Background: an optimization exercise with open tools, aiming at small area. Do not read the settings as production practice.
No functional check of the RTL was part of this run.

<file path="design/flow/run.sh">
#!/bin/bash
# synth_recipe.tcl (not shown) runs the flow's synth.tcl, then flattens the netlist and writes it again
# the make line also repeats each setting of config.mk as NAME=value (left out here)
make -C /OpenROAD-flow-scripts/flow DESIGN_CONFIG=/design/flow/config.mk WORK_HOME=/design/flow/orfs CLKGATE_MAP_FILE= SYNTH_SCRIPT=/design/flow/synth_recipe.tcl finish
</file>
<file path="design/flow/design.v">
module SYNCRSTGEN (
CLK,
NARST,
NRST,
NRST1,
NRST2
);
input CLK;
input NARST;
output NRST;
output NRST1;
output NRST2;
reg [2:0] rgt;
assign NRST = rgt[2];
assign NRST1 = ~(rgt[1] & (~rgt[2]));
assign NRST2 = ~(rgt[0] & (~rgt[2]));
always @ (posedge CLK or negedge NARST) begin
	if (!NARST) begin
		rgt <= 3'b000;
	end else begin
		rgt <= {rgt[1:0], 1'b1};
	end
end
endmodule
module USWI1WF16SHIFT(
PRO,
MULTIAI,
MULTIBF
);
parameter width_int = 1;
parameter width_frac = 16;
input [width_int-1:0] MULTIAI;
input [width_frac-1:0] MULTIBF;
output reg [width_int+width_frac-1:0] PRO;
integer i;
reg [width_int+width_frac-1:0] mai_ext;
always @ (MULTIAI or MULTIBF) begin
	mai_ext = MULTIAI<<width_frac;
	PRO = 0;
	for (i=width_frac-1; i>=0; i=i-1) begin
		PRO = MULTIBF[i]? (PRO+(mai_ext>>(width_frac-i))): PRO;
	end
end
endmodule
module USWF16WF16SHIFT(
PRO,
MULTIAF,
MULTIBF
);
parameter width_frac = 16;
input [width_frac-1:0] MULTIAF;
input [width_frac-1:0] MULTIBF;
output reg [width_frac-1:0] PRO;
integer i;
always @ (MULTIAF or MULTIBF) begin
	PRO = 0;
	for (i=width_frac-1; i>=0; i=i-1) begin
		PRO = MULTIBF[i]? (PRO+(MULTIAF>>(width_frac-i))): PRO;
	end
end
endmodule
module USWI1WF16PRO(
NRST,
CLK,
PRO,
MULTIA,
MULTIB
);
parameter width_int = 1;
parameter width_frac = 16;
input NRST;
input CLK;
input [width_int+width_frac-1:0] MULTIA;
input [width_int+width_frac-1:0] MULTIB;
output [2*width_int+width_frac-1:0] PRO;
wire [width_int-1:0] MAI;
wire [width_int-1:0] MBI;
wire [width_frac-1:0] MAF;
wire [width_frac-1:0] MBF;
wire [width_frac-1:0] PRF;
wire [2*width_int-1:0] proac;
wire [width_int+width_frac-1:0] proad;
wire [width_int+width_frac-1:0] procb;
wire [width_frac-1:0] probd;
reg [width_int-1:0] MAI_reg;
reg [width_int-1:0] MBI_reg;
reg [width_frac-1:0] MAF_reg;
reg [width_frac-1:0] MBF_reg;
reg [2*width_int-1:0] proac_reg;
reg [width_int+width_frac-1:0] proad_reg;
reg [width_int+width_frac-1:0] procb_reg;
reg [width_frac-1:0] probd_reg;
assign MAI = MULTIA[width_int+width_frac-1:width_frac];
assign MBI = MULTIB[width_int+width_frac-1:width_frac];
assign MAF = MULTIA[width_frac-1:0];
assign MBF = MULTIB[width_frac-1:0];
assign proac = MAI_reg*MBI_reg;
USWI1WF16SHIFT #(width_int, width_frac) UX1_USWI1WF16PRO_USWI1WF16SHIFT (.PRO(proad), .MULTIAI(MAI_reg), .MULTIBF(MBF_reg));
USWI1WF16SHIFT #(width_int, width_frac) UX2_USWI1WF16PRO_USWI1WF16SHIFT (.PRO(procb), .MULTIAI(MBI_reg), .MULTIBF(MAF_reg));
USWF16WF16SHIFT #(width_frac) UX1_USWI1WF16PRO_USWF16WF16SHIFT (.PRO(probd), .MULTIAF(MAF_reg), .MULTIBF(MBF_reg));
always @ (posedge CLK or negedge NRST) begin
	if (!NRST) begin
		MAI_reg <= 0;
		MBI_reg <= 0;
		MAF_reg <= 0;
		MBF_reg <= 0;
		proac_reg <= 0;
		proad_reg <= 0;
		procb_reg <= 0;
		probd_reg <= 0;
	end else begin
		MAI_reg <= MAI;
		MBI_reg <= MBI;
		MAF_reg <= MAF;
		MBF_reg <= MBF;
		proac_reg <= proac;
		proad_reg <= proad;
		procb_reg <= procb;
		probd_reg <= probd;
	end
end
assign PRO = (proac_reg<<width_frac) + proad_reg + procb_reg + probd_reg;
endmodule
module SWIWFPRO(
NRST,
CLK,
PROS,
MULTIAS,
MULTIBS
);
parameter width_int_a = 13;
parameter width_int_b = 3;
parameter width_frac = 16;
input NRST;
input CLK;
input [width_int_a+width_frac-1:0] MULTIAS;
input [width_int_b+width_frac-1:0] MULTIBS;
output [width_int_a+width_int_b+width_frac-2:0] PROS;
wire [width_int_a+width_frac-2:0] MULTIAUS;
wire [width_int_b+width_frac-2:0] MULTIBUS;
wire SA;
wire SB;
wire SP;
wire [width_int_a-2:0] MAI;
wire [width_int_b-2:0] MBI;
wire [width_frac-1:0] MAF;
wire [width_frac-1:0] MBF;
wire [width_int_a+width_int_b-3:0] proac;
wire [width_int_a+width_frac-2:0] proad;
wire [width_int_b+width_frac-2:0] procb;
wire [width_frac-1:0] probd;
wire [width_int_a+width_int_b+width_frac-3:0] prous;
reg SA_reg;
reg SB_reg;
reg SP_reg;
reg [width_int_a-2:0] MAI_reg;
reg [width_int_b-2:0] MBI_reg;
reg [width_frac-1:0] MAF_reg;
reg [width_frac-1:0] MBF_reg;
reg [width_int_a+width_int_b-3:0] proac_reg;
reg [width_int_a+width_frac-2:0] proad_reg;
reg [width_int_b+width_frac-2:0] procb_reg;
reg [width_frac-1:0] probd_reg;
assign SA = MULTIAS[width_int_a+width_frac-1];
assign SB = MULTIBS[width_int_b+width_frac-1];
assign SP = SA_reg^SB_reg;
assign MULTIAUS = SA? (~MULTIAS[width_int_a+width_frac-2:0]+1'b1): MULTIAS[width_int_a+width_frac-2:0];
assign MULTIBUS = SB? (~MULTIBS[width_int_b+width_frac-2:0]+1'b1): MULTIBS[width_int_b+width_frac-2:0];
assign MAI = MULTIAUS[width_int_a+width_frac-2:width_frac];
assign MBI = MULTIBUS[width_int_b+width_frac-2:width_frac];
assign MAF = MULTIAUS[width_frac-1:0];
assign MBF = MULTIBUS[width_frac-1:0];
assign proac = MAI_reg*MBI_reg;
USWI1WF16SHIFT #(width_int_a-1, width_frac) UX1_USWI1WF16PRO_USWI1WF16SHIFT (.PRO(proad), .MULTIAI(MAI_reg), .MULTIBF(MBF_reg));
USWI1WF16SHIFT #(width_int_b-1, width_frac) UX2_USWI1WF16PRO_USWI1WF16SHIFT (.PRO(procb), .MULTIAI(MBI_reg), .MULTIBF(MAF_reg));
USWF16WF16SHIFT #(width_frac) UX1_USWI1WF16PRO_USWF16WF16SHIFT (.PRO(probd), .MULTIAF(MAF_reg), .MULTIBF(MBF_reg));
always @ (posedge CLK or negedge NRST) begin
	if (!NRST) begin
		SA_reg <= 0;
		SB_reg <= 0;
		SP_reg <= 0;
		MAI_reg <= 0;
		MBI_reg <= 0;
		MAF_reg <= 0;
		MBF_reg <= 0;
		proac_reg <= 0;
		proad_reg <= 0;
		procb_reg <= 0;
		probd_reg <= 0;
	end else begin
		SA_reg <= SA;
		SB_reg <= SB;
		SP_reg <= SP;
		MAI_reg <= MAI;
		MBI_reg <= MBI;
		MAF_reg <= MAF;
		MBF_reg <= MBF;
		proac_reg <= proac;
		proad_reg <= proad;
		procb_reg <= procb;
		probd_reg <= probd;
	end
end
assign prous = (proac_reg<<width_frac) + proad_reg + procb_reg + probd_reg;
assign PROS = SP_reg? (~{1'b0, prous}+1'b1): {1'b0, prous};
endmodule
module USWI16DIV (
DIVA,
DIVB,
QUO,
REM
);
parameter WI = 16;
input [WI-1:0] DIVA;
input [WI-1:0] DIVB;
output [WI-1:0] QUO;
output [WI-1:0] REM;
integer i;
reg [2*WI-1:0] tempa;
reg [2*WI-1:0] tempb;
reg [2*WI-1:0] flag;
always @(DIVA or DIVB) begin
	tempa = {{WI{1'b0}}, DIVA};
	tempb = {DIVB, {WI{1'b0}}};
	for (i=0; i<WI; i=i+1) begin
		tempa = tempa << 1'b1;
		flag = tempa - tempb;
		if (flag[2*WI-1]) tempa = tempa;  
		else tempa = tempa - tempb + 1'b1;  
	end
end
assign QUO = tempa[WI-1:0];
assign REM = tempa[2*WI-1:WI];
endmodule
module LFSR32 (
CLK,
NRST,
EN,
DO,
URN26
);
input CLK;
input NRST;
input EN;
output DO;
output [26-1:0] URN26;
wire lfsr_fb;
reg [32:1] lfsr;
assign DO = EN? lfsr[1]: 1'b0;
assign URN26 = EN? lfsr[26:1]: 1'b0;
assign lfsr_fb = lfsr[32] ^~ lfsr[22] ^~ lfsr[2] ^~ lfsr[1];
always @(posedge CLK or negedge NRST) begin
	if(!NRST)
		lfsr <= 32'b1;
	else if (EN) begin
		lfsr <= {lfsr[31:1], lfsr_fb};
	end else begin
		lfsr <= 32'b1;
	end
end
endmodule
module LFSR32_initial (
CLK,
NRST,
EN,
DO,
lfsr
);
input CLK;
input NRST;
input EN;
parameter [31:0] INI = 32'd1;
output DO;
output [32:1]lfsr;
wire lfsr_fb;
reg [32:1] lfsr;
assign DO = EN? lfsr[1]: 1'b0;
assign lfsr_fb = lfsr[32] ^~ lfsr[22] ^~ lfsr[2] ^~ lfsr[1];
always @(posedge CLK or negedge NRST) begin
	if (!NRST) begin
		lfsr <= INI;
	end else if (EN) begin
		lfsr <= {lfsr[31:1], lfsr_fb};
	end else begin
		lfsr <= INI;
	end
end
endmodule
module DSM_MESH11_PDS2 (
CLK,
NRST,
EN,
PDS_EN,
DN_EN,
DN_WEIGHT,
IN,
OUT,
PHE
);
input CLK;
input NRST;
input EN;
input PDS_EN;
input DN_EN;
input [4:0] DN_WEIGHT;  
input [26-1:0] IN;
output reg [3:0] OUT;  
output [26+1:0] PHE;  
reg signed [26+2:0] PHE_Full;
wire [26:0] sum1_temp;
wire [26:0] sum2_temp;
wire [26+2:0] sum1_temp_d;
wire [26-1:0] sum1;
wire [26-1:0] sum2;
reg [26-1:0] sum1_reg;
reg [26-1:0] sum2_reg;
wire signed [1:0] ca1;
wire signed [2:0] ca2; 
reg signed [2:0] ca2_reg;  
wire [26-1:0] dn;
wire [26-1:0] dn_n;
wire [26-1:0] dn_y;
wire LFSR_DN;
reg dither;
wire signed [31:0] LFSROUT1;
wire signed [31:0] LFSROUT2;
wire signed [31:0] LFSROUT3;
reg signed [26-1:0]RDNUM1_C;
reg signed [26-1:0]RDNUM2_C;
wire signed [26+1:0]RDNUMSUM;
wire signed [26+1:0]RDNUMSUM_test;
assign RDNUMSUM = {2'b00,RDNUM1_C}-{2'b00,RDNUM2_C} + {2'b00,sum2_reg} ;
assign PHE = PHE_Full[26+1:0];
LFSR32_initial #(.INI(32'd101)) utLFSR1( .CLK(CLK), .NRST(NRST), .EN(1'b1), .DO(), .lfsr(LFSROUT1) );
LFSR32_initial #(.INI(32'd1000001)) utLFSR2( .CLK(CLK), .NRST(NRST), .EN(1'b1), .DO(), .lfsr(LFSROUT2) );
always@(posedge CLK  or negedge NRST) begin
	if (!NRST) begin
	RDNUM1_C<=0; 
	RDNUM2_C<=0; 
	end
	else begin
	RDNUM1_C<= PDS_EN ? LFSROUT1>>6 : {26{1'b0}}; 
	RDNUM2_C<= PDS_EN ? LFSROUT2>>6 : {26{1'b0}}; 
	end
end
always @ (posedge CLK or negedge NRST) begin
	if (!NRST) ca2_reg <= 0;
	else if (EN) begin
		ca2_reg <= ca2;
	end
end
always @ (posedge CLK or negedge NRST) begin
	if (!NRST) begin
		OUT <= 0;
		PHE_Full <= {2'b01, {26{1'b1}}};
	end else if (EN) begin
			OUT <= {2'b00,ca1} + {ca2[2],ca2} - {ca2_reg[2],ca2_reg}; 
			PHE_Full <= {ca2,{26{1'b0}}} - {3'b000,sum1} + {3'b010, {26{1'b0}}}; 
		end
end
always @* begin
	dither = DN_EN & LFSR_DN;
end
LFSR32 	DSMMESH11DN_LFSR32 ( .CLK(CLK), .NRST(NRST), .EN(DN_EN), .DO(LFSR_DN), .URN26());
assign dn_y = (2'b11) << DN_WEIGHT;
assign dn_n = (2'b01) << DN_WEIGHT;
assign dn = dither? dn_y: dn_n;
assign sum1_temp = sum1_reg + IN + dn - dn_n;
assign sum1 = sum1_temp[26-1:0];
assign ca1 = {1'b0, sum1_temp[26]};
always @ (posedge CLK or negedge NRST) begin
	if (!NRST) sum1_reg <= 0;
	else if (EN) begin 
		sum1_reg <= sum1;
	end
end
always @ (posedge CLK or negedge NRST) begin
	if (!NRST) sum2_reg <= 0;
	else if (EN) begin 
		sum2_reg <= sum2;
	end
end
assign sum2 = sum1_temp_d[26-1:0];
assign sum1_temp_d = {3'b000,sum1} + {RDNUMSUM[26+1],RDNUMSUM}; 
assign ca2 = sum1_temp_d[26+2:26]; 
endmodule
module PHASESYNC (
NRST,
CKVD,
SYS_REF,
SYS_EN,
FCW,
LO_PHASECAL_EN,
LO_PHASECAL_EN_SEL,
LO_PHASECAL_EN_LO,
LO_DIV,
LO_DIV5,
LO_STATE,
LO_PCALI_KI,
LO_PCALI_KI_iir,
LO_PCALI_DN_EN,
DSM_BOOTMODE,
SYS_EDGE_SEL,
dsm_nrst,
cali,
pcali_done
);
input NRST;
input CKVD;
input SYS_REF;  
input SYS_EN;  
input [9+26-1:0] FCW;
input LO_PHASECAL_EN;
input LO_PHASECAL_EN_LO;  
input LO_PHASECAL_EN_SEL;  
input [2:0] LO_DIV;  
input LO_DIV5;  
input [1:0] LO_STATE;  
input [4:0] LO_PCALI_KI;  
input [4:0] LO_PCALI_KI_iir;  
input LO_PCALI_DN_EN;
input DSM_BOOTMODE;  
input [2:0] SYS_EDGE_SEL;  
output dsm_nrst;  
output [9+26-1:0] cali;
output pcali_done;
wire signed [9+26-1:0] cali;
wire signed [9+26-1:0] fcw_cali_p;
reg [9+26-1:0] PACCUM_LIMIT;  
reg [9+26-1:0] LO_FCW_F;
wire [26-1:0] URN26;
reg [26-1:0] URN26_d1;
reg [9+26-1:0] PACCUM_s;
reg [9+26-1:0] PACCUM_s_rnd;  
reg [16-1:0] dphase_lo_c;
reg [16-1:0] dphase_lo_m;
reg [16:0] diffphase_temp;  
reg [16+1:0] diffphase_comp1;
reg [16+1:0] diffphase_comp2;
reg [16:0] diffphase; 
reg sys_ref_d1;
reg sys_ref_d2;
reg sys_ref_d3;
reg sys_ref_d4;
wire sys_comb;
wire sys_ctrl;
reg sys_pcali_en;  
reg [2:0] sys_cnt;  
reg sys_mask;
reg [2:0] sys_edge_sel_reg;
wire phasecal_en;
assign phasecal_en = LO_PHASECAL_EN_SEL? LO_PHASECAL_EN_LO: LO_PHASECAL_EN;
always @ (posedge CKVD or negedge NRST) begin
	if (!NRST) begin
		sys_cnt <= 0;
	end else begin
		if (sys_comb && (sys_cnt<7)) begin
			sys_cnt <= sys_cnt + 1;
		end else if (SYS_EN==1'b0) begin
			sys_cnt <= 0;
		end
	end
end
always @* begin
	case (sys_edge_sel_reg)
		3'd0: sys_mask = (sys_cnt==3'd0);
		3'd1: sys_mask = (sys_cnt==3'd1);
		3'd2: sys_mask = (sys_cnt==3'd2);
		3'd3: sys_mask = (sys_cnt==3'd3);
		3'd4: sys_mask = (sys_cnt==3'd4);
		3'd5: sys_mask = (sys_cnt==3'd5);
		3'd6: sys_mask = (sys_cnt==3'd6);
		3'd7: sys_mask = (sys_cnt==3'd7);
	endcase
end
always @ (posedge CKVD) begin
	sys_ref_d1 <= SYS_REF;
	sys_ref_d2 <= sys_ref_d1;
	sys_ref_d3 <= sys_ref_d2;
	sys_ref_d4 <= sys_ref_d3;
	sys_edge_sel_reg <= SYS_EDGE_SEL;
end
assign sys_comb = sys_ref_d3 & (~sys_ref_d4);
assign sys_ctrl = SYS_EN & sys_comb & sys_mask;
always @ (posedge CKVD or negedge NRST) begin
	if (!NRST) begin 
		sys_pcali_en <= 1'b0;
	end else begin
		if ((sys_pcali_en==1'b0)&&(sys_ctrl==1'b1)) begin
			sys_pcali_en <= 1'b1;
		end else if (SYS_EN==1'b0) begin
			sys_pcali_en <= 1'b0;
		end
	end
end
assign dsm_nrst = DSM_BOOTMODE? sys_pcali_en: (NRST & (~sys_ctrl));
reg [9:0] FCW_I_t2;
reg [9-1:0] FCW_I_div5_rem;  
wire [9:0] FCW_I_div5_quo_temp;
wire [9:0] FCW_I_div5_rem_temp;
always @* begin
	FCW_I_t2 = FCW[9+26-1:26-1];  
	FCW_I_div5_rem = FCW_I_div5_rem_temp;
	if (LO_DIV5) begin
		LO_FCW_F = {FCW_I_div5_rem, FCW[26-2:0], 1'b0};  
		PACCUM_LIMIT = 10'd5 << (26);
	end else begin
		LO_FCW_F = FCW - ((FCW >> (26+LO_DIV)) << (26+LO_DIV));
		PACCUM_LIMIT = 1'b1 << (26+LO_DIV);
	end
end
USWI16DIV #(.WI(9+1)) DTCMMDCTRL_USWI16DIV ( .DIVA(FCW_I_t2), .DIVB(10'd5), .QUO(FCW_I_div5_quo_temp), .REM(FCW_I_div5_rem_temp) );
always @ (posedge CKVD or negedge NRST) begin
	if (!NRST) begin
		PACCUM_s <= 0;
		URN26_d1 <= 0;
	end else if (sys_pcali_en) begin
		if ( ( PACCUM_s + LO_FCW_F ) < PACCUM_LIMIT ) begin
			PACCUM_s <= PACCUM_s + LO_FCW_F;
		end else begin
			PACCUM_s <= PACCUM_s + LO_FCW_F - PACCUM_LIMIT;
		end
		URN26_d1 <= URN26;
	end else begin
		PACCUM_s <= 0;
		URN26_d1 <= 0;
	end
end
reg [9+26-1:0] rand_u;  
always @* begin
	if (LO_DIV5) begin
		rand_u = (URN26) + (URN26>>2);
	end else begin
		rand_u = ((URN26<<LO_DIV)>>2);
	end
	PACCUM_s_rnd = PACCUM_s + rand_u;
	if (PACCUM_s_rnd < PACCUM_LIMIT) begin
		PACCUM_s_rnd = PACCUM_s_rnd;
	end else begin
		PACCUM_s_rnd = PACCUM_s_rnd - PACCUM_LIMIT;
	end
end
LFSR32 	DTCMMDCTRL_LFSR32 ( .CLK(CKVD), .NRST(NRST&sys_pcali_en), .EN(LO_PCALI_DN_EN), .DO() , .URN26(URN26) );
always @ (posedge CKVD or negedge NRST) begin
	if (!NRST) dphase_lo_m <= 0;
	else if (sys_pcali_en) begin
		if (LO_DIV5) begin
			case (LO_STATE)  
				2'b10: dphase_lo_m <= 0;
				2'b11: dphase_lo_m <= {2'b01, {(16-2){1'b0}}};  
				2'b01: dphase_lo_m <= {2'b10, {(16-2){1'b0}}};  
				2'b00: dphase_lo_m <= {2'b11, {(16-2){1'b0}}};  
			endcase
		end else begin
			case (LO_STATE)  
				2'b10: dphase_lo_m <= 0;
				2'b11: dphase_lo_m <= {2'b01, {(16-2){1'b0}}};  
				2'b01: dphase_lo_m <= {2'b10, {(16-2){1'b0}}};  
				2'b00: dphase_lo_m <= {2'b11, {(16-2){1'b0}}};  
			endcase
		end
	end else begin
		dphase_lo_m <= 0;
	end
end
always @* begin
	if (LO_DIV5) begin
		dphase_lo_c = PACCUM_s_rnd[26-14]? (PACCUM_s_rnd[9+26-1:26-13] + 1'b1): (PACCUM_s_rnd[9+26-1:26-13] + 1'b0);
		diffphase_temp = {1'b0, dphase_lo_m} - {1'b0, dphase_lo_c} + (3'd5<<(16-3));  
		diffphase_comp1 = diffphase_temp - (3'd5<<(16-4));  
		diffphase_comp2 = diffphase_temp - (3'd5<<(16-4)) - (3'd5<<(16-3));  
		case ({diffphase_comp1[16+1], diffphase_comp2[16+1]})
			2'b00: diffphase = diffphase_temp - (3'd5<<(16-2));  
			2'b01: diffphase = diffphase_temp - (3'd5<<(16-3));  
			2'b11: diffphase = diffphase_temp;  
			default: diffphase = 0;
		endcase
	end else begin
		dphase_lo_c = (|((1'b1<<(26-16-1+LO_DIV))&PACCUM_s_rnd))? ((PACCUM_s_rnd>>(26-16+LO_DIV)) + 1'b1): ((PACCUM_s_rnd>>(26-16+LO_DIV)) + 1'b0);
		diffphase_temp = {1'b0, dphase_lo_m} - {1'b0, dphase_lo_c} + (1'b1<<(16));  
		diffphase_comp1 = diffphase_temp - (1'b1<<(16-1));  
		diffphase_comp2 = diffphase_temp - (1'b1<<(16-1)) - (1'b1<<(16));  
		case ({diffphase_comp1[16+1], diffphase_comp2[16+1]})
			2'b00: diffphase = diffphase_temp - (1'b1<<(16+1));  
			2'b01: diffphase = diffphase_temp - (1'b1<<(16));  
			2'b11: diffphase = diffphase_temp;  
			default: diffphase = 0;
		endcase
	end
end
reg signed [16:0] lms_err_pcali;
reg signed [16+8:0] lms_err_pcali_shift;
reg signed [16:0] lms_err_pcali_abs;
reg signed [16+8:0] lms_err_pcali_abs_shift;
reg signed [16+8:0] lms_err_pcali_iir;
reg signed [16+8:0] lms_err_pcali_iir_shift;
reg signed [16+8:0] lms_err_pcali_iir_abs;
reg signed [16+8:0] lms_err_pcali_iir_abs_shift;
reg pcali_done;
reg signed [16:0] lms_err_pcali_iir_abs_shift_cut;
reg signed [16:0] lms_err_pcali_iir_shift_cut;
assign fcw_cali_p = (sys_pcali_en&phasecal_en)? (LO_PCALI_KI[4]? (lms_err_pcali >>> (~LO_PCALI_KI+1'b1)): (lms_err_pcali <<< LO_PCALI_KI)):0;
assign cali = fcw_cali_p;
always @(posedge CKVD or negedge NRST) begin
	if (!NRST) begin
		lms_err_pcali_iir <= (17'h01000<<8);
	end else if (sys_pcali_en&phasecal_en) begin
		lms_err_pcali_iir <= lms_err_pcali_iir - lms_err_pcali_iir_shift + lms_err_pcali_shift;
	end else begin
		lms_err_pcali_iir <= (17'h01000<<8);
	end
end
always @* begin
	lms_err_pcali = sys_pcali_en? (diffphase[16]? 17'h01000: 17'h1f000): 0;
	lms_err_pcali_abs = lms_err_pcali[16]? (~lms_err_pcali+1'b1): lms_err_pcali;
	lms_err_pcali_abs_shift = lms_err_pcali_abs>>>(2 + LO_PCALI_KI_iir);
	lms_err_pcali_shift = lms_err_pcali[16]? (~lms_err_pcali_abs_shift+1'b1): lms_err_pcali_abs_shift;
	lms_err_pcali_iir_abs = lms_err_pcali_iir[16+8]? (~lms_err_pcali_iir+1'b1): lms_err_pcali_iir;
	lms_err_pcali_iir_abs_shift = lms_err_pcali_iir_abs>>>(10 + LO_PCALI_KI_iir);
	lms_err_pcali_iir_shift = lms_err_pcali_iir[16+8]? (~lms_err_pcali_iir_abs_shift+1'b1): lms_err_pcali_iir_abs_shift;
	lms_err_pcali_iir_abs_shift_cut = lms_err_pcali_iir_abs>>>10;
	lms_err_pcali_iir_shift_cut = lms_err_pcali_iir[16+8]? (~lms_err_pcali_iir_abs_shift_cut+1'b1): lms_err_pcali_iir_abs_shift_cut;
end
always @(posedge CKVD or negedge NRST) begin
	if (!NRST) begin
		pcali_done <= 0;
	end else if (sys_pcali_en&phasecal_en) begin
		pcali_done <= (lms_err_pcali_iir_abs_shift_cut < 8'h80)? 1: 0;
	end else begin
		pcali_done <= 0;
	end
end
endmodule
module DTCMMD_CTRL (
NRST,
DSM_EN,
PDS_EN, 
DN_EN,
DN_WEIGHT,
MMD_EN,
DTC_EN,
GAC_EN,
CALIORDER,
PSEC,
SECSEL_TEST,
REGSEL_TEST,
SYS_REF,
SYS_EN,
FCW,
CKVD,
KDTCA_INIT,
KDTCB_INIT,
KDTCC_INIT,
KA,
KB,
KC,
PHE_SIG,
PHE_SIG2,
GAC_MODE,
MMD_S_DFF,
MMD_P_DFF,
DCW_DELAY,
KDTC_INT,
LO_PHASECAL_EN,
LO_PHASECAL_EN_LO,
LO_PHASECAL_EN_SEL,
LO_DIV,
LO_STATE,
LO_PCALI_KI,
LO_PCALI_KI_iir,
LO_PCALI_DN_EN,
LO_PCALI_DONE,
DSM_BOOTMODE,
SYS_EDGE_SEL
);
input NRST;
input DSM_EN;
input PDS_EN;
input DN_EN;
input [4:0] DN_WEIGHT;
input MMD_EN;
input DTC_EN;
input GAC_EN;
input [2:0] CALIORDER;
input [2:0] PSEC;  
input [1:0] SECSEL_TEST;  
input [3:0] REGSEL_TEST;  
input SYS_REF;
input SYS_EN;
input [9+26-1:0] FCW; 
input CKVD;
input [13-1:0] KDTCA_INIT;
input [13-1:0] KDTCB_INIT;
input [13-1:0] KDTCC_INIT;  
input [4:0] KA;  
input [4:0] KB;
input [4:0] KC;
input PHE_SIG;
input PHE_SIG2;
input GAC_MODE;
output reg [2:0] MMD_S_DFF;
output reg [8:0] MMD_P_DFF;
output reg [12-1:0] DCW_DELAY;
output reg [12:0] KDTC_INT;
input LO_PHASECAL_EN;
input [2:0] LO_DIV;  
input [1:0] LO_STATE;  
input [4:0] LO_PCALI_KI;  
input [4:0] LO_PCALI_KI_iir;
input LO_PCALI_DN_EN;  
output LO_PCALI_DONE;
input DSM_BOOTMODE;
input [2:0] SYS_EDGE_SEL;
input LO_PHASECAL_EN_LO;
input LO_PHASECAL_EN_SEL;
wire [9-1:0] FCW_I;
wire [26-1:0] FCW_F;
wire iDSM_EN;
wire iDTC_EN;
wire iGAC_EN;
wire int_flag;
wire [3:0] dsm_car;  
wire [2+26-1:0] dsm_phe;  
wire [4+26-1:0] dsm_phel_2nd;
wire [17+26-1:0] product;
wire [17+26-1:0] product0;
wire [15+26-1:0] product1;
wire [17+26-1:0] product2;
wire [11:0] dtc_temp;
wire [6:0] mmd_temp;
reg [26+1:0] phel_reg1;
reg [26+1:0] phel_reg2;
reg [26+1:0] phel_sync;  
reg [4+26-1:0] phel_reg1_2nd;
reg [4+26-1:0] phel_reg2_2nd;
reg [4+26-1:0] phel_sync_2nd;  
reg sig_sync;
wire [13+26-1:0] kdtcA_cali;
wire [13+26-1:0] kdtcB_cali;
wire [13+26-1:0] kdtcC_cali;
wire signed [5+26-1:0] lms_errA;  
wire signed [5+26-1:0] lms_errB;
wire signed [5+26-1:0] lms_errC;
wire [13+26-1:0] lms_errA_ext; 
wire [13+26-1:0] lms_errB_ext; 
wire [13+26-1:0] lms_errC_ext; 
integer i;
wire [3:0] phe_msb;
wire [26+1:0] phe_lsb;
reg [3:0] phem_reg1;
reg [3:0] phem_reg2;
reg [3:0] phem_sync;
reg [13+26-1:0] LUTA [15:0];
reg [13+26-1:0] LUTB [15:0];
reg [13+26-1:0] LUTC [15:0];
reg [13+26-1:0] lut_test;
reg [6:0] mmd_temp_p_reg1;
reg [6:0] mmd_temp_p_reg2;
reg [6:0] mmd_temp_p_reg3;
reg [6:0] mmd_temp_p_reg4;
reg mmd_temp_s_reg1;
reg mmd_temp_s_reg2;
reg mmd_temp_s_reg3;
reg mmd_temp_s_reg4;
reg [13+26-1:0] kdtcA_cali_reg1;
reg [13+26-1:0] kdtcA_cali_reg2;
reg [13+26-1:0] kdtcB_cali_reg1;
reg [13+26-1:0] kdtcB_cali_reg2;
reg [13+26-1:0] kdtcC_cali_reg1;
reg [13+26-1:0] kdtcC_cali_reg2;
reg [26+1:0] phe_lsb_reg1;
reg [26+1:0] phe_lsb_reg2;
reg [26+1:0] phe_lsb_reg3;
reg [26+1:0] phe_lsb_reg4;
reg [17+26-1:0] product0_reg1;
reg [17+26-1:0] product0_reg2;
reg [3:0] phe_msb_reg1;
reg [3:0] phe_msb_reg2;
reg [3:0] phe_msb_reg3;
reg [3:0] phe_msb_reg4;
reg [4+26-1:0] dsm_phel_2nd_reg1;
reg [4+26-1:0] dsm_phel_2nd_reg2;
reg [3:0] phem_sync_reg;
reg [13+26-1:0] lms_errA_ext_reg; 
reg [13+26-1:0] lms_errB_ext_reg; 
reg [13+26-1:0] lms_errC_ext_reg; 
wire dsm_nrst;
wire [9+26-1:0] fcw_cali_p;
assign {FCW_I, FCW_F} = FCW + fcw_cali_p;
assign int_flag = |FCW_F;
assign iDSM_EN = DSM_EN;  
assign iDTC_EN = DTC_EN;
assign iGAC_EN = GAC_EN;
PHASESYNC U0_DTCMMDCTRL_PHASESYNC ( .NRST(NRST), .CKVD(CKVD), .SYS_REF(SYS_REF), .SYS_EN(SYS_EN), .FCW(FCW), .LO_PHASECAL_EN(LO_PHASECAL_EN), .LO_PHASECAL_EN_LO(LO_PHASECAL_EN_LO), .LO_PHASECAL_EN_SEL(LO_PHASECAL_EN_SEL), .LO_DIV(LO_DIV), .LO_DIV5(1'b0), .LO_STATE(LO_STATE), .LO_PCALI_KI(LO_PCALI_KI), .LO_PCALI_KI_iir(LO_PCALI_KI_iir), .LO_PCALI_DN_EN(LO_PCALI_DN_EN), .dsm_nrst(dsm_nrst), .cali(fcw_cali_p), .pcali_done(LO_PCALI_DONE), .DSM_BOOTMODE(DSM_BOOTMODE), .SYS_EDGE_SEL(SYS_EDGE_SEL) );
assign mmd_temp = FCW_I + {{3{dsm_car[3]}}, dsm_car};
always @ (posedge CKVD or negedge NRST) begin
	if (!NRST) begin
		mmd_temp_p_reg1 <= 7'd50;
		mmd_temp_p_reg2 <= 7'd50;
		mmd_temp_p_reg3 <= 7'd50;
		mmd_temp_p_reg4 <= 7'd50;
		MMD_P_DFF <= 7'd50;
	end else if (MMD_EN) begin
		mmd_temp_p_reg1 <= mmd_temp;
		mmd_temp_p_reg2 <= mmd_temp_p_reg1;
		mmd_temp_p_reg3 <= mmd_temp_p_reg2;
		mmd_temp_p_reg4 <= mmd_temp_p_reg3;
		MMD_P_DFF <= mmd_temp_p_reg3;  	 
	end else begin
		mmd_temp_p_reg1 <= 7'd50;
		mmd_temp_p_reg2 <= 7'd50;
		mmd_temp_p_reg3 <= 7'd50;
		mmd_temp_p_reg4 <= 7'd50;
		MMD_P_DFF <= 7'd50;
	end
end
always @ (posedge CKVD or negedge NRST) begin
	if (!NRST) begin
		mmd_temp_s_reg1 <= 1'b0;
		mmd_temp_s_reg2 <= 1'b0;
		mmd_temp_s_reg3 <= 1'b0;
		mmd_temp_s_reg4 <= 1'b0;
		MMD_S_DFF <= 1'b0;
	end else if (MMD_EN) begin
		mmd_temp_s_reg1 <= (FCW_I>64)? 1'b1: 1'b0;
		mmd_temp_s_reg2 <= mmd_temp_s_reg1;
		mmd_temp_s_reg3 <= mmd_temp_s_reg2;
		mmd_temp_s_reg4 <= mmd_temp_s_reg3;
		MMD_S_DFF <= mmd_temp_s_reg4;
	end else begin
		mmd_temp_s_reg1 <= 1'b0;
		mmd_temp_s_reg2 <= 1'b0;
		mmd_temp_s_reg3 <= 1'b0;
		mmd_temp_s_reg4 <= 1'b0;
		MMD_S_DFF <= 1'b0;
	end
end
assign phe_msb = dsm_phe[26+1:26+1-3]>>PSEC;  
assign phe_lsb = ((dsm_phe<<(4-PSEC))>>(4-PSEC)); 
assign kdtcA_cali = LUTA[phe_msb]; assign kdtcB_cali = LUTB[phe_msb]; assign kdtcC_cali = LUTC[phe_msb];
USWI1WF16PRO #(2, 26) U0_DTCMMDCTRL_USWI1WF16PRO( .NRST(NRST), .CLK(CKVD), .PRO(dsm_phel_2nd), .MULTIA(phe_lsb), .MULTIB(phe_lsb) );
SWIWFPRO #(13, 5, 26) U1_DTCMMDCTRL_SWIWFPRO( .NRST(NRST), .CLK(CKVD), .PROS(product2), .MULTIAS(kdtcA_cali_reg2), .MULTIBS({1'b0,dsm_phel_2nd}) );
SWIWFPRO #(13, 3, 26) U2_DTCMMDCTRL_SWIWFPRO( .NRST(NRST), .CLK(CKVD), .PROS(product1), .MULTIAS(kdtcB_cali_reg2), .MULTIBS({1'b0,phe_lsb_reg2}) );
assign product0 = {{4{kdtcC_cali_reg2[12+26]}}, kdtcC_cali_reg2};
assign product = product2 + {{2{product1[14+26]}}, product1} + product0_reg2;  
assign dtc_temp = product[26-1]? (product[11+26:26]+1'b1): product[11+26:26];  
always @ (posedge CKVD or negedge NRST) begin
	if (!NRST) begin
		DCW_DELAY <= 0;
	end else begin
		DCW_DELAY <= iDTC_EN? dtc_temp: 0;   
	end
end
always @ (posedge CKVD or negedge NRST) begin
	if (!NRST) begin
		sig_sync <= 0;
		phel_reg1 <= 0;
		phel_reg2 <= 0;
		phel_sync <= 0;
		phel_reg1_2nd <= 0;
		phel_reg2_2nd <= 0;
		phel_sync_2nd <= 0;
		phem_reg1 <= 0;
		phem_reg2 <= 0;
		phem_sync <= 0;
	end else if (GAC_EN) begin
		sig_sync <= GAC_MODE? PHE_SIG: PHE_SIG2;    
		phel_reg1 <= phe_lsb_reg4;
		phel_reg2 <= phel_reg1;
		phel_sync <= phel_reg2;
		phel_reg1_2nd <= dsm_phel_2nd_reg2;
		phel_reg2_2nd <= phel_reg1_2nd;
		phel_sync_2nd <= phel_reg2_2nd;
		phem_reg1 <= phe_msb_reg4;
		phem_reg2 <= phem_reg1;
		phem_sync <= phem_reg2;
	end
end
always @ (posedge CKVD) begin
	if (!NRST) begin
		for (i = 15; i >= 0; i = i-1) begin
			LUTA[i] <= KDTCA_INIT<<26;
			LUTB[i] <= KDTCB_INIT<<26;
		end
		for (i = 15; i >= 0; i = i-1) begin
			LUTC[i] <= (KDTCC_INIT*i)<<26;		
		end
	end else if (iGAC_EN==1'b1) begin				
		LUTA[phem_sync_reg] <= LUTA[phem_sync_reg] + lms_errA_ext_reg;
		LUTB[phem_sync_reg] <= LUTB[phem_sync_reg] + lms_errB_ext_reg;
		LUTC[phem_sync_reg] <= (|phem_sync_reg)? (LUTC[phem_sync_reg] + lms_errC_ext_reg): 0;  
	end
end
assign lms_errC = sig_sync? {5'b00001, {26{1'b0}}}: {5'b11111, {26{1'b0}}};  
assign lms_errC_ext = CALIORDER[0]? (KC[4]? (lms_errC>>>(~KC+1'b1)): (lms_errC<<<KC)): 0;
assign lms_errB = sig_sync? {3'b000, phel_sync}: (~{3'b000, phel_sync}+1'b1);  
assign lms_errB_ext = CALIORDER[1]? (KB[4]? (lms_errB>>>(~KB+1'b1)): (lms_errB<<<KB)): 0;
assign lms_errA = sig_sync? {1'b0, phel_sync_2nd}: (~{1'b0, phel_sync_2nd}+1'b1);  
assign lms_errA_ext = CALIORDER[2]? (KA[4]? (lms_errA>>>(~KA+1'b1)): (lms_errA<<<KA)): 0;
DSM_MESH11_PDS2 DTCMMDCTRL_PDSDSM(	.CLK(CKVD), 
									.NRST(NRST&dsm_nrst),
									.EN(iDSM_EN),
									.PDS_EN(PDS_EN),
									.DN_EN(DN_EN),
									.DN_WEIGHT(DN_WEIGHT),
									.IN (FCW_F),
									.OUT (dsm_car), 
									.PHE (dsm_phe)
									);
always @ (posedge CKVD or negedge NRST) begin
	if (!NRST) begin
		kdtcA_cali_reg1 <= 0;
		kdtcA_cali_reg2 <= 0;
		kdtcB_cali_reg1 <= 0;
		kdtcB_cali_reg2 <= 0;
		kdtcC_cali_reg1 <= 0;
		kdtcC_cali_reg2 <= 0;
	end else begin
		kdtcA_cali_reg1 <= kdtcA_cali;
		kdtcA_cali_reg2 <= kdtcA_cali_reg1;
		kdtcB_cali_reg1 <= kdtcB_cali;
		kdtcB_cali_reg2 <= kdtcB_cali_reg1;
		kdtcC_cali_reg1 <= kdtcC_cali;
		kdtcC_cali_reg2 <= kdtcC_cali_reg1;
	end
end
always @ (posedge CKVD or negedge NRST) begin
	if (!NRST) begin
		phe_lsb_reg1 <= 0;
		phe_lsb_reg2 <= 0;
		phe_lsb_reg3 <= 0;
		phe_lsb_reg4 <= 0;
	end else begin
		phe_lsb_reg1 <= phe_lsb;
		phe_lsb_reg2 <= phe_lsb_reg1;
		phe_lsb_reg3 <= phe_lsb_reg2;
		phe_lsb_reg4 <= phe_lsb_reg3;
	end
end
always @ (posedge CKVD or negedge NRST) begin
	if (!NRST) begin
		phe_msb_reg1 <= 0;
		phe_msb_reg2 <= 0;
		phe_msb_reg3 <= 0;
		phe_msb_reg4 <= 0;
	end else begin
		phe_msb_reg1 <= phe_msb;
		phe_msb_reg2 <= phe_msb_reg1;
		phe_msb_reg3 <= phe_msb_reg2;
		phe_msb_reg4 <= phe_msb_reg3;
	end
end
always @ (posedge CKVD or negedge NRST) begin
	if (!NRST) begin
		product0_reg1 <= 0;
		product0_reg2 <= 0;
	end else begin
		product0_reg1 <= product0;
		product0_reg2 <= product0_reg1;
	end
end
always @ (posedge CKVD or negedge NRST) begin
	if (!NRST) begin
		dsm_phel_2nd_reg1 <= 0;
		dsm_phel_2nd_reg2 <= 0;
	end else begin
		dsm_phel_2nd_reg1 <= dsm_phel_2nd;
		dsm_phel_2nd_reg2 <= dsm_phel_2nd_reg1;
	end
end
always @ (posedge CKVD) begin
	phem_sync_reg <= phem_sync;
	lms_errA_ext_reg <= lms_errA_ext;
	lms_errB_ext_reg <= lms_errB_ext;
	lms_errC_ext_reg <= lms_errC_ext;
end
always @* begin
	case (SECSEL_TEST)
		2'b11: lut_test = LUTC[REGSEL_TEST];  
		2'b10: lut_test = LUTB[REGSEL_TEST];  
		default: lut_test = LUTA[REGSEL_TEST];  
	endcase
end
always @ (posedge CKVD or negedge NRST) begin
	if (!NRST) begin
		KDTC_INT <= 0;
	end else begin
		KDTC_INT <= lut_test[13+26-1:26];
	end
end
endmodule
module PHESIG_SDM (
EN,
NRST,
CLK,
ALPHA,
PHE_SIG,
OUT,
OUTN
);
input EN;
input NRST;
input CLK;
input [3:0] ALPHA;  
input PHE_SIG;
output [1:0] OUT;
output [1:0] OUTN;
wire [26-1:0] beta;
reg flag;  
reg [26-1:0] sdmsum;
reg [26-1:0] sumreg;
reg [1:0] sdmcarry;
wire [26-1:0] sum;
wire carry;
assign OUT = sdmcarry;
assign OUTN = ~sdmcarry;
assign beta = (ALPHA << (26-4));
assign {carry, sum} = sdmsum + beta;
always @(posedge CLK or negedge NRST) begin
	if (!NRST) begin
		flag <= 1'b0;
		sdmsum <= 0;
		sdmcarry <= 2'b00;
	end else if (EN) begin
		if (flag==1'b1) begin
			flag <= PHE_SIG? 1'b1: 
					(beta>sdmsum)? 1'b0: 1'b1;
			sdmsum <= PHE_SIG? (sdmsum+beta):
					(beta>sdmsum)? (beta-sdmsum): (sdmsum-beta);
			sdmcarry <= PHE_SIG? {1'b0, carry}: 2'b00;
		end else begin
			flag <= (~PHE_SIG)? 1'b0:
					(beta>sdmsum)? 1'b1: 1'b0;
			sdmsum <= (~PHE_SIG)? (sdmsum+beta):
					(beta>sdmsum)? (beta-sdmsum): (sdmsum-beta);
			sdmcarry <= (~PHE_SIG)? {1'b1, carry}: 2'b00;
		end
	end
end
endmodule
module OTWCALI(
CLK,
EN,
NRST,
VCTEST,
STEP_SEL,
OTWIN,
OTWOUT
);
input CLK;
input EN;
input NRST;
input [1:0] VCTEST;  
input [1:0] STEP_SEL;  
input [9-1:0] OTWIN;
output [9-1:0] OTWOUT;
reg [9:0] win;  
reg flag;
reg [9-1:0] otw_cali;
reg powerup;  
assign OTWOUT = otw_cali;
always @ (posedge CLK or negedge NRST) begin
	if (!NRST) begin
		win <= 0;
		flag <= 0;
		powerup <= 0;
	end else if (EN) begin
		win <= win + 1;
		flag <= (win==1023)? 1: 0;
		powerup <= 1;
	end else begin
		win <= 0;
		flag <= 0;
		powerup <= powerup;
	end
end
always @ (posedge CLK or negedge NRST) begin
	if (!NRST) begin
		otw_cali <= (1'b1 << (9-1));
	end else if (EN) begin
		if (flag) begin  
			case (VCTEST)
				2'b10: begin
					case (STEP_SEL)
						2'b00: otw_cali <= otw_cali + 9'd1;
						2'b01: otw_cali <= otw_cali + 9'd2;
						2'b10: otw_cali <= otw_cali + 9'd3;
						2'b11: otw_cali <= otw_cali + 9'd4;
					endcase
				end
				2'b01: begin
					case (STEP_SEL)
						2'b00: otw_cali <= otw_cali - 9'd1;
						2'b01: otw_cali <= otw_cali - 9'd2;
						2'b10: otw_cali <= otw_cali - 9'd3;
						2'b11: otw_cali <= otw_cali - 9'd4;
					endcase
				end
				default: otw_cali <= otw_cali;
			endcase
		end
	end else begin
		otw_cali <= powerup? otw_cali: OTWIN;
	end
end
endmodule
module CTRLMUX (
SPI_PLL_EN,
AFC_CTRL, FAFC_CTRL, SPI_FAFC_EN, SPI_AFC_EN,
AFC_OTWP, AFC_OTWN, FAFC_OTWP, FAFC_OTWN,
SPI_CTRL,
SPI_PHESIG_GEN_EN, SPI_DTC_GAINCAL_EN, SPI_DTC_EN, SPI_MMD_EN, SPI_DSM_EN, SPI_PDS_EN, SPI_DN_EN, SPI_SPD_EN, SPI_PFD_EN, SPI_CP_EN, SPI_PRECHARGE_EN, SPI_SNPCNTTDC_EN, SPI_CNTPREDIV_EN,
SPI_CP, SPI_CS, SPI_OTWSOURCE,
SPI_MMD_P, SPI_MMD_S,
LOOP_MMD_P, LOOP_MMD_S,
O_PHESIG_GEN_EN, O_DTC_GAINCAL_EN, O_DTC_EN, O_MMD_EN, O_DSM_EN, O_PDS_EN, O_DN_EN, O_SPD_EN, O_PFD_EN, O_CP_EN, O_PRECHARGE_EN, O_SNPCNTTDC_EN, O_CNTPREDIV_EN,
O_MMD_P, O_MMD_S,
O_CP, O_CS, O_CP_N, O_CS_N,
CKVD, SPI_OTWCALI_EN, NRST, VCTEST, SPI_OTWCALI_STEPSEL
);
input SPI_PLL_EN;			 
input AFC_CTRL;				 
input FAFC_CTRL;
input SPI_AFC_EN;
input SPI_FAFC_EN;
input [8:0] SPI_MMD_P;
input [2:0] SPI_MMD_S;
input [9-1:0] AFC_OTWP;
input [9-1:0] AFC_OTWN;
input [9-1:0] FAFC_OTWP;
input [9-1:0] FAFC_OTWN;
input SPI_CTRL;				 
input SPI_PHESIG_GEN_EN;
input SPI_DTC_GAINCAL_EN;
input SPI_DTC_EN;
input SPI_MMD_EN;
input SPI_DSM_EN;
input SPI_PDS_EN;
input SPI_DN_EN;
input SPI_SPD_EN;
input SPI_PFD_EN;
input SPI_CP_EN;
input SPI_PRECHARGE_EN;
input [9-1:0] SPI_CP;
input [9-1:0] SPI_CS;
input SPI_OTWSOURCE;
input [8:0] LOOP_MMD_P;
input [2:0] LOOP_MMD_S;
input SPI_SNPCNTTDC_EN;
input SPI_CNTPREDIV_EN;
output O_PHESIG_GEN_EN;
output O_DTC_GAINCAL_EN;
output O_DTC_EN;
output O_MMD_EN;
output O_DSM_EN;
output O_PDS_EN;
output O_DN_EN;
output O_SPD_EN;
output O_PFD_EN;
output O_CP_EN;
output O_PRECHARGE_EN;
output [8:0] O_MMD_P;
output [2:0] O_MMD_S;
output [9-1:0] O_CP;
output [9-1:0] O_CS;
output [9-1:0] O_CP_N;
output [9-1:0] O_CS_N;
output O_SNPCNTTDC_EN;
output O_CNTPREDIV_EN;
input CKVD;
input SPI_OTWCALI_EN;
input NRST;
input [1:0] VCTEST;
input [1:0] SPI_OTWCALI_STEPSEL;
wire S;
reg [9-1:0] OTWP;
reg [9-1:0] OTWN;
assign S = (~SPI_CTRL) & (AFC_CTRL|FAFC_CTRL);  
assign O_PHESIG_GEN_EN 	= SPI_PLL_EN? (S? 0: SPI_PHESIG_GEN_EN): 0;
assign O_DTC_GAINCAL_EN = SPI_PLL_EN? (S? 0: SPI_DTC_GAINCAL_EN): 0;
assign O_DTC_EN 		= SPI_PLL_EN? (S? 0: SPI_DTC_EN): 0;
assign O_MMD_EN 		= SPI_PLL_EN? (S? 0: SPI_MMD_EN): 0;
assign O_DSM_EN 		= SPI_PLL_EN? (S? 0: SPI_DSM_EN): 0;
assign O_PDS_EN 		= SPI_PLL_EN? (S? 0: SPI_PDS_EN): 0;
assign O_DN_EN 			= SPI_PLL_EN? (S? 0: SPI_DN_EN): 0;
assign O_SPD_EN 		= SPI_PLL_EN? (S? 0: SPI_SPD_EN): 0;
assign O_PFD_EN 		= SPI_PLL_EN? (S? 0: SPI_PFD_EN): 0;
assign O_CP_EN 			= SPI_PLL_EN? (S? 0: SPI_CP_EN): 0;
assign O_PRECHARGE_EN 	= (S? 1: SPI_PRECHARGE_EN);
assign O_SNPCNTTDC_EN 	= (S? 1: SPI_SNPCNTTDC_EN);
assign O_CNTPREDIV_EN 	= (S? 1: SPI_CNTPREDIV_EN);
always @* begin
	case ({SPI_AFC_EN, SPI_FAFC_EN})
		2'b01: begin OTWP = SPI_OTWSOURCE? FAFC_OTWP: SPI_CP; OTWN = SPI_OTWSOURCE? FAFC_OTWN: ~SPI_CP; end
		2'b10: begin OTWP = SPI_OTWSOURCE? AFC_OTWP: SPI_CP; OTWN = SPI_OTWSOURCE? AFC_OTWN: ~SPI_CP; end
		default: begin OTWP = AFC_OTWP; OTWN = AFC_OTWN; end
	endcase
end
wire [9-1:0] OTWP_cali; 
OTWCALI U0_OTWCALI (
.CLK		(CKVD),	
.EN			(SPI_OTWCALI_EN),
.NRST		(NRST),	
.VCTEST		(VCTEST),	
.STEP_SEL	(SPI_OTWCALI_STEPSEL),
.OTWIN		(OTWP),	
.OTWOUT		(OTWP_cali)
);
assign O_CP = OTWP_cali;
assign O_CS = OTWP_cali;
assign O_CP_N = ~OTWP_cali;
assign O_CS_N = ~OTWP_cali;
assign O_MMD_P = S? SPI_MMD_P: LOOP_MMD_P;
assign O_MMD_S = S? SPI_MMD_S: LOOP_MMD_S;
endmodule
module DIGLOOP (
SPI_NARST,
CKVD,
SPI_CONFIG,
SYNC_EN,
SYNC_REF,
SPI_DIGRST,
SPI_AFC_EN, SPI_FAFC_EN,
SPI_PLL_EN, SPI_CTRL, AFC_CTRL, FAFC_CTRL, FREQLOCK, FREQLOCK2,
SPI_PHESIG_GEN_EN, SPI_DTC_GAINCAL_EN, SPI_DTC_EN, SPI_MMD_EN, SPI_DSM_EN, SPI_PDS_EN, SPI_DN_EN, SPI_SPD_EN, SPI_PFD_EN, SPI_CP_EN, SPI_PRECHARGE_EN, SPI_SNPCNTTDC_EN, SPI_CNTPREDIV_EN,
SPI_FCW, SPI_KDTCA_INIT, SPI_KDTCB_INIT, SPI_KDTCC_INIT, SPI_KA, SPI_KB, SPI_KC, SPI_ALPHA, SPI_DN_WEIGHT, SPI_CALIORDER, SPI_PSEC, SPI_SECSEL_TEST, SPI_REGSEL_TEST, SPI_CAL_MODE,
SPI_CP, SPI_CS, SPI_OTWSOURCE, SPI_OTWSEL,
SPI_FCW_MULTI, SPI_FAFC_FMULTI, SPI_MMD_P, SPI_MMD_S, SPI_TDCRESNORM, SPI_AUXMMD_SEL, SPI_FCW_MGN,
AFC_OTWP, AFC_OTWN, FAFC_OTWP, FAFC_OTWN,
PHE_SIG, PHE_SIG2, LO_PHASECAL_EN_LO,
LO_STATE, SPI_LO_DIV, SPI_LO_PCALI_KI, SPI_LO_PCALI_KI_iir, SPI_LO_PCALI_DN_EN, SPI_LO_PHASECAL_EN, SPI_LO_PHASECAL_EN_SEL, SPI_DSM_BOOTMODE, SPI_SYS_EDGE_SEL,
O_PHESIG_GEN_EN, O_DTC_GAINCAL_EN, O_DN_EN, O_DTC_EN, O_MMD_EN, O_DSM_EN, O_PDS_EN, O_PRECHARGE_EN, O_PFD_EN, O_CP_EN, O_SPD_EN, O_SNPCNTTDC_EN, O_CNTPREDIV_EN,
O_MMD_P, O_MMD_S, DCW_DELAY, VDACCTRL_OUTP, VDACCTRL_OUTN,
SPI_FCW_O, SPI_MMD_P_O, SPI_MMD_S_O, SPI_FCW_MULTI_O, SPI_FAFC_FMULTI_O, SPI_TDCRESNORM_O, SPI_AUXMMD_SEL_O, SPI_FCW_MGN_O,
O_CP, O_CS, O_CP_N, O_CS_N, SPI_OTWSEL_O,
KDTC_INT, FLOCK, LO_PCALI_DONE,
VCTEST, SPI_OTWCALI_EN, SPI_OTWCALI_STEPSEL
);
input SPI_NARST;
input SYNC_EN;
input SYNC_REF;
input CKVD;
input SPI_CONFIG;
input [9+26-1:0] SPI_FCW;
input PHE_SIG;
input PHE_SIG2;
output reg [9+26-1:0] SPI_FCW_O;
input SPI_PLL_EN;			 
input AFC_CTRL;				 
input FAFC_CTRL;
input SPI_DIGRST;
input SPI_AFC_EN;
input SPI_FAFC_EN;
input FREQLOCK;
input FREQLOCK2;
input [9-1:0] AFC_OTWP;
input [9-1:0] AFC_OTWN;
input [9-1:0] FAFC_OTWP;
input [9-1:0] FAFC_OTWN;
input SPI_CTRL;				 
input SPI_PHESIG_GEN_EN;
input SPI_DTC_GAINCAL_EN;
input SPI_DTC_EN;
input SPI_MMD_EN;
input SPI_DSM_EN;
input SPI_PDS_EN;
input SPI_DN_EN;
input SPI_SPD_EN;
input SPI_PFD_EN;
input SPI_CP_EN;
input SPI_PRECHARGE_EN;
input [12:0] SPI_KDTCA_INIT;
input [12:0] SPI_KDTCB_INIT; 
input [12:0] SPI_KDTCC_INIT;
input [4:0] SPI_KA;
input [4:0] SPI_KB;
input [4:0] SPI_KC; 
input [3:0] SPI_ALPHA;
input [4:0] SPI_DN_WEIGHT;
input [2:0] SPI_CALIORDER;
input [2:0] SPI_PSEC;
input [1:0] SPI_SECSEL_TEST;
input [3:0] SPI_REGSEL_TEST;
input SPI_CAL_MODE;
input [9-1:0] SPI_CP;
input [9-1:0] SPI_CS;
input SPI_OTWSOURCE;  
input [2:0]  SPI_OTWSEL;
input SPI_SNPCNTTDC_EN;
input SPI_CNTPREDIV_EN;
input [6:0] SPI_FCW_MULTI;
input [4:0] SPI_FAFC_FMULTI;
input [8:0] SPI_MMD_P;
input [2:0] SPI_MMD_S;
input [15:0] SPI_TDCRESNORM;
input SPI_AUXMMD_SEL;
input [7:0] SPI_FCW_MGN;
input SPI_LO_PHASECAL_EN;
input [2:0] SPI_LO_DIV;
input [4:0] SPI_LO_PCALI_KI;
input [4:0] SPI_LO_PCALI_KI_iir;
input SPI_LO_PCALI_DN_EN;
input [1:0] LO_STATE;
input SPI_DSM_BOOTMODE;
input [2:0] SPI_SYS_EDGE_SEL;
input LO_PHASECAL_EN_LO;
input SPI_LO_PHASECAL_EN_SEL;
wire NRST;
wire NRST1;
wire NRST2;
wire inrst;
reg [12:0] SPI_KDTCA_INIT_O;
reg [12:0] SPI_KDTCB_INIT_O;
reg [12:0] SPI_KDTCC_INIT_O;
reg [4:0] SPI_KA_O;
reg [4:0] SPI_KB_O;
reg [4:0] SPI_KC_O;
reg [3:0] SPI_ALPHA_O;
reg [4:0] SPI_DN_WEIGHT_O;
reg [2:0] SPI_CALIORDER_O;
reg [2:0] SPI_PSEC_O;
reg [1:0] SPI_SECSEL_TEST_O;
reg [3:0] SPI_REGSEL_TEST_O;
reg SPI_OTWSOURCE_O;
reg [9-1:0] SPI_CP_O;
reg [9-1:0] SPI_CS_O;
reg SPI_CAL_MODE_O;
reg [2:0] SPI_LO_DIV_O;
reg [4:0] SPI_LO_PCALI_KI_O;
reg [4:0] SPI_LO_PCALI_KI_iir_O;
reg SPI_LO_PCALI_DN_EN_O;
reg SPI_LO_PHASECAL_EN_O;
wire [8:0] MMD_DCW;
wire [2:0] MMD_S;
output [1:0] VDACCTRL_OUTP;
output [1:0] VDACCTRL_OUTN;
output reg [8:0] SPI_MMD_P_O;
output reg [2:0] SPI_MMD_S_O;
output reg [6:0] SPI_FCW_MULTI_O;
output reg [4:0] SPI_FAFC_FMULTI_O;
output reg [15:0] SPI_TDCRESNORM_O;
output reg SPI_AUXMMD_SEL_O;
output reg [7:0] SPI_FCW_MGN_O;
output [11:0] DCW_DELAY;
output [8:0] O_MMD_P;
output [2:0] O_MMD_S;
output [9-1:0] O_CP;
output [9-1:0] O_CS;
output [9-1:0] O_CP_N;
output [9-1:0] O_CS_N;
output reg [2:0] SPI_OTWSEL_O;
output O_PHESIG_GEN_EN;
output O_DTC_GAINCAL_EN;
output O_DN_EN;
output O_DTC_EN;
output O_MMD_EN;
output O_DSM_EN;
output O_PDS_EN;
output O_PRECHARGE_EN;
output O_PFD_EN;
output O_CP_EN;
output O_SPD_EN;
output O_SNPCNTTDC_EN;
output O_CNTPREDIV_EN;
output [12:0] KDTC_INT;
output FLOCK;
output LO_PCALI_DONE;
input SPI_OTWCALI_EN;
input [1:0] VCTEST;
input [1:0] SPI_OTWCALI_STEPSEL;
reg conf_reg;
wire conf_win;
assign conf_win = conf_reg;
assign inrst = SPI_DIGRST? NRST2: NRST;
always @ (posedge CKVD or negedge inrst) begin
	if (!inrst) begin
		conf_reg <= 1'b1;
	end else if (SPI_CONFIG) conf_reg <= 1'b1;
	else conf_reg <= 1'b0;
end
assign FLOCK = FREQLOCK | FREQLOCK2;
always @ (posedge CKVD) begin
	if ((!NRST) || conf_win) begin
		SPI_FCW_O		<= SPI_FCW;
		SPI_KA_O 		<= SPI_KA;
		SPI_KB_O 		<= SPI_KB;
		SPI_KC_O 		<= SPI_KC;
		SPI_ALPHA_O		<= SPI_ALPHA;
		SPI_KDTCA_INIT_O <= SPI_KDTCA_INIT;
		SPI_KDTCB_INIT_O <= SPI_KDTCB_INIT;
		SPI_KDTCC_INIT_O <= SPI_KDTCC_INIT;
		SPI_DN_WEIGHT_O <= SPI_DN_WEIGHT;
		SPI_CALIORDER_O <= SPI_CALIORDER;
		SPI_PSEC_O <= SPI_PSEC;
		SPI_SECSEL_TEST_O <= SPI_SECSEL_TEST;
		SPI_REGSEL_TEST_O <= SPI_REGSEL_TEST;
		SPI_OTWSOURCE_O	<= SPI_OTWSOURCE;
		SPI_OTWSEL_O	<= SPI_OTWSEL;
		SPI_CP_O		<= SPI_CP;
		SPI_CS_O		<= SPI_CS;
		SPI_MMD_P_O		<= SPI_MMD_P;
		SPI_MMD_S_O		<= SPI_MMD_S;
		SPI_FCW_MULTI_O	<= SPI_FCW_MULTI;
		SPI_FAFC_FMULTI_O<= SPI_FAFC_FMULTI;
		SPI_TDCRESNORM_O<= SPI_TDCRESNORM;
		SPI_CAL_MODE_O	<= SPI_CAL_MODE;
		SPI_AUXMMD_SEL_O<= SPI_AUXMMD_SEL;
		SPI_FCW_MGN_O	<= SPI_FCW_MGN;
		SPI_LO_DIV_O		<= SPI_LO_DIV;
		SPI_LO_PCALI_KI_O	<= SPI_LO_PCALI_KI;
		SPI_LO_PCALI_KI_iir_O	<= SPI_LO_PCALI_KI_iir;
		SPI_LO_PCALI_DN_EN_O<= SPI_LO_PCALI_DN_EN;
		SPI_LO_PHASECAL_EN_O<= SPI_LO_PHASECAL_EN;
	end
end
CTRLMUX U0_MUX (
.LOOP_MMD_P			(MMD_DCW			),
.LOOP_MMD_S 		(MMD_S				),
.SPI_PLL_EN         (SPI_PLL_EN         ),
.AFC_CTRL           (AFC_CTRL           ),
.FAFC_CTRL          (FAFC_CTRL          ),
.SPI_AFC_EN			(SPI_AFC_EN			),
.SPI_FAFC_EN		(SPI_FAFC_EN		),
.SPI_MMD_P          (SPI_MMD_P_O        ),
.SPI_MMD_S          (SPI_MMD_S_O        ),
.AFC_OTWP           (AFC_OTWP           ),
.AFC_OTWN           (AFC_OTWN           ),
.FAFC_OTWP          (FAFC_OTWP          ),
.FAFC_OTWN          (FAFC_OTWN          ),
.SPI_CTRL           (SPI_CTRL           ),
.SPI_PHESIG_GEN_EN 	(SPI_PHESIG_GEN_EN ),
.SPI_DTC_GAINCAL_EN (SPI_DTC_GAINCAL_EN ),
.SPI_DTC_EN         (SPI_DTC_EN         ),
.SPI_MMD_EN         (SPI_MMD_EN         ),
.SPI_DSM_EN         (SPI_DSM_EN         ),
.SPI_PDS_EN         (SPI_PDS_EN         ),
.SPI_DN_EN          (SPI_DN_EN          ),
.SPI_SPD_EN			(SPI_SPD_EN			),
.SPI_PFD_EN			(SPI_PFD_EN			),
.SPI_CP_EN			(SPI_CP_EN			),
.SPI_PRECHARGE_EN	(SPI_PRECHARGE_EN	),
.SPI_CP				(SPI_CP_O			),
.SPI_CS				(SPI_CS_O			),
.SPI_OTWSOURCE    	(SPI_OTWSOURCE_O   	),
.O_PHESIG_GEN_EN	(O_PHESIG_GEN_EN 	),
.O_DTC_GAINCAL_EN   (O_DTC_GAINCAL_EN   ),
.O_DTC_EN           (O_DTC_EN           ),
.O_MMD_EN           (O_MMD_EN           ),
.O_DSM_EN           (O_DSM_EN           ),
.O_PDS_EN           (O_PDS_EN           ),
.O_DN_EN            (O_DN_EN            ),
.O_SPD_EN			(O_SPD_EN			),
.O_PFD_EN			(O_PFD_EN			),
.O_CP_EN			(O_CP_EN			),
.O_PRECHARGE_EN		(O_PRECHARGE_EN		),
.O_MMD_P            (O_MMD_P            ),
.O_MMD_S	        (O_MMD_S            ),
.O_CP             	(O_CP             	),
.O_CS             	(O_CS             	),
.O_CP_N            	(O_CP_N            	),
.O_CS_N            	(O_CS_N            	),
.SPI_SNPCNTTDC_EN	(SPI_SNPCNTTDC_EN	),
.SPI_CNTPREDIV_EN	(SPI_CNTPREDIV_EN	),
.O_SNPCNTTDC_EN		(O_SNPCNTTDC_EN		),
.O_CNTPREDIV_EN		(O_CNTPREDIV_EN		),
.CKVD				(CKVD),
.SPI_OTWCALI_EN		(SPI_OTWCALI_EN),
.NRST				(inrst),
.VCTEST				(VCTEST),
.SPI_OTWCALI_STEPSEL(SPI_OTWCALI_STEPSEL)
);
DTCMMD_CTRL U0_DTCMMDCTRL(
.NRST			(inrst				),
.DSM_EN			(O_DSM_EN			),
.PDS_EN			(O_PDS_EN			), 
.DN_EN			(O_DN_EN			),
.DN_WEIGHT		(SPI_DN_WEIGHT_O	),
.MMD_EN			(O_MMD_EN			),
.DTC_EN			(O_DTC_EN			),
.GAC_EN			(O_DTC_GAINCAL_EN	),
.CALIORDER		(SPI_CALIORDER_O	),
.PSEC			(SPI_PSEC_O			),
.SECSEL_TEST	(SPI_SECSEL_TEST_O	),
.REGSEL_TEST	(SPI_REGSEL_TEST_O	),
.SYS_REF		(SYNC_REF			),
.SYS_EN			(SYNC_EN			),
.FCW			(SPI_FCW_O			),
.CKVD			(CKVD				),
.KDTCA_INIT		(SPI_KDTCA_INIT_O	),
.KDTCB_INIT		(SPI_KDTCB_INIT_O	),
.KDTCC_INIT		(SPI_KDTCC_INIT_O	),
.KA				(SPI_KA_O			),
.KB				(SPI_KB_O			),
.KC				(SPI_KC_O			),
.PHE_SIG		(PHE_SIG			),
.PHE_SIG2		(PHE_SIG2			),
.GAC_MODE		(SPI_CAL_MODE_O		),
.MMD_S_DFF		(MMD_S				),
.MMD_P_DFF		(MMD_DCW			),
.DCW_DELAY		(DCW_DELAY			),
.KDTC_INT		(KDTC_INT			),
.LO_PHASECAL_EN	(SPI_LO_PHASECAL_EN_O),
.LO_PHASECAL_EN_SEL	(SPI_LO_PHASECAL_EN_SEL),
.LO_PHASECAL_EN_LO	(LO_PHASECAL_EN_LO),
.LO_DIV			(SPI_LO_DIV_O		),
.LO_STATE		(LO_STATE			),
.LO_PCALI_KI	(SPI_LO_PCALI_KI_O	),
.LO_PCALI_KI_iir(SPI_LO_PCALI_KI_iir_O	),
.LO_PCALI_DN_EN	(SPI_LO_PCALI_DN_EN_O),
.LO_PCALI_DONE 	(LO_PCALI_DONE),
.DSM_BOOTMODE	(SPI_DSM_BOOTMODE),
.SYS_EDGE_SEL	(SPI_SYS_EDGE_SEL)
);
PHESIG_SDM U0_PHESIG_SDM(
.EN			(O_PHESIG_GEN_EN),
.NRST		(inrst),
.CLK		(CKVD),
.ALPHA		(SPI_ALPHA_O),
.PHE_SIG	(PHE_SIG),
.OUT		(VDACCTRL_OUTP),
.OUTN       (VDACCTRL_OUTN)
);
SYNCRSTGEN U0_SYNCRST( .CLK (CKVD), .NARST (SPI_NARST), .NRST (NRST), .NRST1 (NRST1), .NRST2(NRST2));
endmodule
</file>
<file path="design/flow/config.mk">
export PLATFORM = sky130hd
export DESIGN_NAME = DIGLOOP
export DESIGN_NICKNAME = DIGLOOP
export VERILOG_FILES = /design/flow/design.v
export SDC_FILE = /design/flow/constraint.sdc
export NUM_CORES = 8
export LEC_CHECK = 0
export CAP_MARGIN = 20
export CORE_MARGIN = 2
export CORE_UTILIZATION = 40
export SLEW_MARGIN = 20
</file>
<file path="design/flow/constraint.sdc">
create_clock -name core_clock -period 30.0 [get_ports {CKVD}]
set_input_delay 6.0000 -clock core_clock [delete_from_list [all_inputs] [get_ports {CKVD}]]
set_output_delay 6.0000 -clock core_clock [all_outputs]
set_load 0.01 [all_outputs]
</file>
Fig. 1: wiring heat map
24 x 24 tiles, from dark purple (low) to yellow (high), scaled to the fullest tile. Values are wire area over tile area, all layers added.
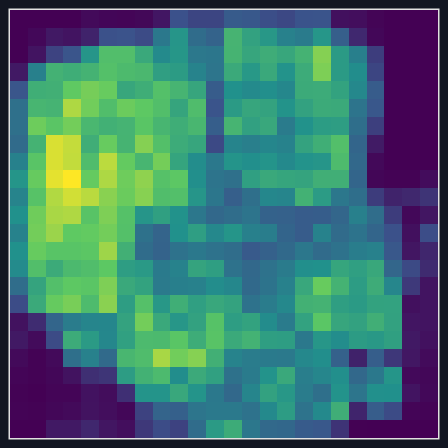
The densest ninth of the die: west. 44% of the tiles are over half the peak. The fullest tile reaches 0.56. The mean over all tiles is 0.24. 11% of the tiles are nearly empty.
Routed WL: 1250 mm
DR vias: 315k
GRT Util Overall: 27.0%

Fig. 2: the clock network
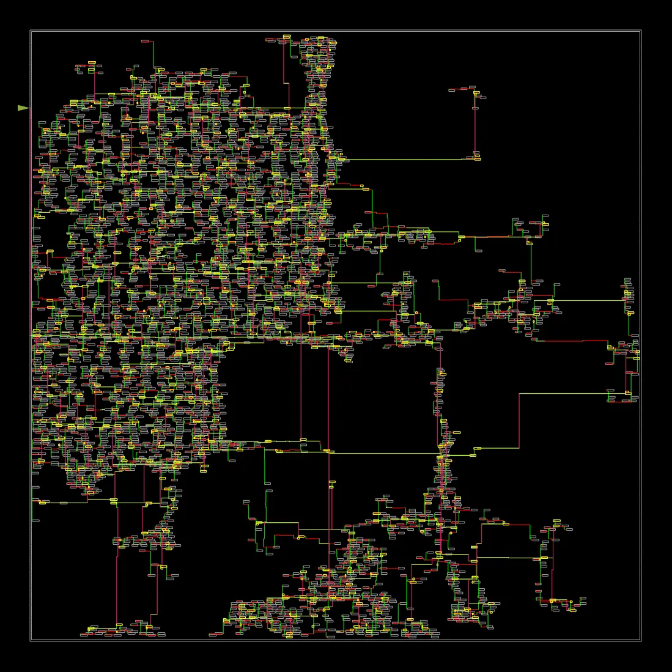
Setup Skew: 0.194 ns

==> reports/metrics.csv <==
stage,metric,value,unit
outcome,status,timing/DRC/antenna clean,
yosys,most common cell in the netlist,nand2_1,
layout,multi-input logic area,0.238,mm^2
layout,register area,0.101,mm^2
floorplanning,DIE WIDTH,944,um
yosys,Post-synth EDFFs,2060,
setup_path,largest stage delay on the critical path,0.71,ns
setup_path,R2R Path End,U0_DTCMMDCTRL.U2_DTCMMDCTRL_SWIWFPRO.probd_reg[25],
sta,Peak Freq,36.4,MHz
yosys,Mapped Cells,40725,
grt,Overflow after GRT,0,
setup_path,startpoint class of the critical path,register,
sta,Tightest Pin Transition,1.26,ns
yosys,sequential share of the synthesized area,28.6,%
floorplanning,full die area,0.890,mm^2
clock_tree,PostCTS Resize Cnt,0,
layout,NumNets Final,43408,
grt,vias in the first global route,303802,
setup_path,critical path required time,30.83,ns
yosys,area of the mapped netlist,0.353,mm^2
detailed_routing,antenna-violating nets left,0,
setup_path,CP max-delay cell,o31ai_1,
sta,Final Max Tran Viols,0,
placed_design,Port Buffers,426,
detailed_routing,DRC,0,
setup_path,crit path max fanout,8,
sta,period utilization,91.5,%
clock_tree,worst skew pair latency,1.11,ns
placed_design,post-placement setup slack,3.05,ns
detailed_routing,drt first-iter violations,30100,
setup_path,r2r setup slk,2.56,ns
sta,setup_tns,0,ns
floorplanning,Rows,345,
clock_tree,H-tree depth,5,
yosys,distinct cell type count after synthesis,179,
layout,Final Util,43.7,%
floorplanning,Core Area,0.881,mm^2
floorplanning,die height,944,um
layout,share of post-route cells with drive strength above 1,9.23,%
yosys,"flops & latches, synth",3645,
yosys,cell taking the most area after synthesis,edfxtp_1,
setup_path,r2r startpoint,U0_DTCMMDCTRL.U2_DTCMMDCTRL_SWIWFPRO.MAF_reg[1],
yosys,Post-Synth Simple-Gate Area,20.1,%
detailed_routing,wire per inst,23.9,um
clock_tree,clock sinks,3645,
sta,"Hold Violations, Final",0,
detailed_routing,TritonRoute pass-1 iters,9,
run,max_cap viols,0,
placed_design,final RePlAce weighted congestion,0.948,
setup_path,Setup crit end kind,register,
floorplanning,Starting Density,40.1,%
setup_path,"most used cell, CP",ha_1,
sta,count of final setup violators,0,
clock_tree,clock slew at reported path FFs,0.06,ns
sta,Tmin final,27.44,ns
yosys,syn_area_per_cell,8.67,um^2
yosys,XOR/XNOR Fraction of Synth Area,9.56,%
placed_design,DP HPWL,894,mm
yosys,mux contribution to synthesized area,8.60,%
worst_hold_path,Worst Hold Class,reg -> reg,
layout,top flop regs,"U0_DTCMMDCTRL.LUTA x624, U0_DTCMMDCTRL.LUTB x624, U0_DTCMMDCTRL.LUTC x624",
yosys,adder-cell share of the synthesized area,10.8,%
yosys,Async SR Flop Fraction,39.9,%
sta,max_slew headroom,13.8,%
clock_tree,CTS Buffer Depth,4,
yosys,post-synth top area share,17.5,%
layout,# fillers,85281,
yosys,Ys Warns,19,
grt,largest net degree at the start of global routing,185,
detailed_routing,post-DR vias/cell,5.99,
grt,initial antenna violation count,114,
yosys,Synth Flop Type,edfxtp_1,
yosys,top post-synthesis cells by count,"nand2_1, nor2_1, ha_1, xnor2_1, o21ai_0",
setup_path,critical path arrival,28.28,ns
yosys,Synth Area in Compound Gates,18.0,%
sta,unrepaired setup endpoints after global routing,false,
worst_hold_path,hold depth,0,
yosys,largest family of logic cells by synthesized area,simple AND/OR/NAND/NOR gates,
clock_tree,"Setup Fix Bufs, Post-CTS",0,
setup_path,Worst Setup EP,U0_DTCMMDCTRL.U2_DTCMMDCTRL_SWIWFPRO.probd_reg[25],
clock_tree,Num CTS Buffers,416,
layout,synth-to-layout area growth,9.04,%
clock_tree,post-cts hold buffer count,0,
clock_tree,clock root cell,clkbuf_16,
setup_path,Worst Setup SP,U0_DTCMMDCTRL.U2_DTCMMDCTRL_SWIWFPRO.MAF_reg[1],
floorplanning,I/O pins,454,
clock_tree,TritonCTS clock tree,yes,
sta,slack of the critical path,2.56,ns
grt,first-pass GRT wire length,1870,mm
setup_path,Worst R2R Path Depth,119,
setup_path,Setup CP Type,reg -> reg,
yosys,Synth area leaders,"edfxtp_1, dfrtp_1, ha_1, xnor2_1, nand2_1",
Fig. 3: sequential cells coloured by instance or generate block
Other sequential cells in the stronger grey, the rest of the logic in the fainter grey.
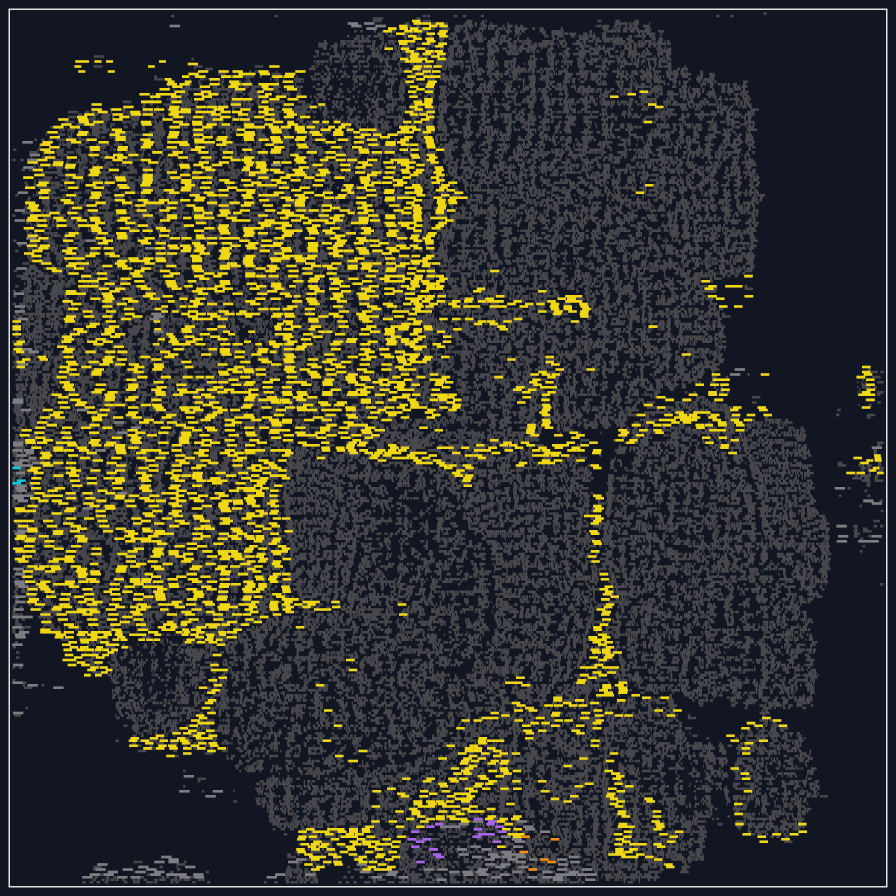
`U0_DTCMMDCTRL`: shown in yellow, sequential cells 3421. `U0_PHESIG_SDM`: shown in orange, sequential cells 6, where south. `U0_MUX`: shown in purple, sequential cells 21, where south. `U0_SYNCRST`: shown in cyan, sequential cells 3.
Another 194 sequential cells are not coloured.

Fig. 4: pin map
Drawn at 0.5 px/um. Pins as bars across the die edge, other pins in grey.
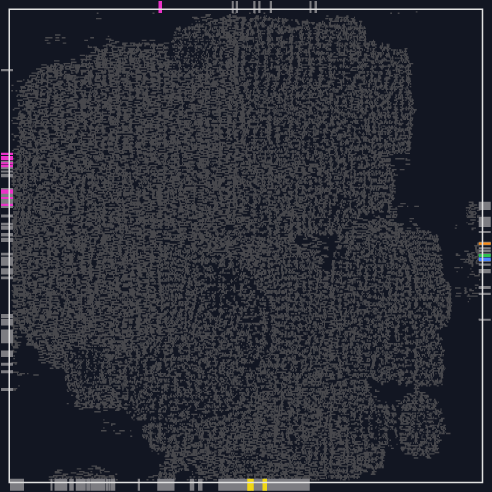
`LO_STATE`: shown in green, pins 2, direction input, edge east. `SPI_LO_PHASECAL_EN_SEL`: shown in orange, pins 1, direction input, edge east. `FAFC_OTWP`: shown in yellow, pins 9, direction input, edge south. `SPI_SYS_EDGE_SEL`: shown in blue, pins 3, direction input, edge east. `SPI_KDTCA_INIT`: shown in magenta, pins 13, direction input, edge 11 west, 2 north.
All pins by edge: 301 south, 107 west, 36 east, 10 north.

## metal layers
layer	track usage (%)	wire length, um
met5	0	207
met1	36.4	528000
met4	11.1	61300
met3	3.96	105000
met2	43.6	559000
## final cells by class
class                           count  area share, %
Sequential cell                  3645           26.2
Timing Repair Buffer             1044           2.40
Inverter                         2021           1.98
Multi-Input combinational cell  33206           61.8
Antenna cell                       59         0.0384
Clock inverter                    198          0.621
Tap cell                        11798           3.83
Clock buffer                      584           3.09
## worst max-delay path, delay by kind of cell (launching register included)
family / cells / cell delay, ns
AO/OA/AOI/OAI: 49 / 10.37
XOR/XNOR: 7 / 1.21
adder cells (fa/ha/maj): 20 / 7.04
buffers and inverters: 5 / 0.32
flip-flops: 1 / 0.59
multiplexers: 2 / 0.68
AND/OR/NAND/NOR: 36 / 7.13
## through the flow
step | hold WS (ns) | cell area, um^2 | cells
after CTS | 0.315 | 385000 | 52495
after detailed placement | 0.314 | 370000 | 51713
final | 0.317 | 385000 | 52555
after floorplan | 0.310 | 353000 | 40811
after global routing | 0.329 | 385000 | 52524
after global placement | 0.320 | 370000 | 51710
## worst min path at each step
stage,from,endpoint
3_3_place_gp,U0_DTCMMDCTRL.U0_DTCMMDCTRL_PHASESYNC.sys_ref_d1,U0_DTCMMDCTRL.U0_DTCMMDCTRL_PHASESYNC.sys_ref_d2
3_5_place_dp,U0_DTCMMDCTRL.U0_DTCMMDCTRL_PHASESYNC.sys_ref_d2,U0_DTCMMDCTRL.U0_DTCMMDCTRL_PHASESYNC.sys_ref_d3
4_1_cts,U0_DTCMMDCTRL.kdtcC_cali_reg1[1],U0_DTCMMDCTRL.kdtcC_cali_reg2[1]
6_report,U0_DTCMMDCTRL.kdtcC_cali_reg1[7],U0_DTCMMDCTRL.kdtcC_cali_reg2[7]
2_1_floorplan,U0_DTCMMDCTRL.U0_DTCMMDCTRL_PHASESYNC.sys_ref_d1,U0_DTCMMDCTRL.U0_DTCMMDCTRL_PHASESYNC.sys_ref_d2
5_1_grt,U0_DTCMMDCTRL.kdtcC_cali_reg1[7],U0_DTCMMDCTRL.kdtcC_cali_reg2[7]
## cells by family after synthesis
kind of cell	Yosys count
buffers and inverters	3960
and+or+nand+nor	15025
adders and majority gates	2817
muxes	1937
xor gates and xnor gates	3683
other	2
DFF	3645
AOI/OAI and AO/OA	9656
## cell usage in the layout, fill, tap and decap left out, drive strengths merged, types with 410 or more instances in the layout
cell type	synthesis	routed
nor2	3795	3795
buf	353	617
fa	410	410
a31oi	432	432
clkbuf	1586	585
nand3	1172	1172
and2	647	647
a21oi	2311	2311
ha	2389	2389
edfxtp	2060	2060
mux2	698	698
o21a	496	496
nor3	816	816
mux4	805	805
xor2	1192	1192
xnor2	2446	2446
clkdlybuf4s50	0	426
mux2i	434	434
inv	1988	2015
dfrtp	1397	1397
nand2	5278	5278
and3	539	539
a21o	662	662
o21ai	2430	2430
nor2b	468	468

-- separate check: timing with driven ports --
How much do the figures lean on ideal ports? The routed layout below was timed once more, with nothing changed but the port constraints. Step 1 sets driving cells, clkbuf_16 on the clock port and buf_2 on the other inputs (assumed; they add their load-dependent delay and slew). Step 2 also shifts input and output timing later by t, the mid clock arrival at the registers, as if the neighbouring blocks saw the same clock. a / b / c = ideal ports / drivers / drivers and shift; a / b = the first two.
t, ns: 1.171
slack for setup (ns): 2.558 / 2.558 / 2.558
worst setup path at the end: register to register
After both steps this run still meets setup and hold. For this run, drivers alone change the setup slack by 0.000 ns; drivers and shift together by 0.000 ns.
